This is an optimization exercise on Yosys and OpenROAD, whose aim is small area and a short achievable clock period, not a production implementation.
At most, simulation tests tie the RTL to the original design; equivalence was not proved.
The series may have gaps, and a smaller design here may also do less where the tests do not look.
The RTL of runs 2 to 5, 7, 8 and 13 was laid out without a check of its function.
Power figures rest on the tool's default switching activity, not on a simulated workload.

[design/flow/constraint.sdc]
create_clock -name core_clock -period 5.0 [get_ports {clk}]
set_input_delay 1.0000 -clock core_clock [delete_from_list [all_inputs] [get_ports {clk}]]
set_output_delay 1.0000 -clock core_clock [all_outputs]
set_load 0.01 [all_outputs]
[design/flow/config.mk]
export PLATFORM = sky130hd
export DESIGN_NAME = quantizer
export DESIGN_NICKNAME = quantizer
export VERILOG_FILES = /design/flow/design.v
export SDC_FILE = /design/flow/constraint.sdc
export NUM_CORES = 4
export LEC_CHECK = 0
export CAP_MARGIN = 20
export CORE_MARGIN = 2
export CORE_UTILIZATION = 40
export SLEW_MARGIN = 20
[design/flow/run.sh]
#!/bin/bash
# synth_recipe.tcl (not shown) runs the flow's synth.tcl, then flattens the netlist and writes it again
# the make line also repeats each setting of config.mk as NAME=value (left out here)
make -C /OpenROAD-flow-scripts/flow DESIGN_CONFIG=/design/flow/config.mk WORK_HOME=/design/flow/orfs CLKGATE_MAP_FILE= SYNTH_SCRIPT=/design/flow/synth_recipe.tcl finish
[design/flow/design.v]
`timescale 1ns / 1ps
module quant_pre(
    input         clk,
    input         rst,
    input  [31:0] i_max,
    input  [31:0] i_activation,
    output [31:0] o_unit,
    output [31:0] o_activation
);
    reg [31:0] r_unit;
    reg [31:0] r_activation;
    always@(posedge clk or posedge rst) begin
        if (rst) begin
		    r_unit       <= 32'd0;
			r_activation <= 32'd0;
        end else begin
            if (i_activation[30:23] > i_max[30:23]) begin 
                r_unit <= 32'h80000000; 
                r_activation <= 32'hff000000; 
            end else if (i_activation[30:23] < (i_max[30:23] - 8'd8)) begin 
                r_unit <= 32'h00000008;
                r_activation <= 32'd0;
            end else begin
                r_unit <= {2'd1, i_max[22:0], 7'd0};
                case (i_max[30:23] - i_activation[30:23])
                    8'd8:    r_activation <= {9'd1, i_activation[22:0]};
                    8'd7:    r_activation <= {8'd1, i_activation[22:0], 1'd0};
                    8'd6:    r_activation <= {7'd1, i_activation[22:0], 2'd0};
                    8'd5:    r_activation <= {6'd1, i_activation[22:0], 3'd0};
                    8'd4:    r_activation <= {5'd1, i_activation[22:0], 4'd0};
                    8'd3:    r_activation <= {4'd1, i_activation[22:0], 5'd0};
                    8'd2:    r_activation <= {3'd1, i_activation[22:0], 6'd0};
                    8'd1:    r_activation <= {2'd1, i_activation[22:0], 7'd0};
                    default: r_activation <= {1'd1, i_activation[22:0], 8'd0};
                endcase
            end
        end
    end
    assign o_unit = r_unit;
    assign o_activation = r_activation;
endmodule
`timescale 1ns / 1ps
module quant_divider(
	input         clk,
	input         rst,
    input  [7:0]  i_index,
	input  [31:0] i_unit,
	input  [31:0] i_activation,
	output [7:0]  o_index,
	output [31:0] o_left,
	output [31:0] o_unit
);
    reg [7:0]  r_index;
    reg [31:0] r_left;
    reg [31:0] r_unit;
    always@(posedge clk or posedge rst) begin
        if (rst) begin
            r_index <=  1'd0;
            r_left  <= 32'd0;
            r_unit  <= 32'd0;
        end else begin
            r_unit  <= {1'd0, i_unit[31:1]};  
            if ((i_activation == 32'd0) | (i_activation < i_unit)) begin 
                r_index <= {i_index[6:0], 1'd0};
                r_left  <= i_activation;
            end else begin
                r_index <= {i_index[6:0], 1'd1};
                r_left  <= i_activation - i_unit;
            end
        end
    end
assign o_index = r_index;
assign o_left  = r_left;
assign o_unit  = r_unit;
endmodule
`timescale 1ns / 1ps
module quantizer(
    input         clk,
    input         rst,
    input  [31:0] i_max,
    input  [31:0] i_activation,
    output [7:0]  o_index
);
    wire [7:0]  w_index[7:0];
    wire [31:0] w_left [7:0];
    wire [31:0] w_unit [7:0];
    quant_pre u_quant_pre(
        .clk(clk),
        .rst(rst),
        .i_max(i_max),
        .i_activation(i_activation),
        .o_unit(w_unit[0]),
        .o_activation(w_left[0])
    );
    quant_divider u_quant_divider_1 (
        .clk(clk), .rst(rst),
        .i_index(8'd0), .i_unit(w_unit[0]), .i_activation(w_left[0]), 
	    .o_index(w_index[0]), .o_left(w_left[1]), .o_unit(w_unit[1])
    );
    quant_divider u_quant_divider_2 (
        .clk(clk), .rst(rst),
        .i_index(w_index[0]), .i_unit(w_unit[1]), .i_activation(w_left[1]), 
	    .o_index(w_index[1]), .o_left(w_left[2]), .o_unit(w_unit[2])
    );
    quant_divider u_quant_divider_3 (
        .clk(clk), .rst(rst),
        .i_index(w_index[1]), .i_unit(w_unit[2]), .i_activation(w_left[2]), 
	    .o_index(w_index[2]), .o_left(w_left[3]), .o_unit(w_unit[3])
    );
    quant_divider u_quant_divider_4 (
        .clk(clk), .rst(rst),
        .i_index(w_index[2]), .i_unit(w_unit[3]), .i_activation(w_left[3]), 
	    .o_index(w_index[3]), .o_left(w_left[4]), .o_unit(w_unit[4])
    );
    quant_divider u_quant_divider_5 (
        .clk(clk), .rst(rst),
        .i_index(w_index[3]), .i_unit(w_unit[4]), .i_activation(w_left[4]), 
	    .o_index(w_index[4]), .o_left(w_left[5]), .o_unit(w_unit[5])
    );
    quant_divider u_quant_divider_6 (
        .clk(clk), .rst(rst),
        .i_index(w_index[4]), .i_unit(w_unit[5]), .i_activation(w_left[5]), 
	    .o_index(w_index[5]), .o_left(w_left[6]), .o_unit(w_unit[6])
    );
    quant_divider u_quant_divider_7 (
        .clk(clk), .rst(rst),
        .i_index(w_index[5]), .i_unit(w_unit[6]), .i_activation(w_left[6]), 
	    .o_index(w_index[6]), .o_left(w_left[7]), .o_unit(w_unit[7])
    );
    quant_divider u_quant_divider_8 (
        .clk(clk), .rst(rst),
        .i_index(w_index[6]), .i_unit(w_unit[7]), .i_activation(w_left[7]), 
	    .o_index(w_index[7]), .o_left(), .o_unit()
    );
    assign o_index = w_index[7];
endmodule
Figure 1. Gate-type map (run 1).
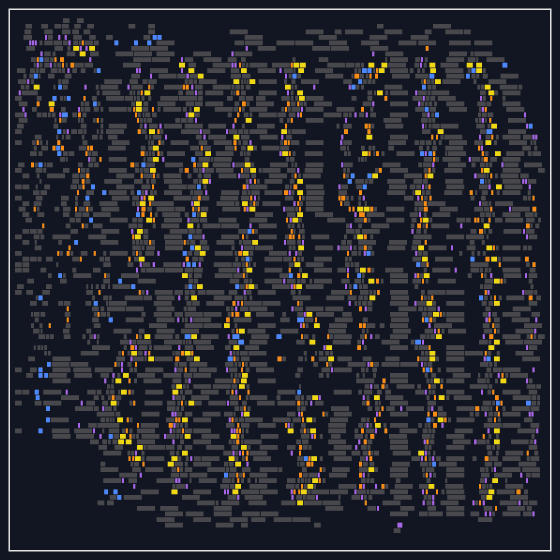
family	color	cells	most used	where
NAND gates	orange	348	nand2_1	spread over the die
inverters	purple	288	inv_1	spread over the die
XOR/XNOR gates	yellow	177	xor2_1	spread over the die
AND and OR gates	blue	101	and2_1	spread over the die

Figure 2. M3 wires (run 1).
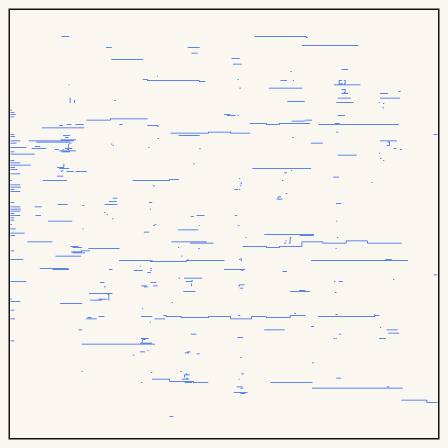
nets with wire on the layer	198
longest straight run	59.8 um
main direction	horizontal

Figure 3. Clock tree after CTS (run 1).
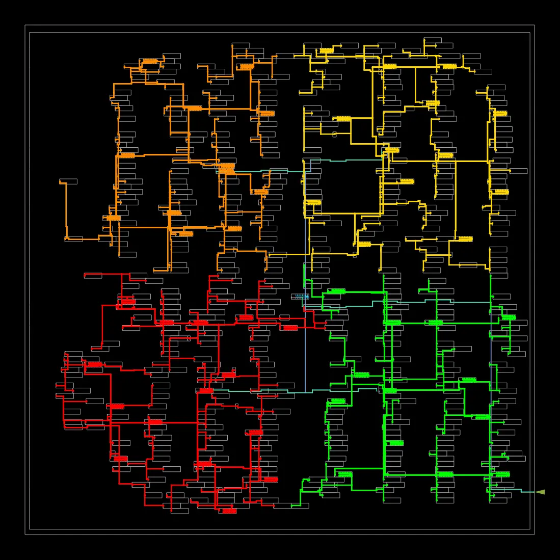
FFs & Latches: 496
# clock sinks: 496

==> results.toml, run 1 <==
[placement]
dp_hpwl_um = 52600
placed_cell_area_um2 = 29200
io_buffers = 71

[status]
status = "no timing/DRC/antenna violations"

[global_route]
grt_usage_pct = 19.5
grt_max_degree = 124
grt_use_met2_pct = 37.5
gr-total-overflow = 0

[die]
start_util_pct = 40.5
coreArea_um2 = 67300

[yosys]
synthDistinctLibCells = 83
synth_area_per_cell_um2 = 9.72
syn-cell-area_um2 = 27300
yosys.area_share.simple_pct = 13.2
synth.most_common_cell = "dfrtp_1"

[clocking]
cts_resized = 0
cts_buffers = 54
cts_tree = "yes"
postCtsSetupBuffers = 0
max-clock-path-buffers = 3
clock-root-buffer = "clkbuf_16"
cts-htree-levels = 2

[min_path]
hold_start = "u_quant_divider_6.r_index[3]"

[power]
pwr-share-clk_pct = 19.7
netSwitchingPower_mw = 7.85
seqPwrFrac_pct = 32.0
switching_share_pct = 40.1
p_leak_nw = 13.5
peakVddDrop_v = 0.000305

[sta]
setup_viol = 0
finalCriticalPeriod_ps = 4340
final.setup_skew_ps = 15.4
finalMaxSlewViolations = 0
rsz0062_at_grt = "no"
timing.hold.ws_ps = 344

[cells_and_area]
seq-cell-share_pct = 40.1
final_nets = 3196

[route]
drtIter0Drc = 956

[worst_setup_path]
reg2reg_to = "u_quant_divider_2.r_left[5]"
path_max_fanout = 33
regToRegStartpoint = "u_quant_divider_1.r_left[2]"
cp.depth = 14
critPathMaxStageDelay_ps = 530
cp_slowest_cell = "nor3b_1"
crit_path_start = "u_quant_divider_1.r_left[2]"
critPathTopFamily = "compound AO/OA/AOI/OAI gates"
Figure 4. Placement density heat map (run 1).
The bar under the picture is 100 um long. 27 x 27 tiles, from dark blue (low) to red (high), 0 to 100% covered.
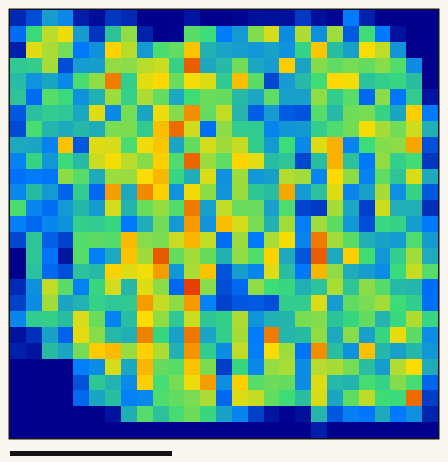

==> run 1 -> run 2 <==
==> design/flow/design.v (replaced) <==
`timescale 1ns / 1ps
module quant_pre(
    input             clk,
    input             rst,
    input      [31:0] i_max,
    input      [31:0] i_activation,
    output reg [24:0] o_a,      
    output reg [22:0] o_mm,     
    output reg [2:0]  o_sh,     
    output reg        o_big,    
    output reg        o_eq      
);
    wire [7:0] em = i_max[30:23];
    wire [7:0] ea = i_activation[30:23];
    wire [7:0] d  = em - ea;
    wire big  = ea > em;
    wire zero = ea < (em - 8'd8);
    wire eq   = (ea == em);
    always @(posedge clk) begin
        begin
            o_mm  <= i_max[22:0];
            o_big <= big;
            o_eq  <= eq & ~zero;
            o_sh  <= eq ? 3'd0 : (d[2:0] - 3'd1);
            if (zero & ~big)
                o_a <= 25'd0;
            else if (eq)
                o_a <= {1'b1, i_activation[22:0], 1'b0};
            else
                o_a <= {2'b01, i_activation[22:0]};
        end
    end
endmodule
`timescale 1ns / 1ps
module quant_divider(
    input  [24:0] i_v,
    input  [22:0] i_mm,
    output        o_bit,
    output [23:0] o_rem
);
    wire [25:0] diff = {1'b0, i_v} - {2'b01, i_mm};
    assign o_bit = ~diff[25];
    assign o_rem = o_bit ? diff[23:0] : i_v[23:0];
endmodule
`timescale 1ns / 1ps
module quantizer(
    input         clk,
    input         rst,
    input  [31:0] i_max,
    input  [31:0] i_activation,
    output [7:0]  o_index
);
    wire [24:0] a0;
    wire [22:0] mm0;
    wire [2:0]  sh0;
    wire        big0, eq0;
    quant_pre u_quant_pre(
        .clk(clk), .rst(rst), .i_max(i_max), .i_activation(i_activation),
        .o_a(a0), .o_mm(mm0), .o_sh(sh0), .o_big(big0), .o_eq(eq0)
    );
    wire        c1;
    wire [23:0] rem1;
    quant_divider u_step1(.i_v(a0), .i_mm(mm0), .o_bit(c1), .o_rem(rem1));
    wire sat1 = big0 | (eq0 & (a0[23:1] >= mm0));
    wire [23:0] rem [1:8];
    wire [22:0] mm  [1:8];
    wire [2:0]  sh  [1:8];
    wire        sat [1:8];
    wire [7:0]  q   [1:8];    
    assign rem[1] = rem1;
    assign mm[1]  = mm0;
    assign sh[1]  = sh0;
    assign sat[1] = sat1;
    assign q[1]   = {7'd0, c1};
    genvar k;
    generate
        for (k = 2; k <= 8; k = k + 1) begin : g_stage
            reg [23:0] r_rem;
            reg [22:0] r_mm;
            reg [2:0]  r_sh;
            reg        r_sat;
            reg [6:0]  r_q;
            always @(posedge clk) begin
                begin
                    r_rem <= rem[k-1];
                    r_mm  <= mm[k-1];
                    r_sh  <= sh[k-1];
                    r_sat <= sat[k-1];
                    r_q   <= q[k-1][6:0];
                end
            end
            wire        c;
            wire [23:0] nrem;
            quant_divider u_step(.i_v({r_rem, 1'b0}), .i_mm(r_mm), .o_bit(c), .o_rem(nrem));
            assign rem[k] = nrem;
            assign mm[k]  = r_mm;
            assign sh[k]  = r_sh;
            assign sat[k] = r_sat;
            assign q[k]   = {r_q, c};
        end
    endgenerate
    wire [7:0] idx = sat[8] ? 8'hff : (q[8] >> sh[8]);
    reg [7:0] r_valid;
    reg [7:0] r_index;
    always @(posedge clk or posedge rst) begin
        if (rst) begin
            r_valid <= 8'd0;
            r_index <= 8'd0;
        end else begin
            r_valid <= {r_valid[6:0], 1'b1};
            r_index <= idx & {8{r_valid[7]}};
        end
    end
    assign o_index = r_index;
endmodule
--- a/design/flow/config.mk
+++ b/design/flow/config.mk
@@ -8,4 +8,5 @@
 export CAP_MARGIN = 20
 export CORE_MARGIN = 2
-export CORE_UTILIZATION = 40
+export CORE_UTILIZATION = 60
+export SETUP_SLACK_MARGIN = 2.0
 export SLEW_MARGIN = 20
Figure 5. Placement density heat map (run 2).
The bar under the picture is 50 um long. 19 x 19 tiles, from dark blue (low) to red (high), 0 to 100% covered.
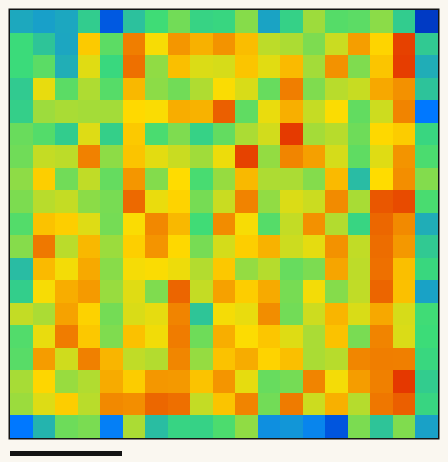
mean over tiles	67%
emptiest ninth of the die	top left
fullest tile	94%
tiles over 75% full	35%

Figure 6. Gate-type map (run 2).
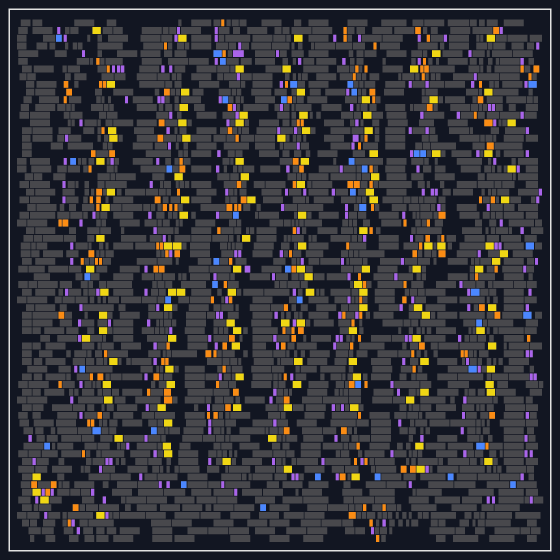
family	color	cells	where
NAND gates	orange	183	spread over the die
XOR/XNOR gates	yellow	125	spread over the die
inverters	purple	238	spread over the die
AND and OR gates	blue	41	spread over the die

==> run 2 against run 1 <==
  * Still clean on timing, DRC and antenna
  * Sequential power down 18%
  * Fmax up 46%
  * Wire length down 38%
  * Via count down 25%
  * Non-clock buffer count up 16
  * Clock power down 17%
  * Worst hold slack worse by 20 ps
  * Synthesized area down 23%
  * Die area down 48%
  * Total power down 18%
==> results.toml, run 2 <==
[status]
status = "no timing/DRC/antenna violations"

[cells_and_area]
seq-cell-share_pct = 36.9
final_nets = 2647

[clocking]
cts_sinks = 454
cts_tree = "yes"
cts_resized = 68
cts_buffers = 46
max-clock-path-buffers = 3

[global_route]
grt_max_degree = 41
grt_use_met2_pct = 41.6

[die]
start_util_pct = 60.8
coreArea_um2 = 34500

[yosys]
syn-cell-area_um2 = 21000
yosys.area_share.simple_pct = 10.7

[sta]
timing.hold.ws_ps = 324
final.setup_skew_ps = 14.6
rsz0062_at_grt = "yes"
finalCriticalPeriod_ps = 2970

[worst_setup_path]
critPathMaxStageDelay_ps = 500
crit_path_start = "g_stage[7].r_mm[1]"
critPathTopFamily = "compound AO/OA/AOI/OAI gates"
cp.depth = 14

[power]
netSwitchingPower_mw = 5.87
pwr-share-clk_pct = 20.2
seqPwrFrac_pct = 32.2

[route]
drtIter0Drc = 745

[placement]
dp_hpwl_um = 28800
Figure 7. Sequential cells colored by netlist name (run 2).
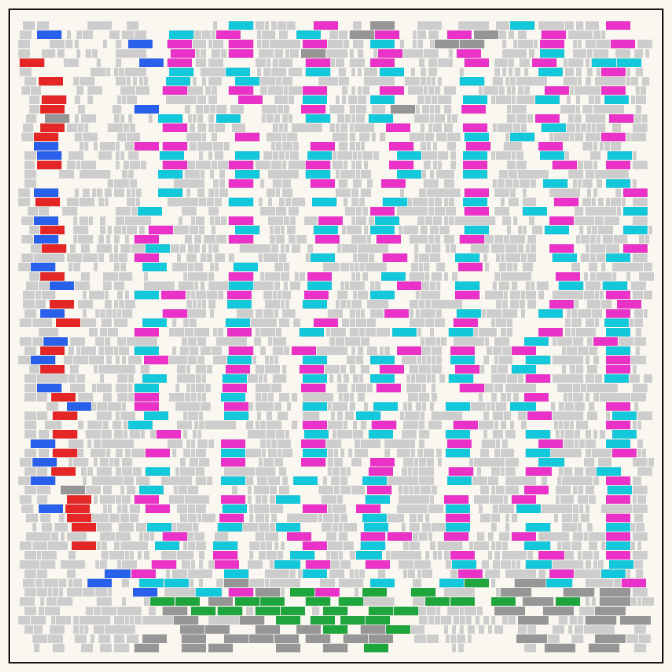
signal	color	sequential cells
u_quant_pre.o_a	red	25
u_quant_pre.o_mm	blue	23
g_stage.r_q	green	28
g_stage.r_rem	magenta	168
g_stage.r_mm	cyan	161
not colored	49

Figure 8. M3 wires (run 2).
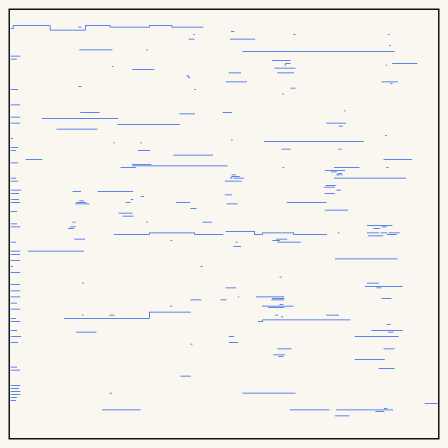

==> run 2 -> run 3 <==
--- a/design/flow/config.mk
+++ b/design/flow/config.mk
@@ -8,5 +8,4 @@
 export CAP_MARGIN = 20
 export CORE_MARGIN = 2
-export CORE_UTILIZATION = 60
-export SETUP_SLACK_MARGIN = 2.0
+export CORE_UTILIZATION = 40
 export SLEW_MARGIN = 20
Figure 9. M3 wires (run 3).
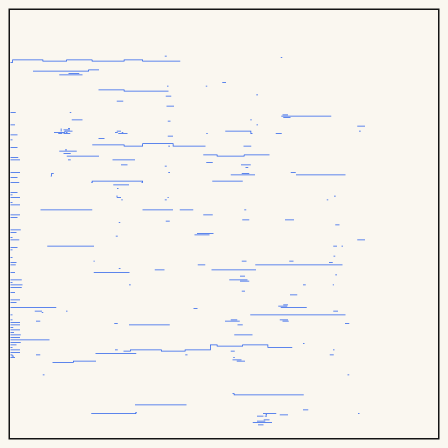
share of all routed wire	3.7%
wire length on this layer	1460 um
routed wire length: 39100 um
total number of vias: 14900
met3 Use GR: 2.73%

Figure 10. Placement density heat map (run 3).
The bar under the picture is 50 um long. 23 x 23 tiles, from dark blue (low) to red (high), 0 to 100% covered.
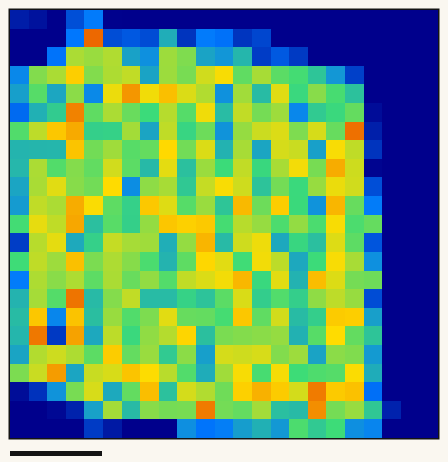
fullest tile	88%
tiles over 75% full	8.9%
mean over tiles	43%
emptiest ninth of the die	top right
nearly empty tiles	21%

==> run 3 against run 2 <==
  * Still clean
  * First-iteration DRC count down 37%
  * Clock power up 9.0%
  * Non-clock buffer count down 45
  * Clock skew up 2.0 ps
  * Combinational power down 15%
  * Design area down 3.6%
  * Setup slack worse by 710 ps
  * Synthesized area unchanged
  * Wire length down 7.5%
  * Utilization down 26 points
  * Highest routed layer unchanged
==> results.toml, run 3 <==
[min_path]
hold_start = "g_stage[6].r_q[2]"

[sta]
max_freq_mhz = 272
final.setup_skew_ps = 16.6
setup_tns_ps = 0
rsz0062_at_grt = "no"
finalCriticalPeriod_ps = 3670
timing.hold.ws_ps = 319

[yosys]
synth-xor-area-share_pct = 5.23
synthCells = 2223
yosys.area_share.simple_pct = 10.7
syn-cell-area_um2 = 21000
synth_top_area_share_pct = 41.9
synth.ff_latch_count = 454

[cells_and_area]
top_regs = "g_stage.r_rem (168), g_stage.r_mm (161), g_stage.r_q (28)"
n_antenna_cell = 0
seq-cell-share_pct = 38.2
inv_count = 237
final_nets = 2597
stdcell_area_um2 = 24000

[placement]
dp_hpwl_um = 30500

[worst_setup_path]
crit_path_start = "g_stage[5].r_mm[14]"
cp-endpoint = "g_stage[6].r_rem[21]"
cp.depth = 13
critPathTopFamily = "compound AO/OA/AOI/OAI gates"
worstPathArrival_ps = 4120
path_max_fanout = 37

[clocking]
cts_sinks = 454
cts_tree = "yes"
max-clock-path-buffers = 3
clkTransAtPathRegs_ps = 60
cts_resized = 0
cts_buffers = 47

[global_route]
grt_use_met2_pct = 26.4
gr-total-overflow = 0
grt_max_degree = 40

[power]
netSwitchingPower_mw = 5.39
pwr-share-clk_pct = 23.4

[route]
drtIter0Drc = 470

[status]
status = "no timing/DRC/antenna violations"

[die]
start_util_pct = 40.7
Figure 11. Gate-type map (run 3).
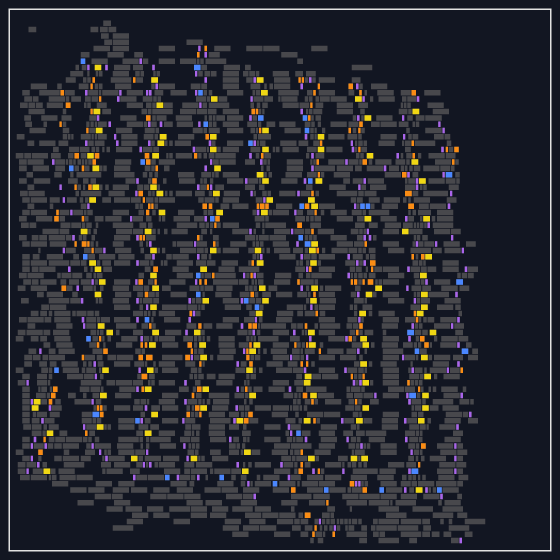
family	color	cells
XOR/XNOR gates	yellow	125
NAND gates	orange	183
inverters	purple	237
AND and OR gates	blue	41
most common cell after layout, fill and taps aside: dfxtp_1
Non-Filler Instances: 3023
multi-input combinational area share: 44.7%

Figure 12. Clock tree after CTS (run 3).
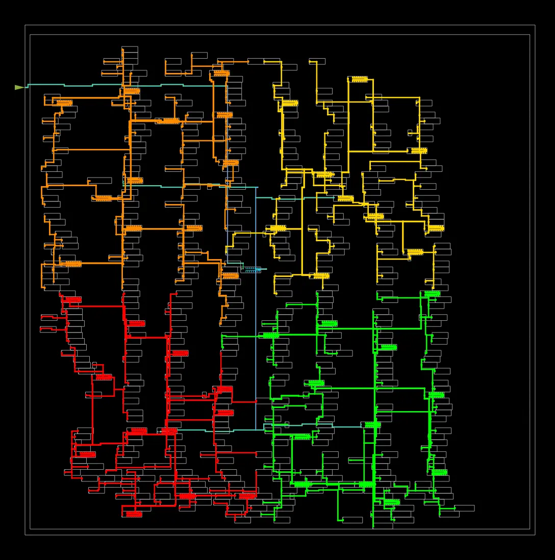

==> run 3 -> run 4 <==
--- a/design/flow/config.mk
+++ b/design/flow/config.mk
@@ -8,4 +8,5 @@
 export CAP_MARGIN = 20
 export CORE_MARGIN = 2
-export CORE_UTILIZATION = 40
+export CORE_UTILIZATION = 60
+export SETUP_SLACK_MARGIN = 3.2
 export SLEW_MARGIN = 20
Figure 13. Clock tree after CTS (run 4).
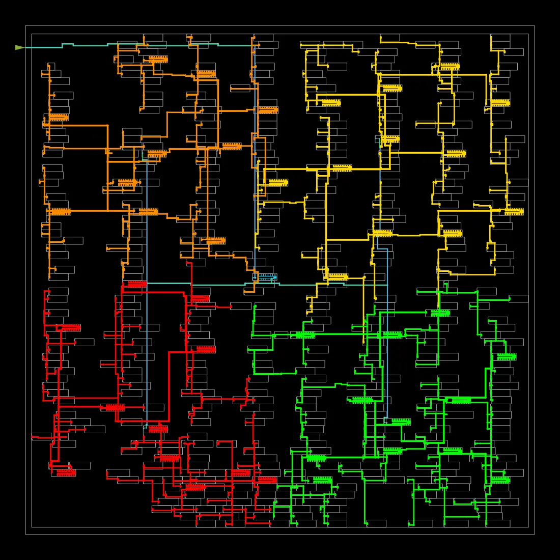
total CTS buffers: 46
# clock sinks: 454
FFs & Latches: 454
# H-tree levels: 2
Root Driver: clkbuf_16

Figure 14. M3 wires (run 4).
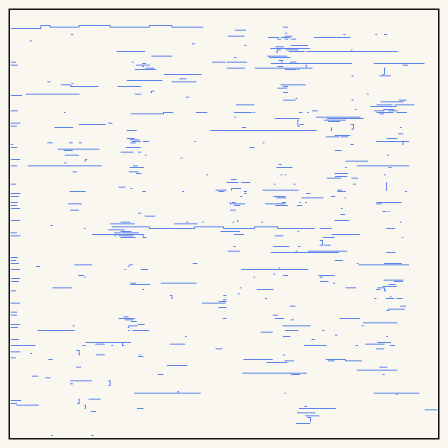
wire length on this layer	2260 um
main direction	horizontal
share of all routed wire	3.7%

Figure 15. Sequential cells colored by netlist name (run 4).
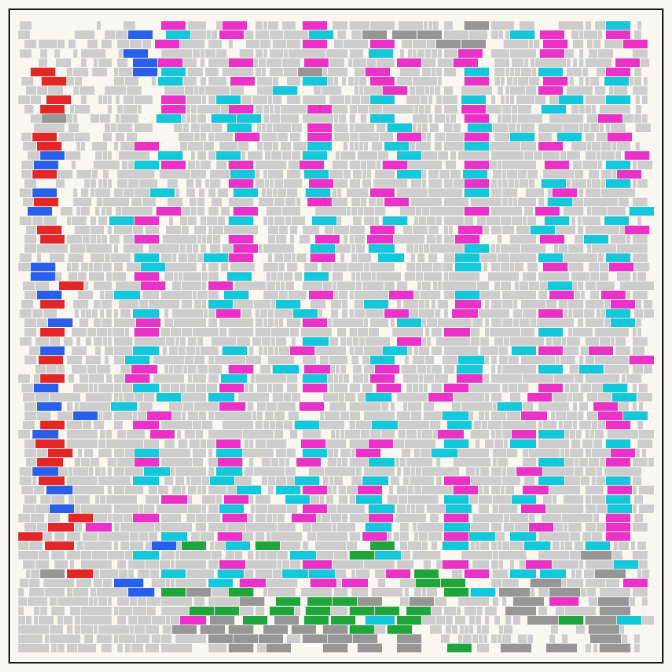
signal	color	sequential cells
u_quant_pre.o_mm	blue	23
u_quant_pre.o_a	red	25
g_stage.r_rem	magenta	168
g_stage.r_q	green	28
g_stage.r_mm	cyan	161
sequential group power: 5.42 mW
fraction of area in registers: 30.9%

==> run 4 against run 3 <==
  * Total power grew 42%
  * Non-clock buffer count grew 243
  * Die area down 33%
  * Setup slack better by 710 ps
  * Fmax rose by 24%
  * Sequential power increased by 6.1%
  * Critical path depth decreased by 2
  * Utilization increased by 41 points
  * Register-to-register slack improved by 710 ps
  * Combinational power up 93%
  * Sequential share of layout area shrank 7.3 points
  * Largest cell class unchanged
==> results.toml, run 4 <==
[route]
vias = 17600
antenna_left = 0
routed_wl_um = 60900

[global_route]
gr-usage-met3_pct = 3.90
grt_use_met2_pct = 56.5
grt_max_degree = 17

[min_path]
whs_path_depth = 0
hold_start = "g_stage[4].r_q[0]"
min_to = "g_stage[5].r_q[1]"

[placement]
dp_hpwl_um = 29300

[worst_setup_path]
cp.depth = 11
critPathTopFamily = "compound AO/OA/AOI/OAI gates"
cp-endpoint = "g_stage[6].r_rem[22]"
worstPathArrival_ps = 3420
reg2reg_to = "g_stage[6].r_rem[22]"
crit_path_start = "g_stage[5].r_rem[1]"
path_max_fanout = 4
critPathRequiredTime_ps = 5460

[yosys]
synth-xor-area-share_pct = 5.23
synth.ff_latch_count = 454
yosys.area_share.simple_pct = 10.7
synth_top_area_share_pct = 41.9
synth.most_common_cell = "dfxtp_1"
syn-cell-area_um2 = 21000
synthCells = 2223

[clocking]
max-clock-path-buffers = 3
cts_tree = "yes"
hold_buffers = 0
cts_resized = 539
clkTransAtPathRegs_ps = 60

[die]
rows = 68
start_util_pct = 60.8
die_area_um2 = 36400

[cells_and_area]
drive_above_1_share_pct = 37.3
nonClkBufAreaFrac_pct = 12.2
final_common_cell = "dfxtp_1"
multi_input_area_share_pct = 46.3
final_nets = 2848
stdcell_area_um2 = 30000
top_regs = "g_stage.r_rem (168), g_stage.r_mm (161), g_stage.r_q (28)"
largest_reg_flops = 168
inv_count = 241
instances_no_fill = 3048
n_antenna_cell = 0

[sta]
timing.hold.ws_ps = 322
setup_tns_ps = 0
max_freq_mhz = 337
finalCriticalPeriod_ps = 2960
final.setup_skew_ps = 16.5
fin_crit_sh_pct = 59.3
rsz0062_at_grt = "yes"

[power]
netSwitchingPower_mw = 8.16
pwr-share-clk_pct = 17.1
seqPwrFrac_pct = 25.3

[status]
status = "no timing/DRC/antenna violations"
Figure 16. Placement density heat map (run 4).
The bar under the picture is 50 um long. 19 x 19 tiles, from dark blue (low) to red (high), 0 to 100% covered.
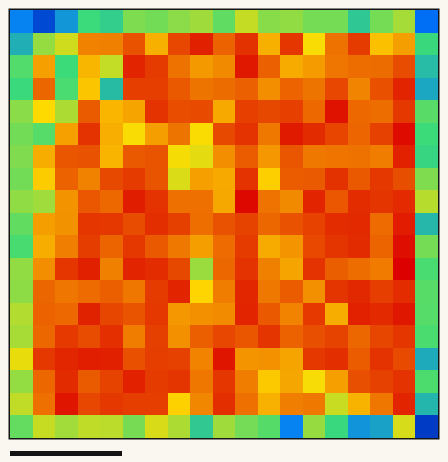

==> run 4 -> run 5 <==
--- a/design/flow/config.mk
+++ b/design/flow/config.mk
@@ -9,4 +9,4 @@
 export CORE_MARGIN = 2
 export CORE_UTILIZATION = 60
-export SETUP_SLACK_MARGIN = 3.2
+export SETUP_SLACK_MARGIN = 2.6
 export SLEW_MARGIN = 20
Figure 17. Placement density heat map (run 5).
The bar under the picture is 50 um long. 19 x 19 tiles, from dark blue (low) to red (high), 0 to 100% covered.
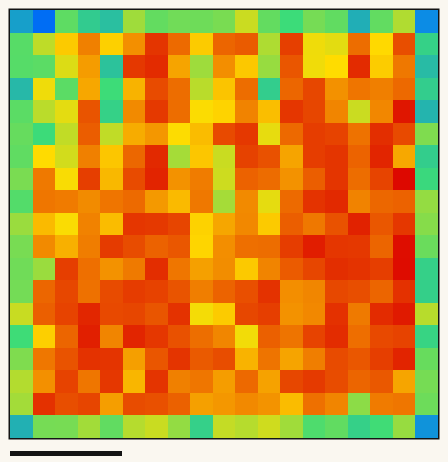
fullest tile	99%
mean over tiles	79%
emptiest ninth of the die	top left
Initial Utilization: 60.8%
final core utilization: 85.0%

Figure 18. Sequential cells colored by netlist name (run 5).
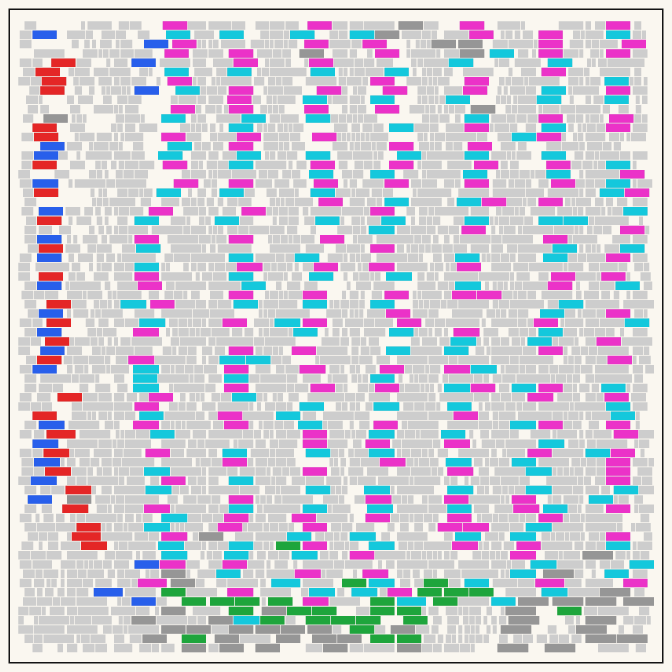
signal	color	sequential cells
g_stage.r_mm	cyan	161
g_stage.r_q	green	28
g_stage.r_rem	magenta	168
u_quant_pre.o_mm	blue	23
u_quant_pre.o_a	red	25
not colored	49
sequential group power: 5.40 mW
register area: 9290 um2

Figure 19. Gate-type map (run 5).
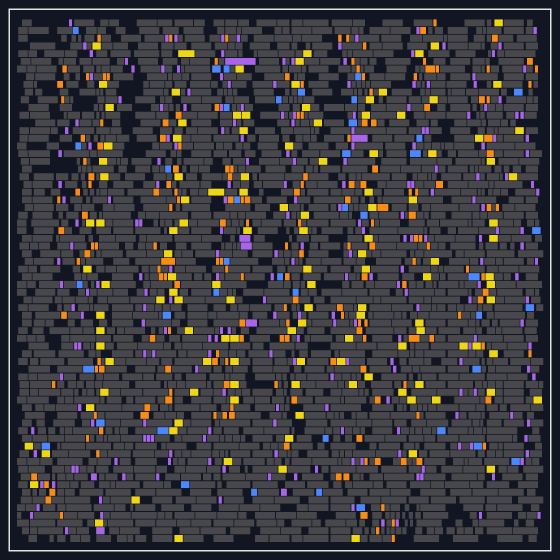
family	color	cells	most used	where
XOR/XNOR gates	yellow	125	xnor2_1	spread over the die
AND and OR gates	blue	41	and3_1	spread over the die
inverters	purple	240	inv_1	spread over the die
NAND gates	orange	183	nand2_1	spread over the die
Non-Filler Instances: 3002
multi-input combinational area share: 46.7%

==> run 5 against run 4 <==
  * Utilization decreased by 2.1 points
  * Synthesized area unchanged
  * Via count decreased by 2.4%
  * Still clean on timing, DRC and antenna
==> results.toml, run 5 <==
[cells_and_area]
n_antenna_cell = 0
seq_cells = 454
final_common_cell = "dfxtp_1"
seq-cell-share_pct = 31.7
drive_above_1_share_pct = 34.3
stdcell_area_um2 = 29300
inv_count = 240
largest_reg_flops = 168

[power]
seqPwrFrac_pct = 26.2
netSwitchingPower_mw = 7.76

[route]
antenna_left = 0
vias = 17200

[clocking]
cts-htree-levels = 2
cts_tree = "yes"
max-clock-path-buffers = 3
cts_sinks = 454
cts_buffers = 47
cts_resized = 436

[sta]
fin_crit_sh_pct = 59.3
timing.hold.ws_ps = 323
max_freq_mhz = 337
finalCriticalPeriod_ps = 2970

[worst_setup_path]
path_max_fanout = 3
reg2reg_to = "g_stage[6].r_rem[22]"
crit_path_start = "g_stage[5].r_rem[0]"
worstPathArrival_ps = 3410
cp.depth = 12

[yosys]
synth_top_area_share_pct = 41.9
synth.most_common_cell = "dfxtp_1"
yosys.area_share.simple_pct = 10.7
syn-cell-area_um2 = 21000
synth.ff_latch_count = 454

[placement]
dp_hpwl_um = 29200

[die]
die_area_um2 = 36400
rows = 68

[status]
status = "no timing/DRC/antenna violations"

[global_route]
grt_use_met2_pct = 53.8
Figure 20. Clock tree after CTS (run 5).
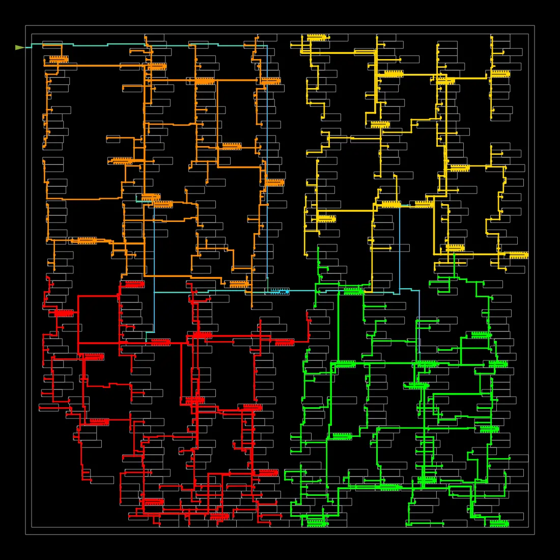

==> run 5 -> run 6 <==
--- a/design/flow/design.v
+++ b/design/flow/design.v
@@ -17,6 +17,12 @@
     wire zero = ea < (em - 8'd8);
     wire eq   = (ea == em);
-    always @(posedge clk) begin
-        begin
+    always @(posedge clk or posedge rst) begin
+        if (rst) begin
+            o_a   <= 25'd0;
+            o_mm  <= 23'd0;
+            o_sh  <= 3'd0;
+            o_big <= 1'b0;
+            o_eq  <= 1'b0;
+        end else begin
             o_mm  <= i_max[22:0];
             o_big <= big;
@@ -81,6 +87,12 @@
             reg        r_sat;
             reg [6:0]  r_q;
-            always @(posedge clk) begin
-                begin
+            always @(posedge clk or posedge rst) begin
+                if (rst) begin
+                    r_rem <= 24'd0;
+                    r_mm  <= 23'd0;
+                    r_sh  <= 3'd0;
+                    r_sat <= 1'b0;
+                    r_q   <= 7'd0;
+                end else begin
                     r_rem <= rem[k-1];
                     r_mm  <= mm[k-1];
@@ -101,14 +113,8 @@
     endgenerate
     wire [7:0] idx = sat[8] ? 8'hff : (q[8] >> sh[8]);
-    reg [7:0] r_valid;
     reg [7:0] r_index;
     always @(posedge clk or posedge rst) begin
-        if (rst) begin
-            r_valid <= 8'd0;
-            r_index <= 8'd0;
-        end else begin
-            r_valid <= {r_valid[6:0], 1'b1};
-            r_index <= idx & {8{r_valid[7]}};
-        end
+        if (rst) r_index <= 8'd0;
+        else     r_index <= idx;
     end
     assign o_index = r_index;
--- a/design/flow/config.mk
+++ b/design/flow/config.mk
@@ -8,5 +8,4 @@
 export CAP_MARGIN = 20
 export CORE_MARGIN = 2
-export CORE_UTILIZATION = 60
-export SETUP_SLACK_MARGIN = 2.6
+export CORE_UTILIZATION = 40
 export SLEW_MARGIN = 20
Figure 21. Clock tree after CTS (run 6).
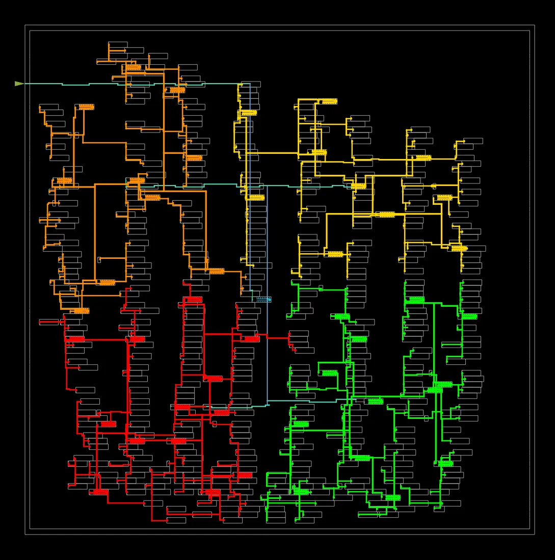
total CTS buffers: 47
# clock sinks: 446
FFs & Latches: 446

Figure 22. Gate-type map (run 6).
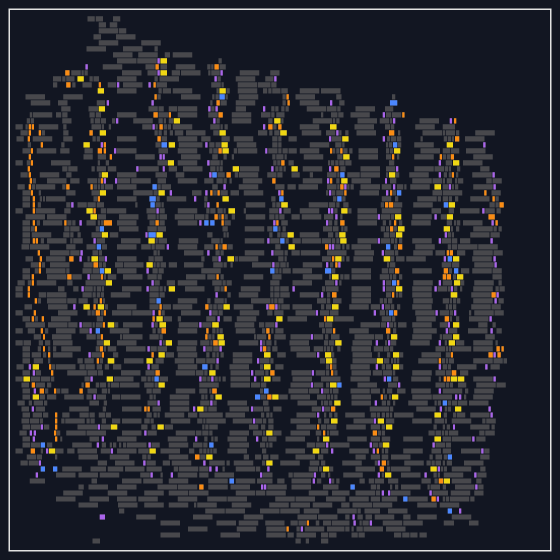
family	color	cells
inverters	purple	233
AND and OR gates	blue	46
NAND gates	orange	197
XOR/XNOR gates	yellow	127

==> run 6 against run 5 <==
  * Still clean
  * Design area fell by 9.9%
  * Via count shrank 8.4%
  * Combinational power decreased by 39%
  * Synthesized area grew 11%
  * First-iteration DRC count fell by 22%
  * Clock power decreased by 13%
  * Setup slack lost 850 ps
  * Global-route usage fell by 13 points
  * Fmax shrank 22%
  * Sequential cell count shrank 8
  * Sequential power decreased by 6.1%
  * Largest power group unchanged
==> results.toml, run 6 <==
[status]
status = "no timing/DRC/antenna violations"

[power]
p_clk_mw = 3.41
seq-power_mw = 5.07
seqPwrFrac_pct = 32.9
p_leak_nw = 12.5
netSwitchingPower_mw = 5.57

[yosys]
synth_edf_count = 0
yosys.area_share.simple_pct = 10.1
syn-cell-area_um2 = 23200
synth_top_area_share_pct = 48.1
synth.ff_latch_count = 446
async_flop_share_pct = 100
synth_area_per_cell_um2 = 10.4
synth.most_common_cell = "dfrtp_1"
synthDistinctLibCells = 79

[worst_setup_path]
path_max_fanout = 22
crit_path_start = "u_quant_pre.o_mm[1]"
cp.depth = 11
path_cells = "inv_1 -> ha_1 -> nor2b_1 -> o31a_1 -> o311ai_1 -> and3_1 -> nand4bb_1 -> a21boi_0 -> o41a_1 -> buf_4 -> mux2_2"
worstPathArrival_ps = 4280
regToRegStartpoint = "u_quant_pre.o_mm[1]"
cp-endpoint = "g_stage[2].r_rem[5]"

[cells_and_area]
final_nets = 2609
final_common_cell = "dfrtp_1"
multi_input_area_um2 = 11000
n_antenna_cell = 0
largest_reg_flops = 168
final-seq-area_um2 = 11200
instances_no_fill = 3121
multi_input_area_share_pct = 41.6
final_cell_mix = "dfrtp_1, inv_1, ha_1"
seq-cell-share_pct = 42.3
nonClkBufAreaFrac_pct = 3.32
post-route-util_pct = 45.9
inv_count = 233
drive_above_1_share_pct = 8.87
stdcell_area_um2 = 26400

[global_route]
grt_use_met2_pct = 27.9

[min_path]
min_path_type = "reg2reg"
hold_start = "g_stage[2].r_sh[0]"

[sta]
timing.hold.ws_ps = 343
fin_crit_sh_pct = 76.3
finalCriticalPeriod_ps = 3810
setup_tns_ps = 0
max_freq_mhz = 262
setup_viol = 0

[die]
die_area_um2 = 59900
rows = 88
nWellTaps = 765

[clocking]
hold_buffers = 0
max-clock-path-buffers = 3
cts-htree-levels = 2
cts_tree = "yes"

[placement]
dp_hpwl_um = 33900

[route]
antenna_left = 0
vias = 15700
drtIter0Drc = 745
wl_met2_um = 22200
Figure 23. Placement density heat map (run 6).
The bar under the picture is 50 um long. 24 x 24 tiles, from dark blue (low) to red (high), 0 to 100% covered.
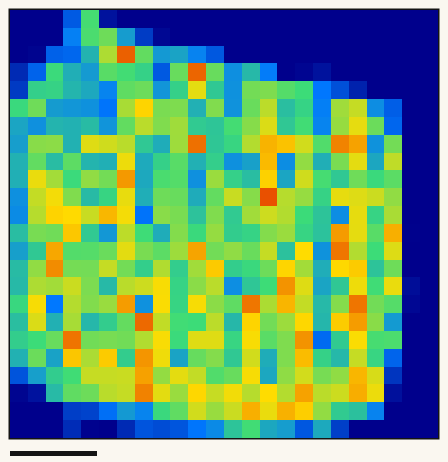
tiles over 75% full	9.2%
emptiest ninth of the die	top right
fullest tile	91%
nearly empty tiles	20%
Core ar.: 57500 um2
Initial Utilization: 40.3%

Figure 24. Sequential cells colored by netlist name (run 6).
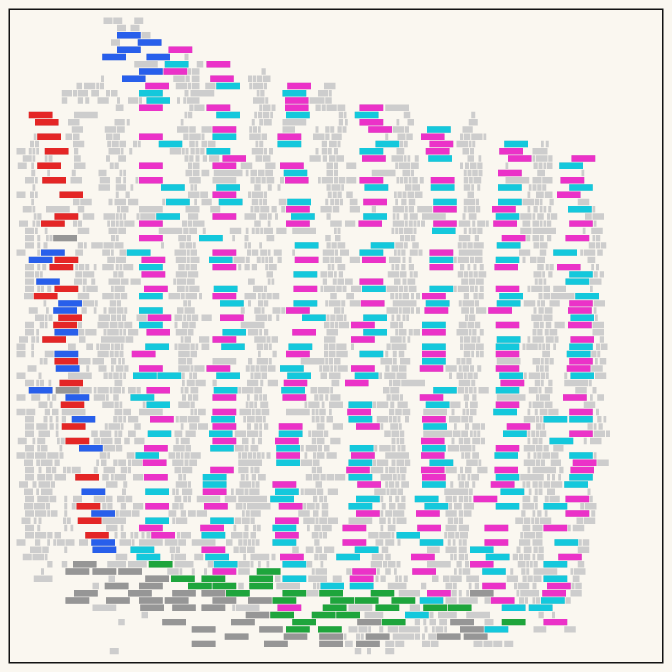

==> run 6 -> run 7 <==
--- a/design/flow/design.v
+++ b/design/flow/design.v
@@ -17,12 +17,6 @@
     wire zero = ea < (em - 8'd8);
     wire eq   = (ea == em);
-    always @(posedge clk or posedge rst) begin
-        if (rst) begin
-            o_a   <= 25'd0;
-            o_mm  <= 23'd0;
-            o_sh  <= 3'd0;
-            o_big <= 1'b0;
-            o_eq  <= 1'b0;
-        end else begin
+    always @(posedge clk) begin
+        begin
             o_mm  <= i_max[22:0];
             o_big <= big;
@@ -39,5 +33,5 @@
 endmodule
 `timescale 1ns / 1ps
-module quant_divider(
+module quant_divider #(parameter ARCH = 0) (
     input  [24:0] i_v,
     input  [22:0] i_mm,
@@ -45,7 +39,44 @@
     output [23:0] o_rem
 );
-    wire [25:0] diff = {1'b0, i_v} - {2'b01, i_mm};
-    assign o_bit = ~diff[25];
-    assign o_rem = o_bit ? diff[23:0] : i_v[23:0];
+    localparam N = 24;
+    wire [N-1:0] a = i_v[N-1:0];
+    wire [N-1:0] b = ~{1'b1, i_mm};           
+    wire [N-1:0] g = a & b;
+    wire [N-1:0] p = a ^ b;
+    wire [N-1:0] g0 = {g[N-1:1], a[0] | b[0]};
+    localparam L = 5;
+    wire [N-1:0] G [0:L];
+    wire [N-1:0] P [0:L];
+    assign G[0] = g0;
+    assign P[0] = {p[N-1:1], 1'b0};
+    genvar l, i;
+    generate
+        for (l = 0; l < L; l = l + 1) begin : g_lvl
+            for (i = 0; i < N; i = i + 1) begin : g_bit
+                if (ARCH == 0) begin : ks    
+                    if (i >= (1 << l)) begin : m
+                        assign G[l+1][i] = G[l][i] | (P[l][i] & G[l][i - (1 << l)]);
+                        assign P[l+1][i] = P[l][i] & P[l][i - (1 << l)];
+                    end else begin : t
+                        assign G[l+1][i] = G[l][i];
+                        assign P[l+1][i] = P[l][i];
+                    end
+                end else begin : sk         
+                    if ((i >> l) & 1) begin : m
+                        assign G[l+1][i] = G[l][i] | (P[l][i] & G[l][((i >> l) << l) - 1]);
+                        assign P[l+1][i] = P[l][i] & P[l][((i >> l) << l) - 1];
+                    end else begin : t
+                        assign G[l+1][i] = G[l][i];
+                        assign P[l+1][i] = P[l][i];
+                    end
+                end
+            end
+        end
+    endgenerate
+    wire [N-1:0] cy = G[L];                   
+    wire [N-1:0] cin = {cy[N-2:0], 1'b1};     
+    wire [N-1:0] d = p ^ cin;
+    assign o_bit = i_v[24] | cy[N-1];
+    assign o_rem = o_bit ? d : a;
 endmodule
 `timescale 1ns / 1ps
@@ -67,5 +98,5 @@
     wire        c1;
     wire [23:0] rem1;
-    quant_divider u_step1(.i_v(a0), .i_mm(mm0), .o_bit(c1), .o_rem(rem1));
+    quant_divider #(.ARCH(0)) u_step1(.i_v(a0), .i_mm(mm0), .o_bit(c1), .o_rem(rem1));
     wire sat1 = big0 | (eq0 & (a0[23:1] >= mm0));
     wire [23:0] rem [1:8];
@@ -87,12 +118,6 @@
             reg        r_sat;
             reg [6:0]  r_q;
-            always @(posedge clk or posedge rst) begin
-                if (rst) begin
-                    r_rem <= 24'd0;
-                    r_mm  <= 23'd0;
-                    r_sh  <= 3'd0;
-                    r_sat <= 1'b0;
-                    r_q   <= 7'd0;
-                end else begin
+            always @(posedge clk) begin
+                begin
                     r_rem <= rem[k-1];
                     r_mm  <= mm[k-1];
@@ -104,5 +129,5 @@
             wire        c;
             wire [23:0] nrem;
-            quant_divider u_step(.i_v({r_rem, 1'b0}), .i_mm(r_mm), .o_bit(c), .o_rem(nrem));
+            quant_divider #(.ARCH(0)) u_step(.i_v({r_rem, 1'b0}), .i_mm(r_mm), .o_bit(c), .o_rem(nrem));
             assign rem[k] = nrem;
             assign mm[k]  = r_mm;
@@ -113,8 +138,14 @@
     endgenerate
     wire [7:0] idx = sat[8] ? 8'hff : (q[8] >> sh[8]);
+    reg [7:0] r_valid;
     reg [7:0] r_index;
     always @(posedge clk or posedge rst) begin
-        if (rst) r_index <= 8'd0;
-        else     r_index <= idx;
+        if (rst) begin
+            r_valid <= 8'd0;
+            r_index <= 8'd0;
+        end else begin
+            r_valid <= {r_valid[6:0], 1'b1};
+            r_index <= idx & {8{r_valid[7]}};
+        end
     end
     assign o_index = r_index;
--- a/design/flow/config.mk
+++ b/design/flow/config.mk
@@ -8,4 +8,5 @@
 export CAP_MARGIN = 20
 export CORE_MARGIN = 2
-export CORE_UTILIZATION = 40
+export CORE_UTILIZATION = 60
+export SETUP_SLACK_MARGIN = 2.0
 export SLEW_MARGIN = 20
Figure 25. Sequential cells colored by netlist name (run 7).
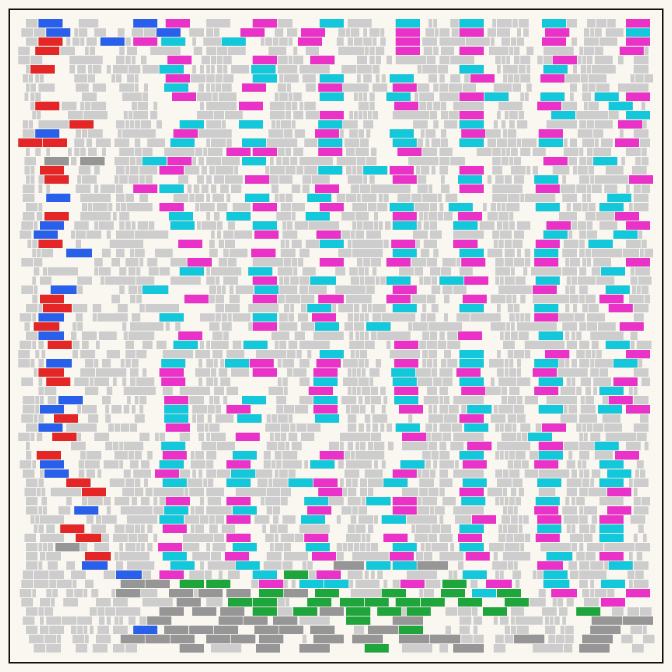
signal	color	sequential cells
g_stage.r_mm	cyan	161
g_stage.r_q	green	28
u_quant_pre.o_a	red	25
g_stage.r_rem	magenta	168
u_quant_pre.o_mm	blue	23
final core utilization: 73.3%
fraction of area in registers: 35.5%
register area: 9200 um2
sequential group power: 5.18 mW

Figure 26. Clock tree after CTS (run 7).
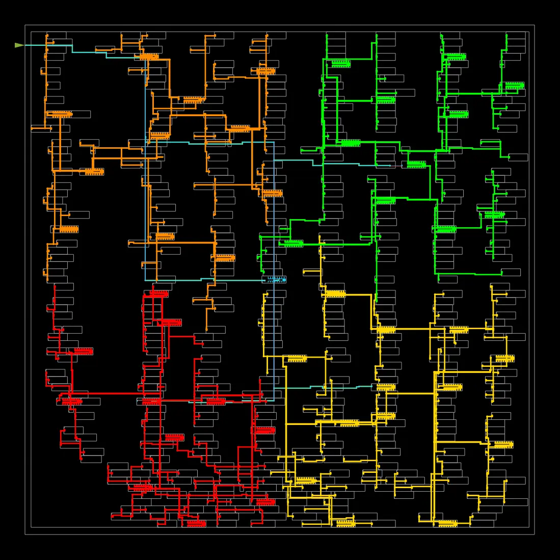
# clock sinks: 454
FFs & Latches: 454

Figure 27. M3 wires (run 7).
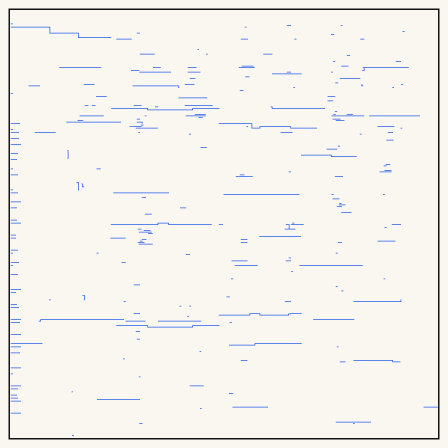
wire length on this layer	1350 um
main direction	horizontal
share of all routed wire	3.1%
met3 Use GR: 3.67%
routed wire length: 43800 um
total number of vias: 15500

==> run 7 against run 6 <==
  * Total power up 11%
  * Fmax grew 23%
  * Via count is 1.4% lower
  * Clock skew is 5.5 ps higher
  * Wire length grew 0.90%
  * Critical path depth rose by 3
  * Synthesized area shrank 7.6%
  * Register-to-register slack improved by 720 ps
  * Sequential share of layout area fell by 6.8 points
  * Combinational power is 21% higher
  * Clock-buffer cell count is 2 higher
  * Critical endpoint is now g_stage[8].r_rem[13]
  * Highest routed layer unchanged
==> results.toml, run 7 <==
[worst_setup_path]
regToRegStartpoint = "g_stage[7].r_mm[2]"
cp-endpoint = "g_stage[8].r_rem[13]"
crit_path_start = "g_stage[7].r_mm[2]"
path_cells = "inv_2 -> ha_4 -> nor2b_4 -> o31a_1 -> o2111ai_2 -> a311oi_2 -> buf_4 -> o221ai_4 -> a21oi_2 -> or2_1 -> a21o_4 -> buf_6 -> buf_16 -> mux2_4"
worstPathArrival_ps = 3540
cp.depth = 14
path_max_fanout = 6

[yosys]
synth_edf_count = 0
async_flop_share_pct = 3.52
synth.ff_latch_count = 454
synth.most_common_cell = "dfxtp_1"
syn-cell-area_um2 = 21400
synth_area_per_cell_um2 = 9.73
yosys.area_share.simple_pct = 10.4
synth_top_area_share_pct = 40.9
synth.area.mux_share_pct = 6.14

[clocking]
hold_buffers = 0
cts-htree-levels = 2
cts_tree = "yes"

[min_path]
min_path_type = "reg2reg"
hold_start = "g_stage[4].r_q[0]"

[route]
wl_met1_um = 17600
antenna_left = 0
wl_met3_um = 1350
routed_via_density = 5.41
wl_met2_um = 23200
drtIter0Drc = 517

[sta]
finalMaxSlewViolations = 0
timing.hold.ws_ps = 316
max_freq_mhz = 323
rsz0062_at_grt = "yes"
setup_viol = 0
finalCriticalPeriod_ps = 3090
fin_crit_sh_pct = 61.9

[cells_and_area]
stdcell_area_um2 = 25900
multi_input_area_um2 = 11900
multi_input_area_share_pct = 45.9
drive_above_1_share_pct = 16.9
top_regs = "g_stage.r_rem (168), g_stage.r_mm (161), g_stage.r_q (28)"
final_nets = 2653
n_antenna_cell = 0
instances_no_fill = 2862
inv_count = 247
nonClkBufAreaFrac_pct = 6.71
largest_reg_flops = 168

[die]
nWellTaps = 461
coreArea_um2 = 35400
rows = 69

[power]
seqPwrFrac_pct = 30.4
netSwitchingPower_mw = 5.95
p_leak_nw = 11.9
p_clk_mw = 3.45

[global_route]
grt_use_met2_pct = 44.1

[status]
status = "no timing/DRC/antenna violations"

[placement]
dp_hpwl_um = 30000
Figure 28. Placement density heat map (run 7).
The bar under the picture is 50 um long. 19 x 19 tiles, from dark blue (low) to red (high), 0 to 100% covered.
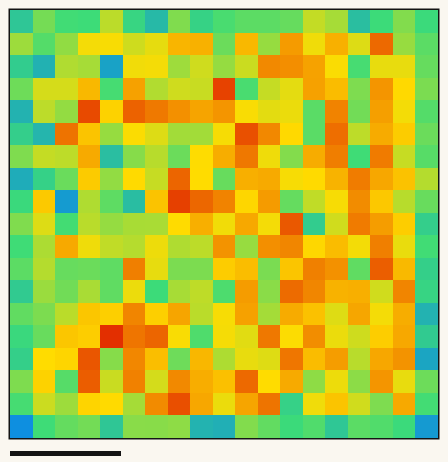

==> run 7 -> run 8 <==
--- a/design/flow/design.v
+++ b/design/flow/design.v
@@ -98,5 +98,5 @@
     wire        c1;
     wire [23:0] rem1;
-    quant_divider #(.ARCH(0)) u_step1(.i_v(a0), .i_mm(mm0), .o_bit(c1), .o_rem(rem1));
+    quant_divider #(.ARCH(1)) u_step1(.i_v(a0), .i_mm(mm0), .o_bit(c1), .o_rem(rem1));
     wire sat1 = big0 | (eq0 & (a0[23:1] >= mm0));
     wire [23:0] rem [1:8];
@@ -129,5 +129,5 @@
             wire        c;
             wire [23:0] nrem;
-            quant_divider #(.ARCH(0)) u_step(.i_v({r_rem, 1'b0}), .i_mm(r_mm), .o_bit(c), .o_rem(nrem));
+            quant_divider #(.ARCH(1)) u_step(.i_v({r_rem, 1'b0}), .i_mm(r_mm), .o_bit(c), .o_rem(nrem));
             assign rem[k] = nrem;
             assign mm[k]  = r_mm;
Figure 29. Placement density heat map (run 8).
The bar under the picture is 50 um long. 19 x 19 tiles, from dark blue (low) to red (high), 0 to 100% covered.
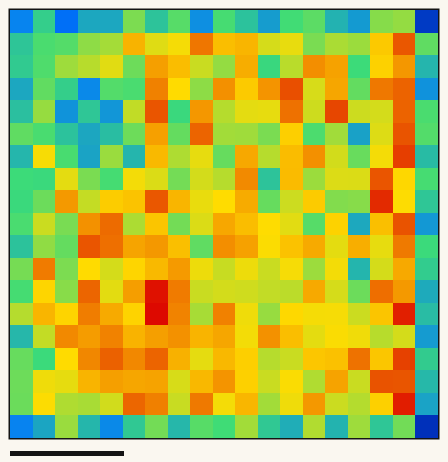
emptiest ninth of the die	top left
tiles over 75% full	37%
mean over tiles	67%
Initial Utilization: 60.7%
Core ar.: 33400 um2
final core utilization: 72.0%

Figure 30. Clock tree after CTS (run 8).
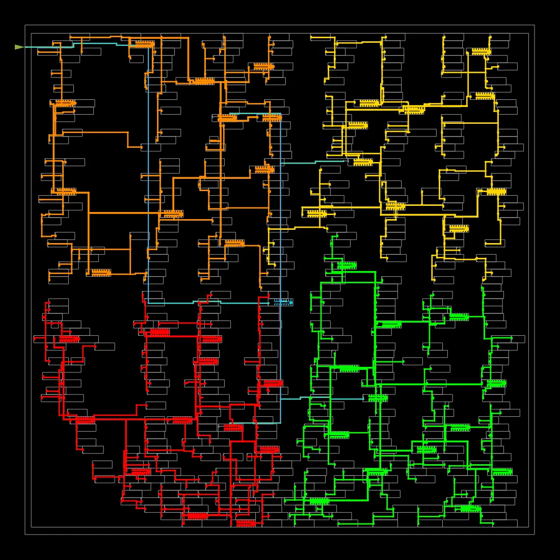

Figure 31. Gate-type map (run 8).
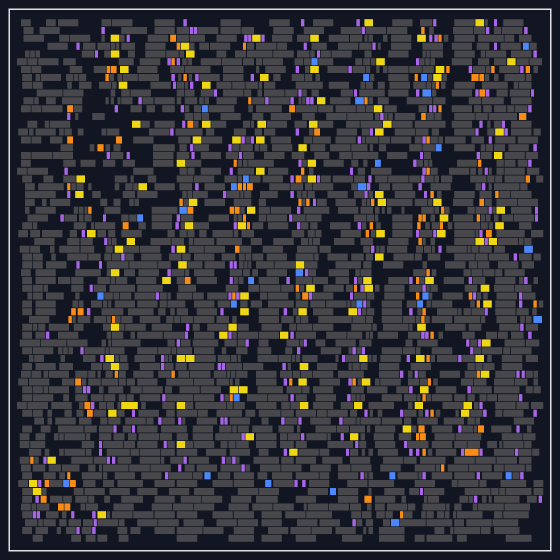
family	color	cells	most used	where
inverters	purple	257	inv_1	spread over the die
XOR/XNOR gates	yellow	109	xnor2_1	spread over the die
AND and OR gates	blue	31	and2_1	spread over the die
NAND gates	orange	113	nand2_1	spread over the die

==> run 8 against run 7 <==
  * Still clean
  * Register-to-register slack better by 50 ps
  * Global-route usage fell by 1.2 points
  * Sequential share of layout area grew 2.6 points
==> results.toml, run 8 <==
[route]
drtIter0Drc = 437
wl_met2_um = 20600
wl_met1_um = 15500

[cells_and_area]
stdcell_area_um2 = 24100
final-seq-area_um2 = 9170
n_antenna_cell = 0
top_regs = "g_stage.r_rem (168), g_stage.r_mm (161), g_stage.r_q (28)"
multi_input_area_share_pct = 43.2
seq_cells = 454

[sta]
finalMaxSlewViolations = 0
fin_crit_sh_pct = 60.9

[clocking]
cts_tree = "yes"
hold_buffers = 0
cts-htree-levels = 2

[worst_setup_path]
path_max_fanout = 8
cp.depth = 12
path_cells = "inv_2 -> ha_4 -> fa_2 -> nor2b_4 -> o2111ai_2 -> a32oi_2 -> buf_4 -> a21oi_4 -> o311a_4 -> o31ai_4 -> buf_12 -> mux2_4"

[min_path]
hold_start = "g_stage[5].r_sat"
min_path_type = "reg2reg"

[power]
seqPwrFrac_pct = 34.1
p_leak_nw = 11.2

[yosys]
synth.ff_latch_count = 454
synth_area_per_cell_um2 = 10.5

[status]
status = "no timing/DRC/antenna violations"

[die]
nWellTaps = 448
Figure 32. M3 wires (run 8).
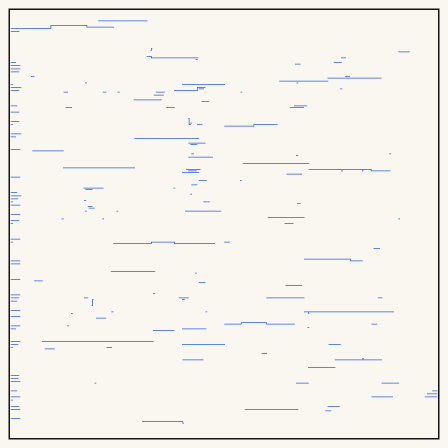

==> run 8 -> run 9 <==
--- a/design/flow/design.v
+++ b/design/flow/design.v
@@ -6,5 +6,5 @@
     input      [31:0] i_activation,
     output reg [24:0] o_a,      
-    output reg [22:0] o_mm,     
+    output reg [22:0] o_nm,     
     output reg [2:0]  o_sh,     
     output reg        o_big,    
@@ -19,5 +19,5 @@
     always @(posedge clk) begin
         begin
-            o_mm  <= i_max[22:0];
+            o_nm  <= ~i_max[22:0];
             o_big <= big;
             o_eq  <= eq & ~zero;
@@ -35,5 +35,5 @@
 module quant_divider #(parameter ARCH = 0) (
     input  [24:0] i_v,
-    input  [22:0] i_mm,
+    input  [22:0] i_nm,       
     output        o_bit,
     output [23:0] o_rem
@@ -41,5 +41,5 @@
     localparam N = 24;
     wire [N-1:0] a = i_v[N-1:0];
-    wire [N-1:0] b = ~{1'b1, i_mm};           
+    wire [N-1:0] b = {1'b0, i_nm};           
     wire [N-1:0] g = a & b;
     wire [N-1:0] p = a ^ b;
@@ -74,5 +74,33 @@
         end
     endgenerate
-    wire [N-1:0] cy = G[L];                   
+    wire [N-1:0] BG [0:2*L];
+    wire [N-1:0] BP [0:2*L];
+    assign BG[0] = G[0];
+    assign BP[0] = P[0];
+    generate
+        for (l = 0; l < L; l = l + 1) begin : g_up
+            for (i = 0; i < N; i = i + 1) begin : g_bit
+                if (((i + 1) % (2 << l)) == 0) begin : m
+                    assign BG[l+1][i] = BG[l][i] | (BP[l][i] & BG[l][i - (1 << l)]);
+                    assign BP[l+1][i] = BP[l][i] & BP[l][i - (1 << l)];
+                end else begin : t
+                    assign BG[l+1][i] = BG[l][i];
+                    assign BP[l+1][i] = BP[l][i];
+                end
+            end
+        end
+        for (l = L - 2; l >= 0; l = l - 1) begin : g_dn
+            for (i = 0; i < N; i = i + 1) begin : g_bit
+                if (((i + 1) % (2 << l)) == (1 << l) && i > (1 << l)) begin : m
+                    assign BG[2*L-1-l][i] = BG[2*L-2-l][i] | (BP[2*L-2-l][i] & BG[2*L-2-l][i - (1 << l)]);
+                    assign BP[2*L-1-l][i] = BP[2*L-2-l][i] & BP[2*L-2-l][i - (1 << l)];
+                end else begin : t
+                    assign BG[2*L-1-l][i] = BG[2*L-2-l][i];
+                    assign BP[2*L-1-l][i] = BP[2*L-2-l][i];
+                end
+            end
+        end
+    endgenerate
+    wire [N-1:0] cy = (ARCH == 2) ? BG[2*L-1] : G[L];    
     wire [N-1:0] cin = {cy[N-2:0], 1'b1};     
     wire [N-1:0] d = p ^ cin;
@@ -94,10 +122,10 @@
     quant_pre u_quant_pre(
         .clk(clk), .rst(rst), .i_max(i_max), .i_activation(i_activation),
-        .o_a(a0), .o_mm(mm0), .o_sh(sh0), .o_big(big0), .o_eq(eq0)
+        .o_a(a0), .o_nm(mm0), .o_sh(sh0), .o_big(big0), .o_eq(eq0)
     );
     wire        c1;
     wire [23:0] rem1;
-    quant_divider #(.ARCH(1)) u_step1(.i_v(a0), .i_mm(mm0), .o_bit(c1), .o_rem(rem1));
-    wire sat1 = big0 | (eq0 & (a0[23:1] >= mm0));
+    quant_divider #(.ARCH(2)) u_step1(.i_v(a0), .i_nm(mm0), .o_bit(c1), .o_rem(rem1));
+    wire sat1 = big0 | (eq0 & (a0[23:1] >= ~mm0));
     wire [23:0] rem [1:8];
     wire [22:0] mm  [1:8];
@@ -129,5 +157,5 @@
             wire        c;
             wire [23:0] nrem;
-            quant_divider #(.ARCH(1)) u_step(.i_v({r_rem, 1'b0}), .i_mm(r_mm), .o_bit(c), .o_rem(nrem));
+            quant_divider #(.ARCH(2)) u_step(.i_v({r_rem, 1'b0}), .i_nm(r_mm), .o_bit(c), .o_rem(nrem));
             assign rem[k] = nrem;
             assign mm[k]  = r_mm;
Figure 33. M3 wires (run 9).
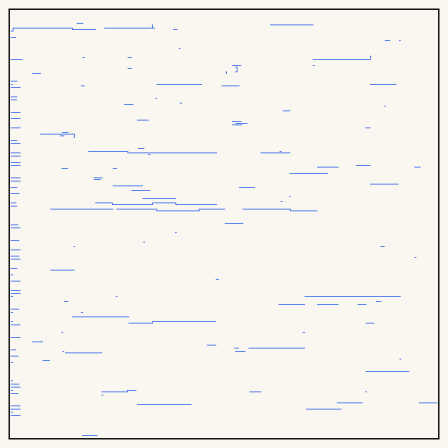
nets with wire on the layer	90
share of all routed wire	2.9%
main direction	horizontal

Figure 34. Sequential cells colored by netlist name (run 9).
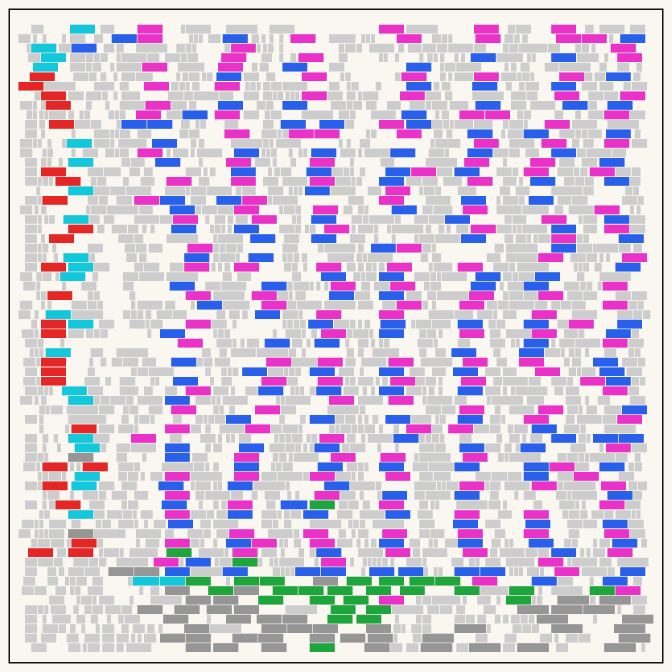
signal	color	sequential cells
g_stage.r_q	green	28
u_quant_pre.o_nm	cyan	23
u_quant_pre.o_a	red	25
g_stage.r_rem	magenta	168
g_stage.r_mm	blue	161

Figure 35. Clock tree after CTS (run 9).
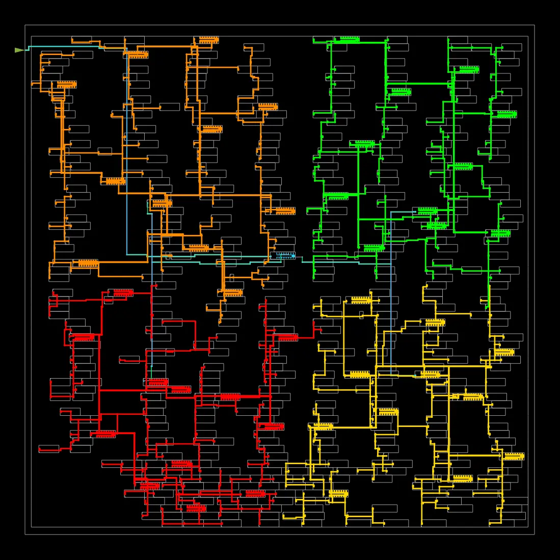
total CTS buffers: 46

==> run 9 against run 8 <==
  * Non-clock buffer count shrank 44
  * Register-to-register slack gained 140 ps
  * Critical endpoint is now g_stage[2].r_rem[19]
  * Clock power shrank 4%
  * Worst hold slack gained 2.4 ps
==> results.toml, run 9 <==
[status]
status = "no timing/DRC/antenna violations"

[clocking]
clkTransAtPathRegs_ps = 60
cts_sinks = 454
hold_buffers = 0
cts_tree = "yes"
cts-htree-levels = 2

[cells_and_area]
seq_cells = 454
nClkBuffers = 66
top_regs = "g_stage.r_rem (168), g_stage.r_mm (161), g_stage.r_q (28)"
seq-cell-share_pct = 40.0
multi_input_area_um2 = 10100
nonClkBufAreaFrac_pct = 3.97
n_antenna_cell = 0
final-seq-area_um2 = 9170
post-route-util_pct = 70.3
multi_input_area_share_pct = 44.2
clk_share_pct = 6.39
drive_above_1_share_pct = 10.8
stdcell_area_um2 = 22900

[die]
coreArea_um2 = 32600
nWellTaps = 442
start_util_pct = 61.2
die_w_um = 186

[power]
p_leak_nw = 10.5
seqPwrFrac_pct = 37.5

[worst_setup_path]
path_buf_inv = 2
reg2reg_to = "g_stage[2].r_rem[19]"
path_max_fanout = 4
cp.depth = 13

[global_route]
met1_usage_pct = 23.2
gr-total-overflow = 0
grt_use_met2_pct = 37.6
grt_max_degree = 34

[yosys]
synth_area_per_cell_um2 = 10.9
synth.ff_latch_count = 454
synth_top_family_by_area = "adder cells"
synth-xor-area-share_pct = 3.25

[sta]
fin_crit_sh_pct = 58.1
final.setup_skew_ps = 20.7

[placement]
post-place-ws_ps = 1350

[route]
wl_met1_um = 14800
wire_per_inst_um = 14.4
drtIter0Drc = 457
top_layer_used = "met4"

[min_path]
hold_start = "g_stage[3].r_q[0]"
min_path_type = "reg2reg"
min_to = "g_stage[4].r_q[1]"
Figure 36. Gate-type map (run 9).
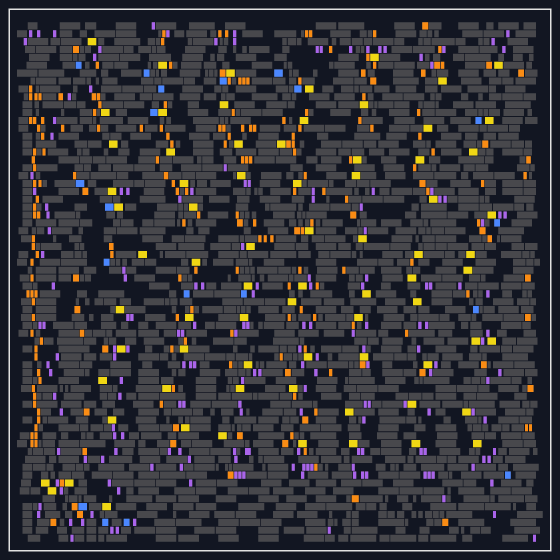

==> run 9 -> run 10 <==
--- a/design/flow/config.mk
+++ b/design/flow/config.mk
@@ -9,4 +9,7 @@
 export CORE_MARGIN = 2
 export CORE_UTILIZATION = 60
+export CTS_BUF_LIST = sky130_fd_sc_hd__clkbuf_16
+export CTS_CLUSTER_DIAMETER = 70
+export CTS_CLUSTER_SIZE = 24
 export SETUP_SLACK_MARGIN = 2.0
 export SLEW_MARGIN = 20
Figure 37. Gate-type map (run 10).
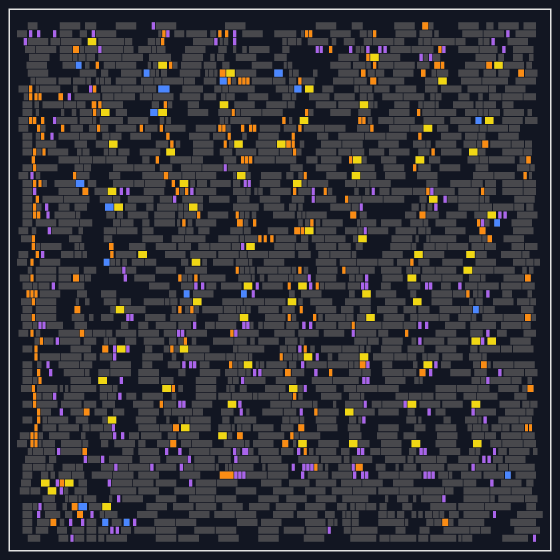
family	color	cells	most used	where
inverters	purple	183	inv_1	spread over the die
AND and OR gates	blue	19	and2_1	spread over the die
XOR/XNOR gates	yellow	74	xnor2_1	spread over the die
NAND gates	orange	202	nand2_1	spread over the die

Figure 38. Sequential cells colored by netlist name (run 10).
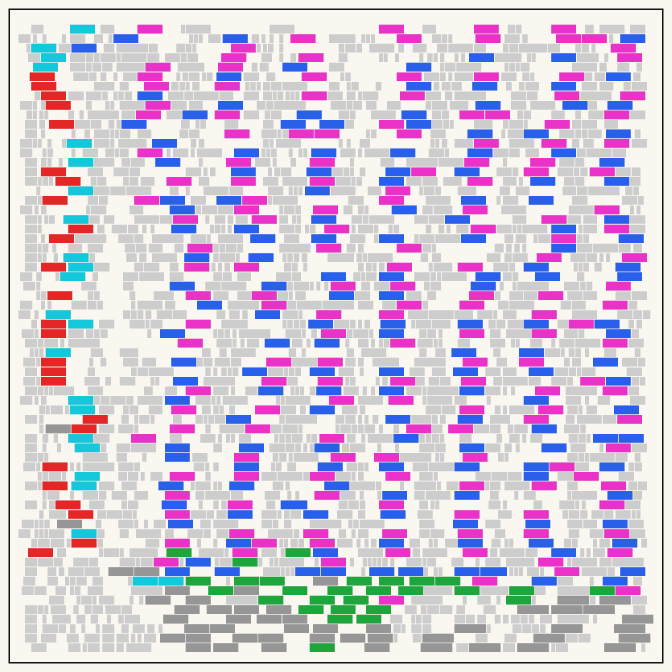
signal	color	sequential cells
u_quant_pre.o_a	red	25
g_stage.r_q	green	28
g_stage.r_mm	blue	161
g_stage.r_rem	magenta	168
u_quant_pre.o_nm	cyan	23

==> run 10 against run 9 <==
  * Still clean on timing, DRC and antenna
  * Clock skew is 1.2 ps lower
  * Critical path depth is 6 lower
  * Sequential power hardly changed
  * Clock-buffer cell count is 37 lower
==> results.toml, run 10 <==
[status]
status = "no timing/DRC/antenna violations"

[power]
pwr-share-clk_pct = 18.5
internal_power_mw = 8.32
seq-power_mw = 5.17
p_leak_nw = 10.2

[die]
die_w_um = 186
coreArea_um2 = 32600
nWellTaps = 442

[cells_and_area]
nonClkBufAreaFrac_pct = 4.09
nClkBuffers = 29
multi_input_area_share_pct = 45.2
seq_cells = 454
top_regs = "g_stage.r_rem (168), g_stage.r_mm (161), g_stage.r_q (28)"
multi_input_area_um2 = 10100
clk_share_pct = 4.11
seq-cell-share_pct = 41.0
n_antenna_cell = 0
post-route-util_pct = 68.6

[yosys]
synth_area_per_cell_um2 = 10.9
synth_compound_area_share_pct = 11.4
synthAdderAreaFrac_pct = 21.6
synth.area.mux_share_pct = 6.28
ys_top_cells_by_count = "dfxtp_1, ha_1, inv_1"
synthCells = 1835
synth_area_leaders = "dfxtp_1, ha_1, fa_1, inv_1, a21oi_1"
synth-xor-area-share_pct = 3.25
synth_top_family_by_area = "adder cells"

[route]
top_layer_used = "met4"
drtIter0Drc = 398
antenna_left = 0

[clocking]
clkTransAtPathRegs_ps = 90
max-clock-path-buffers = 3
cts_sinks = 454
hold_buffers = 0
cts_tree = "yes"

[global_route]
grt_max_degree = 34
grt_use_met2_pct = 36.0
met1_usage_pct = 22.5

[min_path]
min_path_type = "reg2reg"
hold_start = "g_stage[5].r_q[2]"
min_to = "g_stage[6].r_q[3]"

[sta]
setup_ws_ps = 2140
final.setup_skew_ps = 19.4
fin_crit_sh_pct = 57.3
finalMaxSlewViolations = 0

[worst_setup_path]
cp.depth = 7
path_max_fanout = 17
path_buf_inv = 0
reg2reg_to = "g_stage[3].r_rem[12]"

[placement]
post-place-ws_ps = 1350
Figure 39. Clock tree after CTS (run 10).
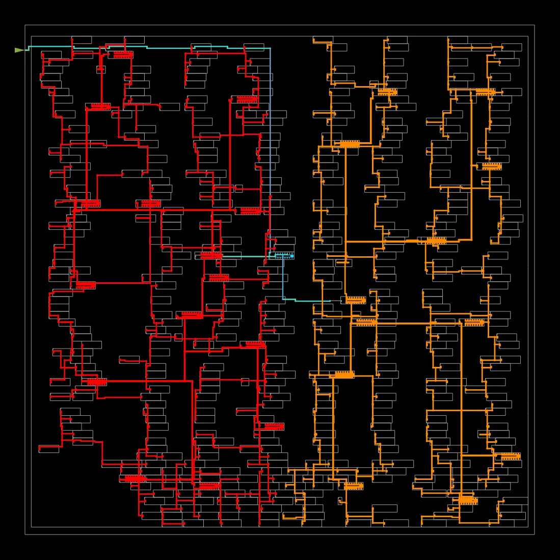
# H-tree levels: 1
total CTS buffers: 28

Figure 40. Placement density heat map (run 10).
The bar under the picture is 50 um long. 19 x 19 tiles, from dark blue (low) to red (high), 0 to 100% covered.
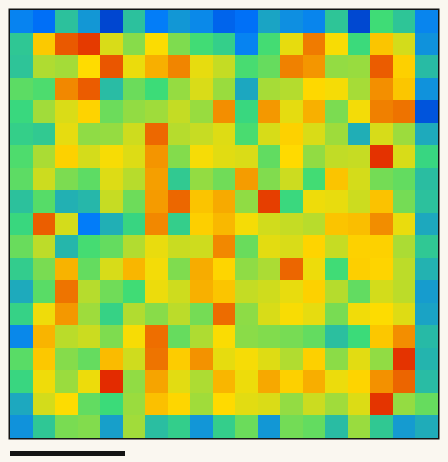

==> run 10 -> run 11 <==
--- a/design/flow/config.mk
+++ b/design/flow/config.mk
@@ -9,7 +9,6 @@
 export CORE_MARGIN = 2
 export CORE_UTILIZATION = 60
-export CTS_BUF_LIST = sky130_fd_sc_hd__clkbuf_16
-export CTS_CLUSTER_DIAMETER = 70
-export CTS_CLUSTER_SIZE = 24
+export CTS_CLUSTER_DIAMETER = 100
+export CTS_CLUSTER_SIZE = 30
 export SETUP_SLACK_MARGIN = 2.0
 export SLEW_MARGIN = 20
Figure 41. Placement density heat map (run 11).
The bar under the picture is 50 um long. 19 x 19 tiles, from dark blue (low) to red (high), 0 to 100% covered.
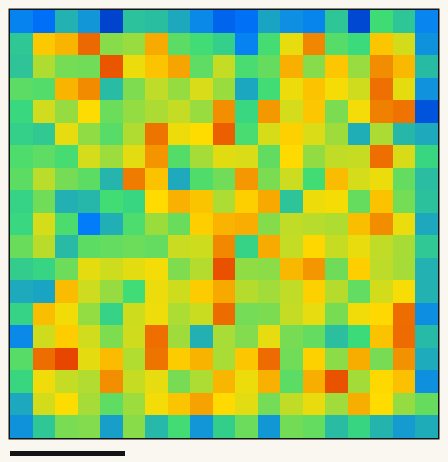
fullest tile	92%
tiles over 75% full	24%
mean over tiles	62%

Figure 42. M3 wires (run 11).
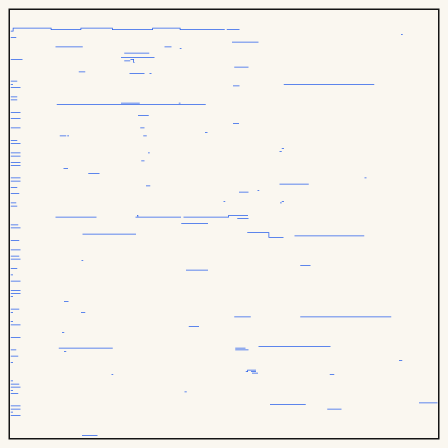
longest straight run	64.6 um
main direction	horizontal
nets with wire on the layer	90
share of all routed wire	2.4%

==> run 11 against run 10 <==
  * Via count shrank 0.86%
  * Global-route usage shrank 0.17 points
  * Clock-buffer cell count down 8
  * Design area decreased by 1.9%
  * Wire length is 0.13% lower
  * Synthesized area unchanged
  * Non-clock buffer count fell by 2
  * Largest cell class unchanged
  * Highest routed layer unchanged
==> results.toml, run 11 <==
[clocking]
max-clock-path-buffers = 3
cts_sinks = 454
cts-htree-levels = 1
clkTransAtPathRegs_ps = 110
hold_buffers = 0

[sta]
setup_ws_ps = 2120
final.setup_skew_ps = 29.4
fin_crit_sh_pct = 57.6

[worst_setup_path]
path_max_fanout = 3
cp.depth = 11

[yosys]
ys_top_cells_by_count = "dfxtp_1, ha_1, inv_1"
synth_top_family_by_area = "adder cells"
synth.area.mux_share_pct = 6.28
synth-xor-area-share_pct = 3.25
synthAdderAreaFrac_pct = 21.6
synth_compound_area_share_pct = 11.4

[die]
die_w_um = 186
nWellTaps = 442
coreArea_um2 = 32600

[global_route]
grt_max_degree = 34
met1_usage_pct = 22.7
grt_use_met2_pct = 37.3

[status]
status = "no timing/DRC/antenna violations"

[cells_and_area]
nonClkBufAreaFrac_pct = 4.08
clk_share_pct = 2.38
seq_cells = 454
multi_input_area_share_pct = 46.1
n_antenna_cell = 0
multi_input_area_um2 = 10100

[route]
antenna_left = 0
drtIter0Drc = 407

[power]
seq-power_mw = 5.17
internal_power_mw = 7.91
pwr-share-clk_pct = 14.3
p_leak_nw = 9.97
Figure 43. Sequential cells colored by netlist name (run 11).
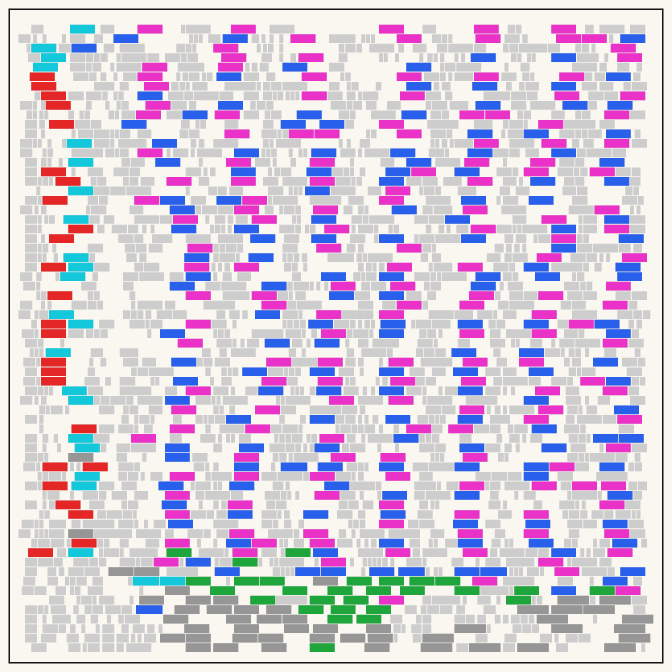
signal	color	sequential cells
u_quant_pre.o_nm	cyan	23
g_stage.r_q	green	28
g_stage.r_rem	magenta	168
g_stage.r_mm	blue	161
u_quant_pre.o_a	red	25
register area: 9180 um2
final core utilization: 67.3%

Figure 44. Clock tree after CTS (run 11).
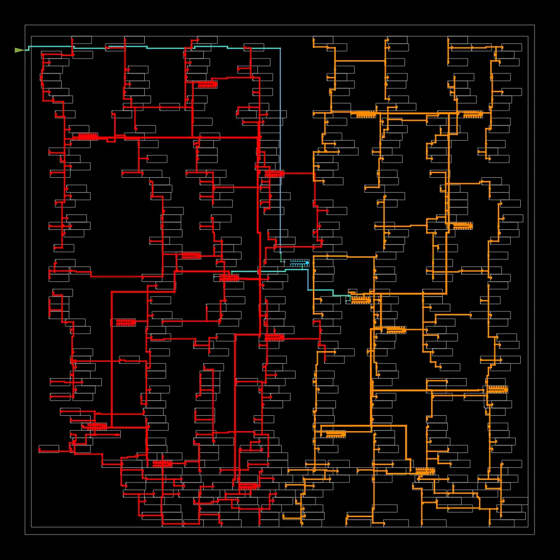

==> run 11 -> run 12 <==
--- a/design/flow/config.mk
+++ b/design/flow/config.mk
@@ -11,4 +11,4 @@
 export CTS_CLUSTER_DIAMETER = 100
 export CTS_CLUSTER_SIZE = 30
-export SETUP_SLACK_MARGIN = 2.0
+export SETUP_SLACK_MARGIN = 2.4
 export SLEW_MARGIN = 20
Figure 45. Clock tree after CTS (run 12).
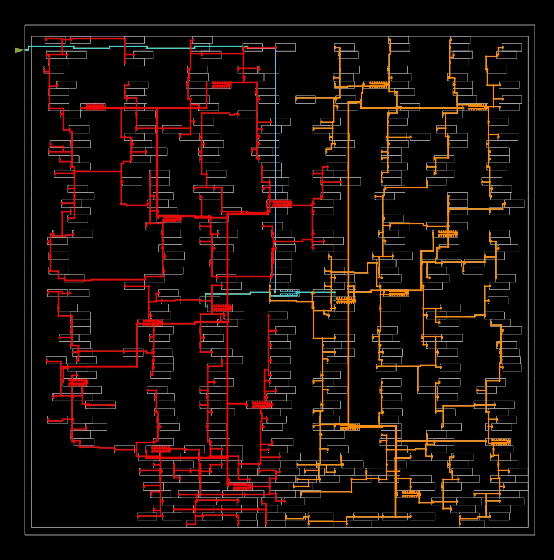
total CTS buffers: 19

Figure 46. M3 wires (run 12).
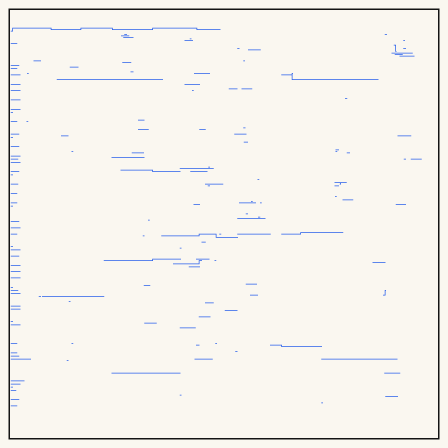
longest straight run	46.0 um
main direction	horizontal
wire length on this layer	876 um

==> run 12 against run 11 <==
  * Still clean on timing, DRC and antenna
  * Via count grew 5.3%
  * Register-to-register slack gained 60 ps
  * Sequential power grew 2%
  * Utilization grew 7.0 points
  * Clock-buffer cell count grew 1
  * Fmax grew 2.3%
  * Largest power group unchanged
==> results.toml, run 12 <==
[cells_and_area]
n_antenna_cell = 0
clk_share_pct = 2.17
multi_input_area_share_pct = 46.3
seq_cells = 454
post-route-util_pct = 74.3
multi_input_area_um2 = 11200
final-seq-area_um2 = 9220

[clocking]
cts_sinks = 454
max-clock-path-buffers = 3
clkTransAtPathRegs_ps = 110

[sta]
final.setup_skew_ps = 33.6
setup_ws_ps = 2180
finalMaxSlewViolations = 0
fin_crit_sh_pct = 56.3

[worst_setup_path]
path_max_fanout = 4
rrSetupSlack_ps = 2180
critPathRequiredTime_ps = 5420
start_kind = "flop"

[power]
p_per_area_nw_per_um2 = 580
internal_power_mw = 8.89
seq-power_mw = 5.29
pwr-share-clk_pct = 12.5

[yosys]
synth-xor-area-share_pct = 3.25
ys.flop_type = "dfxtp_1"
synthAdderAreaFrac_pct = 21.6
ys_top_cells_by_count = "dfxtp_1, ha_1, inv_1"
synth.area.mux_share_pct = 6.28
synth_compound_area_share_pct = 11.4

[global_route]
grt_use_met2_pct = 41.6
grt_max_degree = 34
met1_usage_pct = 25.0

[min_path]
min_to = "g_stage[6].r_q[3]"

[route]
drtIter0Drc = 436
antenna_left = 0

[die]
coreArea_um2 = 32600
die_w_um = 186
nWellTaps = 442

[status]
status = "no timing/DRC/antenna violations"
Figure 47. Placement density heat map (run 12).
The bar under the picture is 50 um long. 19 x 19 tiles, from dark blue (low) to red (high), 0 to 100% covered.
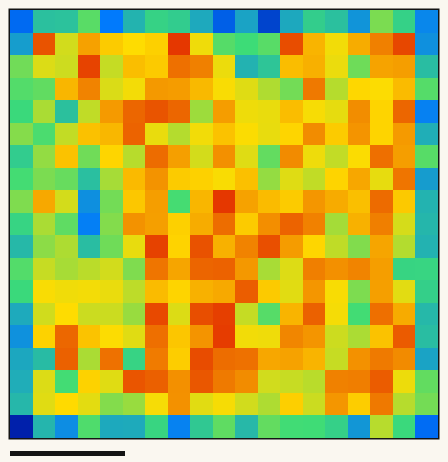
fullest tile	94%
tiles over 75% full	44%
mean over tiles	68%

Figure 48. Sequential cells colored by netlist name (run 12).
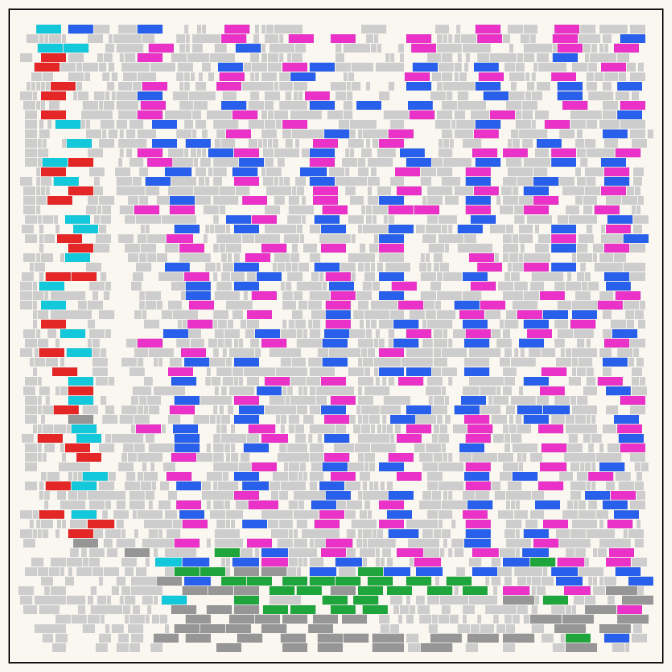

==> run 12 -> run 13 <==
--- a/design/flow/design.v
+++ b/design/flow/design.v
@@ -126,5 +126,5 @@
     wire        c1;
     wire [23:0] rem1;
-    quant_divider #(.ARCH(2)) u_step1(.i_v(a0), .i_nm(mm0), .o_bit(c1), .o_rem(rem1));
+    quant_divider #(.ARCH(0)) u_step1(.i_v(a0), .i_nm(mm0), .o_bit(c1), .o_rem(rem1));
     wire sat1 = big0 | (eq0 & (a0[23:1] >= ~mm0));
     wire [23:0] rem [1:8];
@@ -157,5 +157,5 @@
             wire        c;
             wire [23:0] nrem;
-            quant_divider #(.ARCH(2)) u_step(.i_v({r_rem, 1'b0}), .i_nm(r_mm), .o_bit(c), .o_rem(nrem));
+            quant_divider #(.ARCH(0)) u_step(.i_v({r_rem, 1'b0}), .i_nm(r_mm), .o_bit(c), .o_rem(nrem));
             assign rem[k] = nrem;
             assign mm[k]  = r_mm;
--- a/design/flow/config.mk
+++ b/design/flow/config.mk
@@ -11,4 +11,4 @@
 export CTS_CLUSTER_DIAMETER = 100
 export CTS_CLUSTER_SIZE = 30
-export SETUP_SLACK_MARGIN = 2.4
+export SETUP_SLACK_MARGIN = 2.0
 export SLEW_MARGIN = 20
Figure 49. Sequential cells colored by netlist name (run 13).
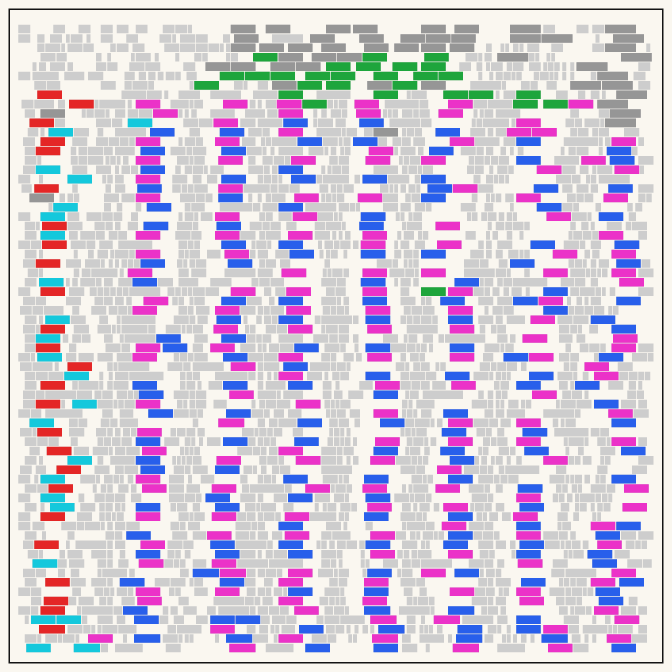
signal	color	sequential cells
u_quant_pre.o_nm	cyan	23
u_quant_pre.o_a	red	25
g_stage.r_q	green	28
g_stage.r_rem	magenta	168
g_stage.r_mm	blue	161
not colored	49

Figure 50. Placement density heat map (run 13).
The bar under the picture is 50 um long. 19 x 19 tiles, from dark blue (low) to red (high), 0 to 100% covered.
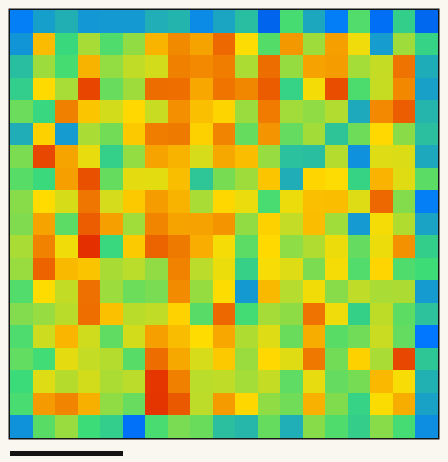
tiles over 75% full	32%
fullest tile	95%
mean over tiles	65%
Core ar.: 33600 um2
final core utilization: 70.5%
Initial Utilization: 61.2%

Figure 51. Clock tree after CTS (run 13).
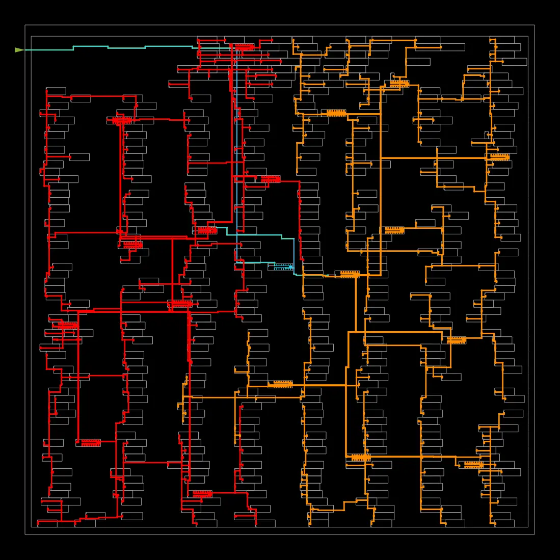

==> run 13 against run 12 <==
  * Still clean
  * Die area grew 3.0%
  * Critical path depth grew 2
  * Setup slack worse by 230 ps
  * Global-route usage increased by 0.30 points
  * Worst hold slack improved by 1.3 ps
  * Clock power about the same
  * Via count up 16%
  * Sequential power down 2%
  * Critical path type unchanged
  * Critical endpoint is now g_stage[4].r_rem[12]
==> results.toml, run 13 <==
[power]
pwr-share-clk_pct = 11.9
p_per_area_nw_per_um2 = 619
seqPwrFrac_pct = 35.3
p_leak_nw = 10.5
internal_power_mw = 8.96
seq-power_mw = 5.18

[global_route]
grt_max_degree = 43
met1_usage_pct = 25.3
grt_use_met2_pct = 42.8

[cells_and_area]
n_antenna_cell = 0
seq_cells = 454
clk_share_pct = 2.16
multi_input_area_um2 = 11600
multi_input_area_share_pct = 48.9
final-seq-area_um2 = 9190
largestClassByArea = "multi-input gates"

[yosys]
synth-xor-area-share_pct = 5.54
synth_compound_area_share_pct = 20.5
ys_top_cells_by_count = "dfxtp_1, ha_1, nand2_1"
synthAdderAreaFrac_pct = 13.9
async_flop_share_pct = 3.52
synth.area.mux_share_pct = 2.01

[status]
status = "no timing/DRC/antenna violations"

[clocking]
cts_buffers = 19
clkTransAtPathRegs_ps = 110
max-clock-path-buffers = 3

[die]
nWellTaps = 448
die_area_um2 = 35800
die_w_um = 189
die_y_um = 189

[worst_setup_path]
start_kind = "flop"
path_cells = "inv_2 -> fa_2 -> nor2b_2 -> o211ai_1 -> buf_4 -> a2111oi_4 -> o2111ai_4 -> a311oi_4 -> a311o_2 -> buf_12 -> a21oi_4 -> buf_6 -> o31ai_2"
path_max_fanout = 6
path_buf_inv = 4
critPathRequiredTime_ps = 5470
endpoint_kind = "flop"
rrSetupSlack_ps = 1950

[sta]
finalMaxSlewViolations = 0
fin_crit_sh_pct = 61.0
final.setup_skew_ps = 30.6
setup_ws_ps = 1950

[route]
antenna_left = 0
drtIter0Drc = 857

[min_path]
min_to = "g_stage[8].r_sh[0]"
Figure 52. M3 wires (run 13).
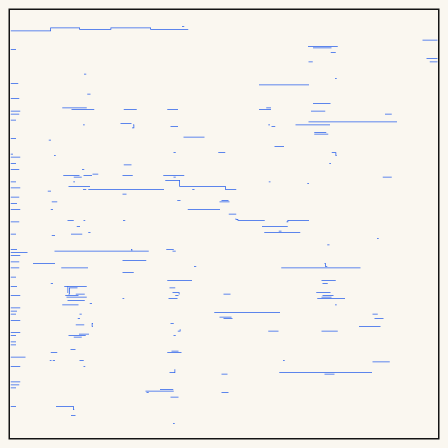

==> run 13 -> run 14 <==
--- a/design/flow/design.v
+++ b/design/flow/design.v
@@ -126,5 +126,5 @@
     wire        c1;
     wire [23:0] rem1;
-    quant_divider #(.ARCH(0)) u_step1(.i_v(a0), .i_nm(mm0), .o_bit(c1), .o_rem(rem1));
+    quant_divider #(.ARCH(2)) u_step1(.i_v(a0), .i_nm(mm0), .o_bit(c1), .o_rem(rem1));
     wire sat1 = big0 | (eq0 & (a0[23:1] >= ~mm0));
     wire [23:0] rem [1:8];
@@ -157,5 +157,5 @@
             wire        c;
             wire [23:0] nrem;
-            quant_divider #(.ARCH(0)) u_step(.i_v({r_rem, 1'b0}), .i_nm(r_mm), .o_bit(c), .o_rem(nrem));
+            quant_divider #(.ARCH(2)) u_step(.i_v({r_rem, 1'b0}), .i_nm(r_mm), .o_bit(c), .o_rem(nrem));
             assign rem[k] = nrem;
             assign mm[k]  = r_mm;
==> design/flow/flow/run.sh (new file) <==
#!/bin/bash
# The standard ORFS layout, run whole; the only change is the cell used
# for the input and output port buffers (a plain buffer instead of the
# delay buffer the resizer picks by default).
set -euo pipefail
export BUFFER_PORTS_ARGS="-buffer_cell sky130_fd_sc_hd__buf_2"
bash standard.sh > standard.log 2>&1
==> design/flow/standard.sh (new file) <==
#!/bin/bash
# synth_recipe.tcl (not shown) runs the flow's synth.tcl, then flattens the netlist and writes it again
# the make line also repeats each setting of config.mk as NAME=value (left out here)
make -C /OpenROAD-flow-scripts/flow DESIGN_CONFIG=/design/flow/config.mk WORK_HOME=/design/flow/orfs CLKGATE_MAP_FILE= SYNTH_SCRIPT=/design/flow/synth_recipe.tcl "${@:-finish}"
removed: design/flow/run.sh
Figure 53. M3 wires (run 14).
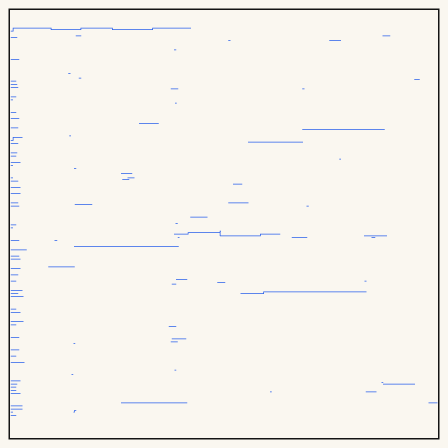
longest straight run	45.3 um
wire length on this layer	621 um
main direction	horizontal
nets with wire on the layer	79

Figure 54. Placement density heat map (run 14).
The bar under the picture is 50 um long. 19 x 19 tiles, from dark blue (low) to red (high), 0 to 100% covered.
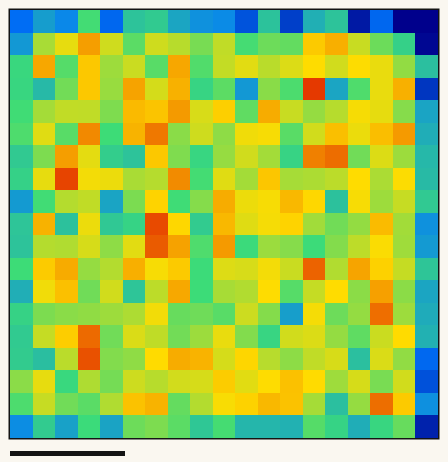
nearly empty tiles	0.80%
mean over tiles	61%
fullest tile	94%
tiles over 75% full	20%
final core utilization: 66.4%
Core ar.: 32600 um2
Initial Utilization: 61.2%

==> run 14 against run 13 <==
  * Largest cell class unchanged
  * Design area decreased by 8.6%
  * Critical path depth decreased by 3
  * Fmax increased by 5.1%
  * Highest routed layer unchanged
  * Cell count decreased by 11%
  * Worst hold slack about the same
  * Critical endpoint is now g_stage[7].r_rem[9]
  * Die area decreased by 2.9%
  * Register-to-register slack improved by 150 ps
  * Clock-buffer cell count unchanged
  * Sequential cell count unchanged
  * First-iteration DRC count decreased by 47%
  * Non-clock buffer count decreased by 28
  * Wire length decreased by 20%
==> results.toml, run 14 <==
[status]
status = "no timing/DRC/antenna violations"

[worst_setup_path]
rrSetupSlack_ps = 2100
endpoint_kind = "flop"
start_kind = "flop"
critPathRequiredTime_ps = 5420
path_cells = "inv_2 -> fa_2 -> nor2b_1 -> o21a_1 -> o31a_2 -> o21ai_4 -> o41a_1 -> buf_6 -> o41a_4 -> mux2_4"
path_max_fanout = 5

[power]
p_leak_nw = 10.0
p_per_area_nw_per_um2 = 566
pwr-share-clk_pct = 14.2
seqPwrFrac_pct = 42.1

[global_route]
grt_use_met2_pct = 36.4
grt_max_degree = 34
met1_usage_pct = 23.5

[yosys]
synth-xor-area-share_pct = 3.25
ys_top_cells_by_count = "dfxtp_1, ha_1, inv_1"
async_flop_share_pct = 3.52

[route]
drtIter0Drc = 450

[cells_and_area]
multi_input_area_um2 = 10200
n_antenna_cell = 0
largestClassByArea = "multi-input gates"
clk_share_pct = 2.37
multi_input_area_share_pct = 46.9
final-seq-area_um2 = 9170

[sta]
finalMaxSlewViolations = 0
setup_ws_ps = 2100
final.setup_skew_ps = 21.8

[die]
die_y_um = 186
nWellTaps = 442
die_w_um = 186

[clocking]
cts_buffers = 19
Figure 55. Sequential cells colored by netlist name (run 14).
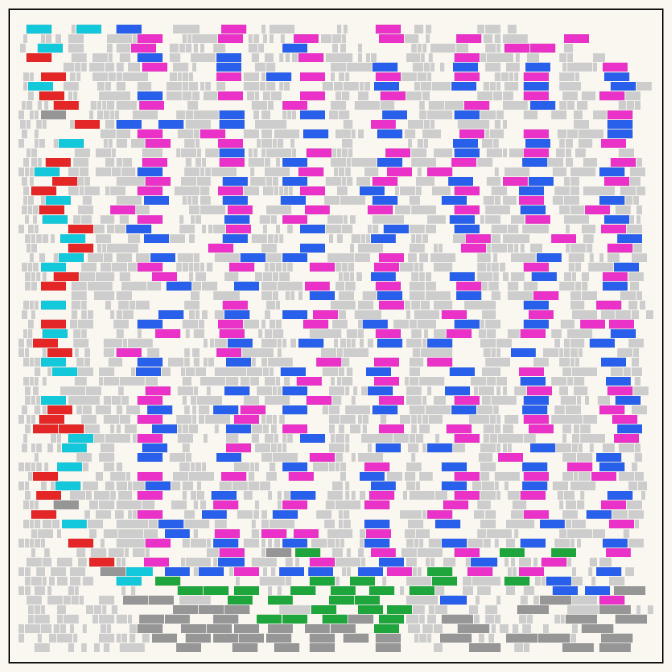
signal	color	sequential cells
g_stage.r_mm	blue	161
g_stage.r_q	green	28
u_quant_pre.o_a	red	25
u_quant_pre.o_nm	cyan	23
g_stage.r_rem	magenta	168
not colored	49

Figure 56. Gate-type map (run 14).
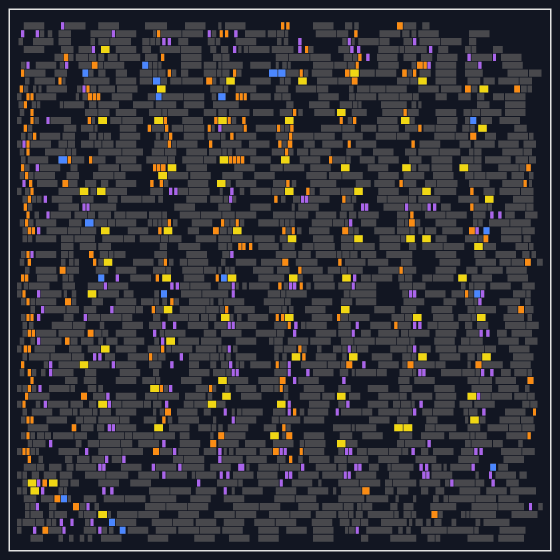

==> run 14 -> run 15 <==
--- a/design/flow/config.mk
+++ b/design/flow/config.mk
@@ -11,4 +11,4 @@
 export CTS_CLUSTER_DIAMETER = 100
 export CTS_CLUSTER_SIZE = 30
-export SETUP_SLACK_MARGIN = 2.0
+export SETUP_SLACK_MARGIN = 1.7
 export SLEW_MARGIN = 20
Figure 57. Gate-type map (run 15).
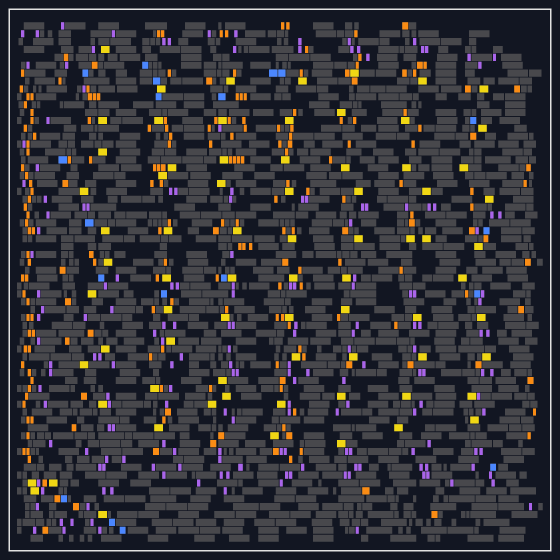
family	color	cells	most used
XOR/XNOR gates	yellow	74	xnor2_1
AND and OR gates	blue	19	and2_1
inverters	purple	183	inv_1
NAND gates	orange	202	nand2_1

Figure 58. M3 wires (run 15).
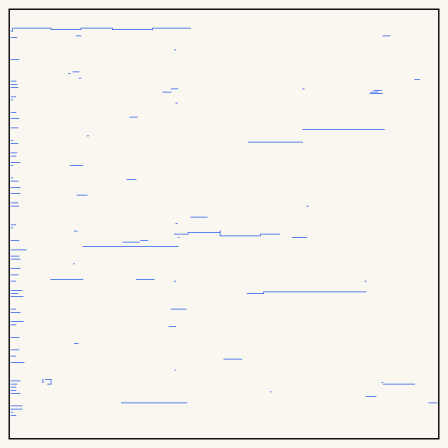
share of all routed wire	2.0%
main direction	horizontal
nets with wire on the layer	77
longest straight run	44.6 um

==> run 15 against run 14 <==
  * Synthesized area did not move
  * Worst hold slack got worse by 2.9 ps
  * Setup slack lost 210 ps
  * Via count down 1.5%
  * Synthesized cell count unchanged
  * Sequential power hardly changed
  * Design area shrank 1.9%
==> results.toml, run 15 <==
[yosys]
ys_top_cells_by_count = "dfxtp_1, ha_1, inv_1"
synth-xor-area-share_pct = 3.25
async_flop_share_pct = 3.52
yosysTopAreaCell = "dfxtp_1"

[cells_and_area]
multi_input_area_share_pct = 46.7
post-route-util_pct = 65.2
n_antenna_cell = 0
final-seq-area_um2 = 9170
nClkBuffers = 21
largestClassByArea = "multi-input gates"
multi_input_area_um2 = 9930
clk_share_pct = 2.42

[power]
pwr-share-clk_pct = 14.5
p_per_area_nw_per_um2 = 561
seqPwrFrac_pct = 43.2

[sta]
final.setup_skew_ps = 20.2
setup_ws_ps = 1880
finalMaxSlewViolations = 0

[status]
status = "no timing/DRC/antenna violations"

[die]
die_w_um = 186
nWellTaps = 442
die_y_um = 186

[worst_setup_path]
rrSetupSlack_ps = 1880
path_cells = "ha_1 -> a21oi_1 -> o21ai_1 -> or4_1 -> a31o_2 -> a31oi_4 -> mux2_2"
path_max_fanout = 34
endpoint_kind = "flop"
critPathRequiredTime_ps = 5430
start_kind = "flop"

[clocking]
cts_buffers = 19

[global_route]
met1_usage_pct = 23.2
grt_use_met2_pct = 34.9

[route]
drtIter0Drc = 422
Figure 59. Placement density heat map (run 15).
The bar under the picture is 50 um long. 19 x 19 tiles, from dark blue (low) to red (high), 0 to 100% covered.
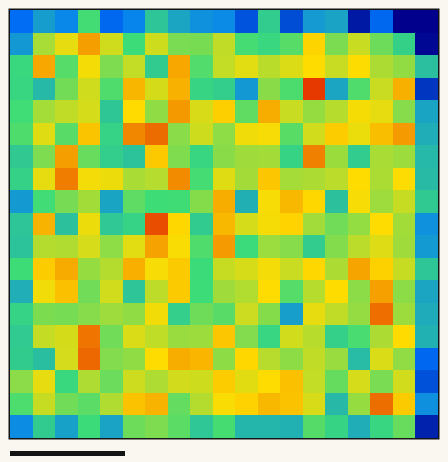
nearly empty tiles	0.80%
mean over tiles	60%
fullest tile	94%
tiles over 75% full	17%

Figure 60. Clock tree after CTS (run 15).
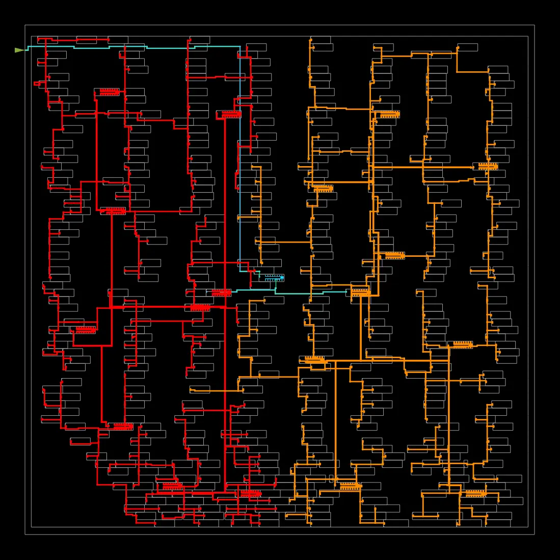

==> run 15 -> run 16 <==
--- a/design/flow/config.mk
+++ b/design/flow/config.mk
@@ -11,4 +11,4 @@
 export CTS_CLUSTER_DIAMETER = 100
 export CTS_CLUSTER_SIZE = 30
-export SETUP_SLACK_MARGIN = 1.7
+export SETUP_SLACK_MARGIN = 2.2
 export SLEW_MARGIN = 20
Figure 61. Clock tree after CTS (run 16).
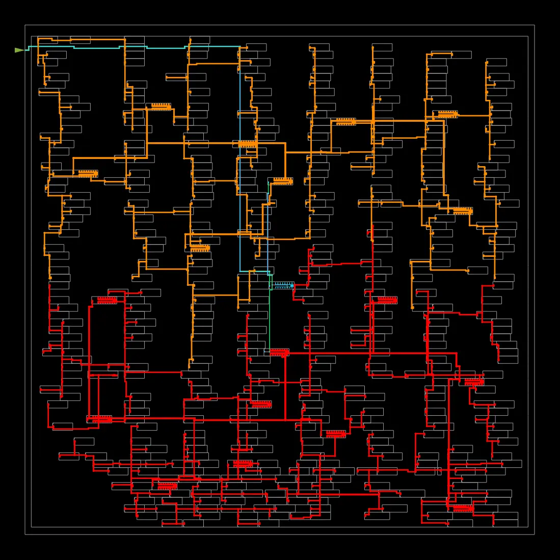

Figure 62. Sequential cells colored by netlist name (run 16).
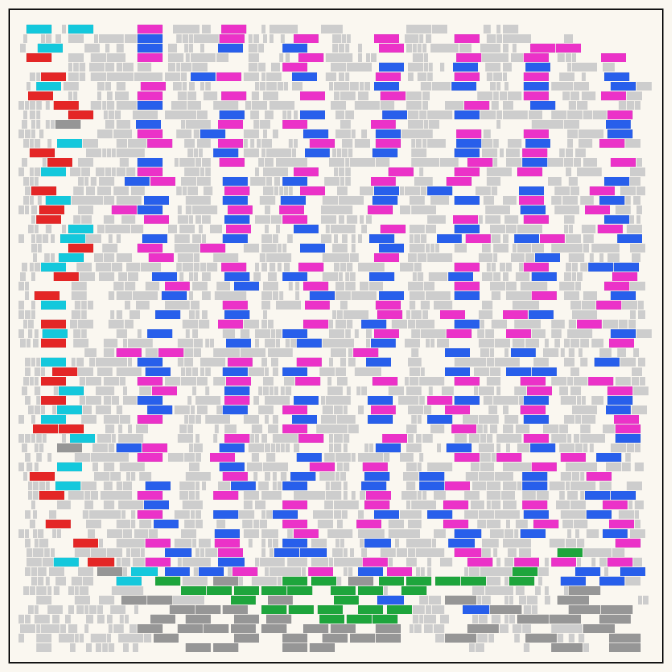
signal	color	sequential cells
g_stage.r_q	green	28
u_quant_pre.o_nm	cyan	23
g_stage.r_mm	blue	161
u_quant_pre.o_a	red	25
g_stage.r_rem	magenta	168

==> run 16 against run 15 <==
  * Still clean
  * Wire length rose by 12%
  * Via count rose by 3.4%
  * Cell count rose by 2.6%
  * Setup slack improved by 260 ps
  * Clock-buffer cell count did not move
  * Critical path depth rose by 6
  * Fmax rose by 9.1%
  * Design area rose by 5.2%
  * Sequential power rose by 1%
==> results.toml, run 16 <==
[cells_and_area]
final-seq-area_um2 = 9180
clk_share_pct = 2.33
n_antenna_cell = 0
nClkBuffers = 21
multi_input_area_um2 = 10500
largestClassByArea = "multi-input gates"
multi_input_area_share_pct = 46.9

[sta]
finalMaxSlewViolations = 0
final.setup_skew_ps = 25.7

[status]
status = "no timing/DRC/antenna violations"

[yosys]
yosysTopAreaCell = "dfxtp_1"
synth-xor-area-share_pct = 3.25
ys_top_cells_by_count = "dfxtp_1, ha_1, inv_1"
async_flop_share_pct = 3.52

[worst_setup_path]
critPathRequiredTime_ps = 5420
rrSetupSlack_ps = 2140
path_max_fanout = 3
endpoint_kind = "flop"
start_kind = "flop"

[power]
pwr-share-clk_pct = 13.7
p_per_area_nw_per_um2 = 572
seqPwrFrac_pct = 40.6

[die]
nWellTaps = 442
die_y_um = 186

[global_route]
met1_usage_pct = 24.0

[route]
drtIter0Drc = 418
Figure 63. Placement density heat map (run 16).
The bar under the picture is 50 um long. 19 x 19 tiles, from dark blue (low) to red (high), 0 to 100% covered.
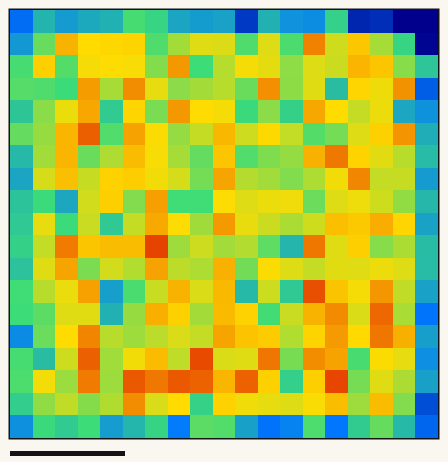
fullest tile	92%
nearly empty tiles	0.80%
mean over tiles	63%
tiles over 75% full	27%
final core utilization: 68.6%

Figure 64. Gate-type map (run 16).
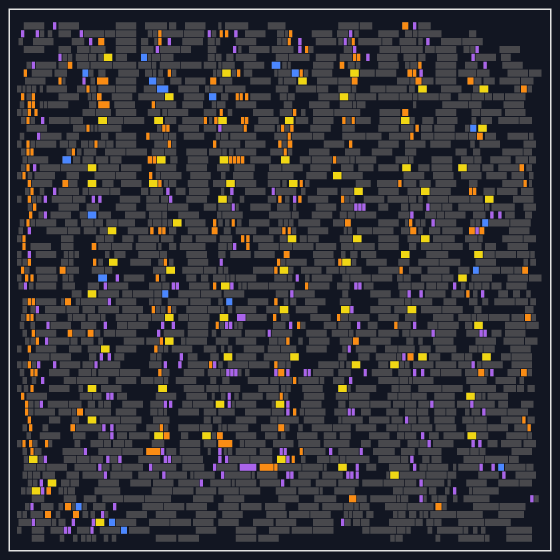

==> run 16 -> run 17 <==
--- a/design/flow/config.mk
+++ b/design/flow/config.mk
@@ -8,7 +8,7 @@
 export CAP_MARGIN = 20
 export CORE_MARGIN = 2
-export CORE_UTILIZATION = 60
+export CORE_UTILIZATION = 70
 export CTS_CLUSTER_DIAMETER = 100
 export CTS_CLUSTER_SIZE = 30
-export SETUP_SLACK_MARGIN = 2.2
+export SETUP_SLACK_MARGIN = 2.0
 export SLEW_MARGIN = 20
Figure 65. Gate-type map (run 17).
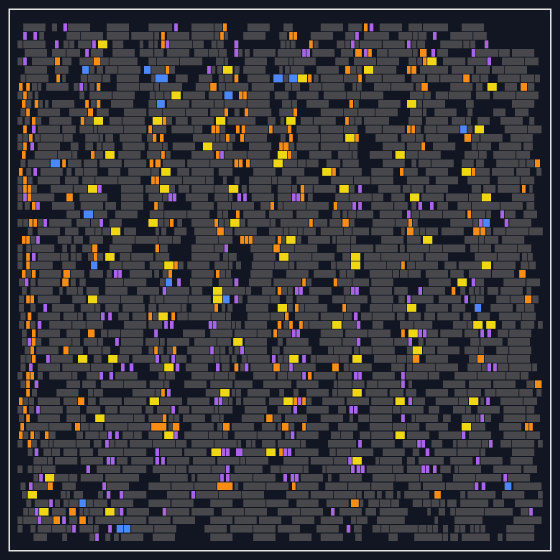
family	color	cells	most used	where
inverters	purple	183	inv_1	spread over the die
XOR/XNOR gates	yellow	74	xnor2_1	spread over the die
NAND gates	orange	202	nand2_1	spread over the die
AND and OR gates	blue	19	and2_1	spread over the die
multi-input combinational area share: 47.0%
Non-Filler Instances: 2301

Figure 66. Clock tree after CTS (run 17).
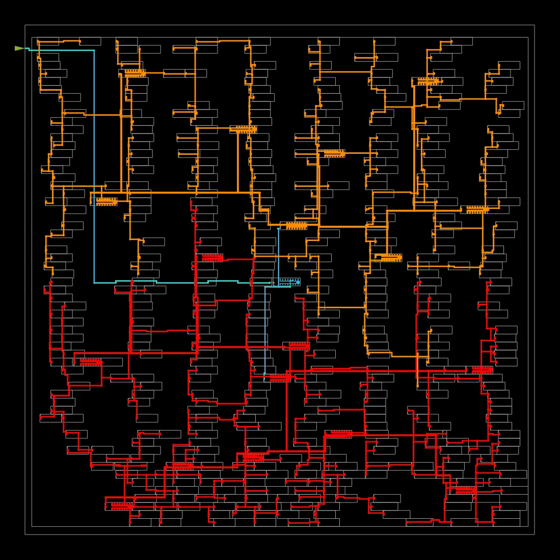

Figure 67. Placement density heat map (run 17).
The bar under the picture is 50 um long. 17 x 17 tiles, from dark blue (low) to red (high), 0 to 100% covered.
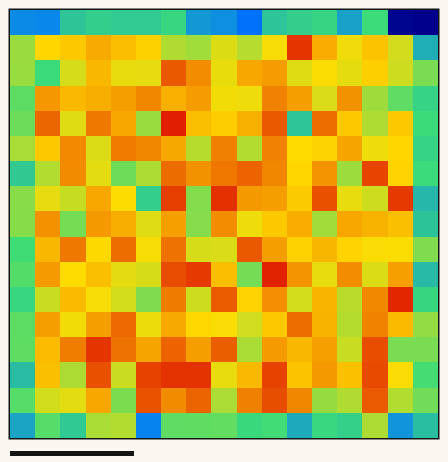
mean over tiles	71%
fullest tile	97%
tiles over 75% full	49%
nearly empty tiles	0.70%

==> run 17 against run 16 <==
  * Clock power is essentially flat
  * Largest power group unchanged
  * Utilization grew 8.8 points
  * Critical path type unchanged
  * Critical path depth shrank 2
==> results.toml, run 17 <==
[status]
status = "no timing/DRC/antenna violations"

[route]
dr.pass1.iters = 5
drtIter0Drc = 543
antenna_left = 0
wire_per_inst_um = 14.1

[cells_and_area]
n_antenna_cell = 0
stdcell_area_um2 = 21600
nClkBuffers = 21
post-route-util_pct = 77.3
largest_reg_flops = 168
clk_share_pct = 2.42
largestClassByArea = "multi-input gates"
multi_input_area_um2 = 10100
seq_cells = 454
final-seq-area_um2 = 9180

[sta]
final.setup_skew_ps = 25.0
finalMaxSlewViolations = 0
hold_violations = 0

[worst_setup_path]
start_kind = "flop"
critPathRequiredTime_ps = 5430
reg2reg_depth = 11
rrSetupSlack_ps = 2100
endpoint_kind = "flop"
path_max_fanout = 5

[global_route]
met1_usage_pct = 26.7
grt_pass1_vias = 12800

[power]
seqPwrFrac_pct = 42.1
internal_power_mw = 7.93
switching_share_pct = 35.5
p_per_area_nw_per_um2 = 569

[yosys]
yosysTopAreaCell = "dfxtp_1"
synth_area_leaders = "dfxtp_1, ha_1, fa_1, inv_1, a21oi_1"
ys_top_cells_by_count = "dfxtp_1, ha_1, inv_1"

[die]
nWellTaps = 378

[clocking]
max-clock-path-buffers = 3
Figure 68. M3 wires (run 17).
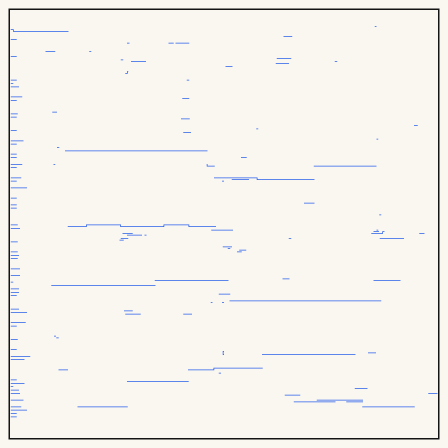

==> run 17 -> run 18 <==
==> design/flow/design.v (replaced) <==
`timescale 1ns / 1ps
module quant_pre(
    input             clk,
    input             rst,
    input      [31:0] i_max,
    input      [31:0] i_activation,
    output reg [24:0] o_a,      
    output reg [22:0] o_nm,     
    output reg [2:0]  o_sh,     
    output reg        o_big,    
    output reg        o_eq      
);
    wire [7:0] em = i_max[30:23];
    wire [7:0] ea = i_activation[30:23];
    wire [7:0] d  = em - ea;
    wire big  = ea > em;
    wire zero = ea < (em - 8'd8);
    wire eq   = (ea == em);
    always @(posedge clk) begin
        begin
            o_nm  <= ~i_max[22:0];
            o_big <= big;
            o_eq  <= eq & ~zero;
            o_sh  <= eq ? 3'd0 : (d[2:0] - 3'd1);
            if (zero & ~big)
                o_a <= 25'd0;
            else if (eq)
                o_a <= {1'b1, i_activation[22:0], 1'b0};
            else
                o_a <= {2'b01, i_activation[22:0]};
        end
    end
endmodule
`timescale 1ns / 1ps
module quant_divider (
    input  [24:0] i_v,
    input  [22:0] i_nm,       
    output        o_bit,
    output [23:0] o_rem
);
    localparam N = 24;
    localparam L = 5;
    wire [N-1:0] a = i_v[N-1:0];
    wire [N-1:0] b = {1'b0, i_nm};
    wire [N-1:0] g = a & b;
    wire [N-1:0] p = a ^ b;
    wire [N-1:0] G [0:2*L-1];
    wire [N-1:0] P [0:2*L-1];
    assign G[0] = {g[N-1:1], a[0] | b[0]};
    assign P[0] = {p[N-1:1], 1'b0};
    genvar l, i;
    generate
        for (l = 0; l < L; l = l + 1) begin : g_up
            for (i = 0; i < N; i = i + 1) begin : g_bit
                if (((i + 1) % (2 << l)) == 0) begin : m
                    assign G[l+1][i] = G[l][i] | (P[l][i] & G[l][i - (1 << l)]);
                    assign P[l+1][i] = P[l][i] & P[l][i - (1 << l)];
                end else begin : k
                    assign G[l+1][i] = G[l][i];
                    assign P[l+1][i] = P[l][i];
                end
            end
        end
        for (l = L - 2; l >= 0; l = l - 1) begin : g_dn
            for (i = 0; i < N; i = i + 1) begin : g_bit
                if (((i + 1) % (2 << l)) == (1 << l) && i > (1 << l)) begin : m
                    assign G[2*L-1-l][i] = G[2*L-2-l][i] | (P[2*L-2-l][i] & G[2*L-2-l][i - (1 << l)]);
                    assign P[2*L-1-l][i] = P[2*L-2-l][i] & P[2*L-2-l][i - (1 << l)];
                end else begin : k
                    assign G[2*L-1-l][i] = G[2*L-2-l][i];
                    assign P[2*L-1-l][i] = P[2*L-2-l][i];
                end
            end
        end
    endgenerate
    wire [N-1:0] cy  = G[2*L-1];               
    wire [N-1:0] cin = {cy[N-2:0], 1'b1};      
    assign o_bit = i_v[24] | cy[N-1];
    assign o_rem = a ^ ({N{o_bit}} & (b ^ cin));
endmodule
`timescale 1ns / 1ps
module quantizer(
    input         clk,
    input         rst,
    input  [31:0] i_max,
    input  [31:0] i_activation,
    output [7:0]  o_index
);
    wire [24:0] a0;
    wire [22:0] mm0;
    wire [2:0]  sh0;
    wire        big0, eq0;
    quant_pre u_quant_pre(
        .clk(clk), .rst(rst), .i_max(i_max), .i_activation(i_activation),
        .o_a(a0), .o_nm(mm0), .o_sh(sh0), .o_big(big0), .o_eq(eq0)
    );
    wire        c1;
    wire [23:0] rem1;
    quant_divider u_step1(.i_v(a0), .i_nm(mm0), .o_bit(c1), .o_rem(rem1));
    wire sat1 = big0 | (eq0 & (a0[23:1] >= ~mm0));
    wire [23:0] rem [1:8];
    wire [22:0] mm  [1:8];
    wire [2:0]  sh  [1:8];
    wire        sat [1:8];
    wire [7:0]  q   [1:8];    
    assign rem[1] = rem1;
    assign mm[1]  = mm0;
    assign sh[1]  = sh0;
    assign sat[1] = sat1;
    assign q[1]   = {7'd0, c1};
    genvar k;
    generate
        for (k = 2; k <= 8; k = k + 1) begin : g_stage
            reg [23:0] r_rem;
            reg [22:0] r_mm;
            reg [2:0]  r_sh;
            reg        r_sat;
            reg [6:0]  r_q;
            always @(posedge clk) begin
                begin
                    r_rem <= rem[k-1];
                    r_mm  <= mm[k-1];
                    r_sh  <= sh[k-1];
                    r_sat <= sat[k-1];
                    r_q   <= q[k-1][6:0];
                end
            end
            wire        c;
            wire [23:0] nrem;
            quant_divider u_step(.i_v({r_rem, 1'b0}), .i_nm(r_mm), .o_bit(c), .o_rem(nrem));
            assign rem[k] = nrem;
            assign mm[k]  = r_mm;
            assign sh[k]  = r_sh;
            assign sat[k] = r_sat;
            assign q[k]   = {r_q, c};
        end
    endgenerate
    wire [7:0] idx = sat[8] ? 8'hff : (q[8] >> sh[8]);
    reg [3:0] r_cnt;
    reg [7:0] r_index;
    always @(posedge clk or posedge rst) begin
        if (rst) begin
            r_cnt   <= 4'd0;
            r_index <= 8'd0;
        end else begin
            if (!r_cnt[3])
                r_cnt <= r_cnt + 4'd1;
            r_index <= idx & {8{r_cnt[3]}};
        end
    end
    assign o_index = r_index;
endmodule
Figure 69. M3 wires (run 18).
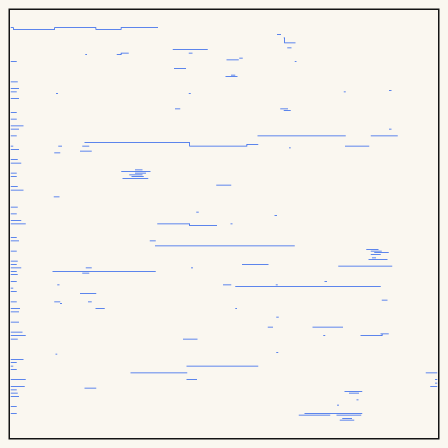
wire length on this layer	876 um
longest straight run	58.2 um
share of all routed wire	2.7%

Figure 70. Gate-type map (run 18).
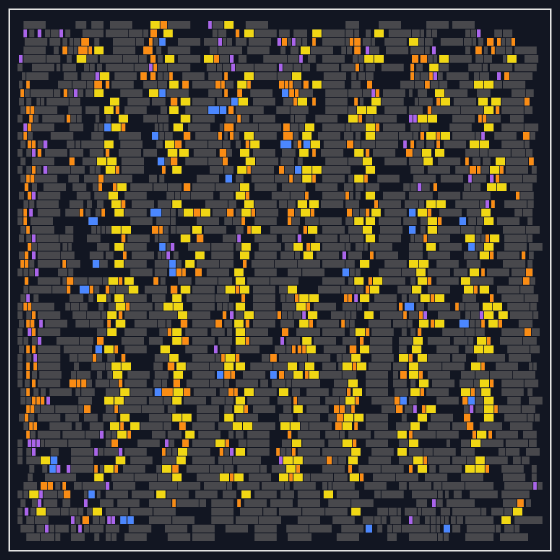
family	color	cells	most used	where
inverters	purple	83	inv_1	spread over the die
XOR/XNOR gates	yellow	300	xnor2_1	spread over the die
AND and OR gates	blue	40	and3_1	spread over the die
NAND gates	orange	327	nand2_1	spread over the die

==> run 18 against run 17 <==
  * Still clean on timing, DRC and antenna
  * Via count grew 6.1%
  * Total power is 0.72% lower
  * Design area decreased by 1.6%
  * Setup slack better by 18 ps
  * Sequential power is essentially flat
  * Non-clock buffer count shrank 7
  * Wire length is 0.51% lower
  * Clock skew increased by 3.8 ps
  * Worst hold slack better by 19 ps
  * Global-route usage fell by 0.36 points
  * First-iteration DRC count shrank 3.7%
==> results.toml, run 18 <==
[cells_and_area]
multi_input_area_share_pct = 48.9
largestClassByArea = "multi-input gates"
nClkBuffers = 20
n_antenna_cell = 0
post-route-util_pct = 76.5
instances_no_fill = 2411
multi_input_area_um2 = 10400
largest_reg_flops = 168
clk_share_pct = 2.23

[global_route]
grt_pass1_vias = 12700
met1_usage_pct = 24.9

[power]
seqPwrFrac_pct = 42.5
p_per_area_nw_per_um2 = 574
switching_share_pct = 35.9

[clocking]
max-clock-path-buffers = 3

[yosys]
ys_top_cells_by_count = "dfxtp_1, nand2_1, xnor2_1"
synth_area_leaders = "dfxtp_1, ha_1, xnor2_1, nand2_1, a21oi_1"

[worst_setup_path]
path_max_fanout = 12
endpoint_kind = "flop"
critPathRequiredTime_ps = 5420
rrSetupSlack_ps = 2120
start_kind = "flop"

[die]
nWellTaps = 378

[status]
status = "no timing/DRC/antenna violations"

[route]
wire_per_inst_um = 13.4
drtIter0Drc = 523
antenna_left = 0
dr.pass1.iters = 5

[sta]
hold_violations = 0
Figure 71. Clock tree after CTS (run 18).
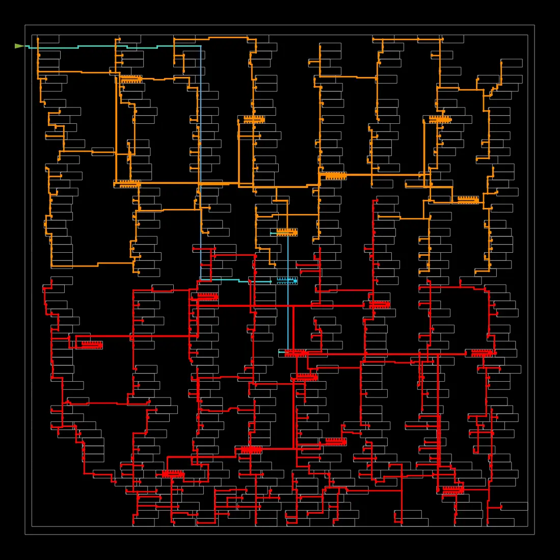
# clock sinks: 450
FFs & Latches: 450
total CTS buffers: 18

## port drivers added, routing unchanged
The flow's constraints put no driver on any port. The routed layouts listed below were extracted and timed again, unchanged, in two steps. Step 1 assumes that a clkbuf_16 drives the clock port and a buf_2 every other input. Step 2 times the ports against the registers' clock, not the clock port: input delays grow and output delays shrink by t, the midpoint of the rising clock arrivals with the driver on. Slacks: ideal / step 1 / step 2; pairs: ideal / step 1.
run	t, ns	setup WS [ns]	worst setup path at the end
run 1	0.655	0.656 / 0.656 / 0.195	input to register
run 2	0.613	2.032 / 2.032 / 1.484	input to register
run 3	0.617	1.325 / 1.325 / 1.061	input to register
run 4	0.625	2.036 / 2.036 / 1.786	input to register
run 5	0.610	2.033 / 2.033 / 1.852	input to register
run 6	0.631	1.187 / 1.187 / 1.187	register to register
run 7	0.617	1.906 / 1.906 / 1.533	input to register
run 8	0.599	1.957 / 1.957 / 1.621	input to register
run 9	0.598	2.094 / 2.094 / 1.534	input to register
run 10	0.619	2.136 / 2.136 / 1.572	input to register
run 11	0.585	2.120 / 2.120 / 1.609	input to register
run 12	0.582	2.184 / 2.184 / 1.917	input to register
run 13	0.583	1.950 / 1.950 / 1.537	input to register
run 14	0.576	2.096 / 2.096 / 1.644	input to register
run 15	0.573	1.884 / 1.884 / 1.646	input to register
run 16	0.581	2.144 / 2.144 / 1.936	input to register
run 17	0.579	2.105 / 2.105 / 1.660	input to register
run 18	0.572	2.123 / 2.123 / 1.753	input to register
After both steps every run listed still meets setup and hold. For run 10, which loses most, drivers alone change the setup slack by 0.000 ns; drivers and shift together by -0.564 ns.
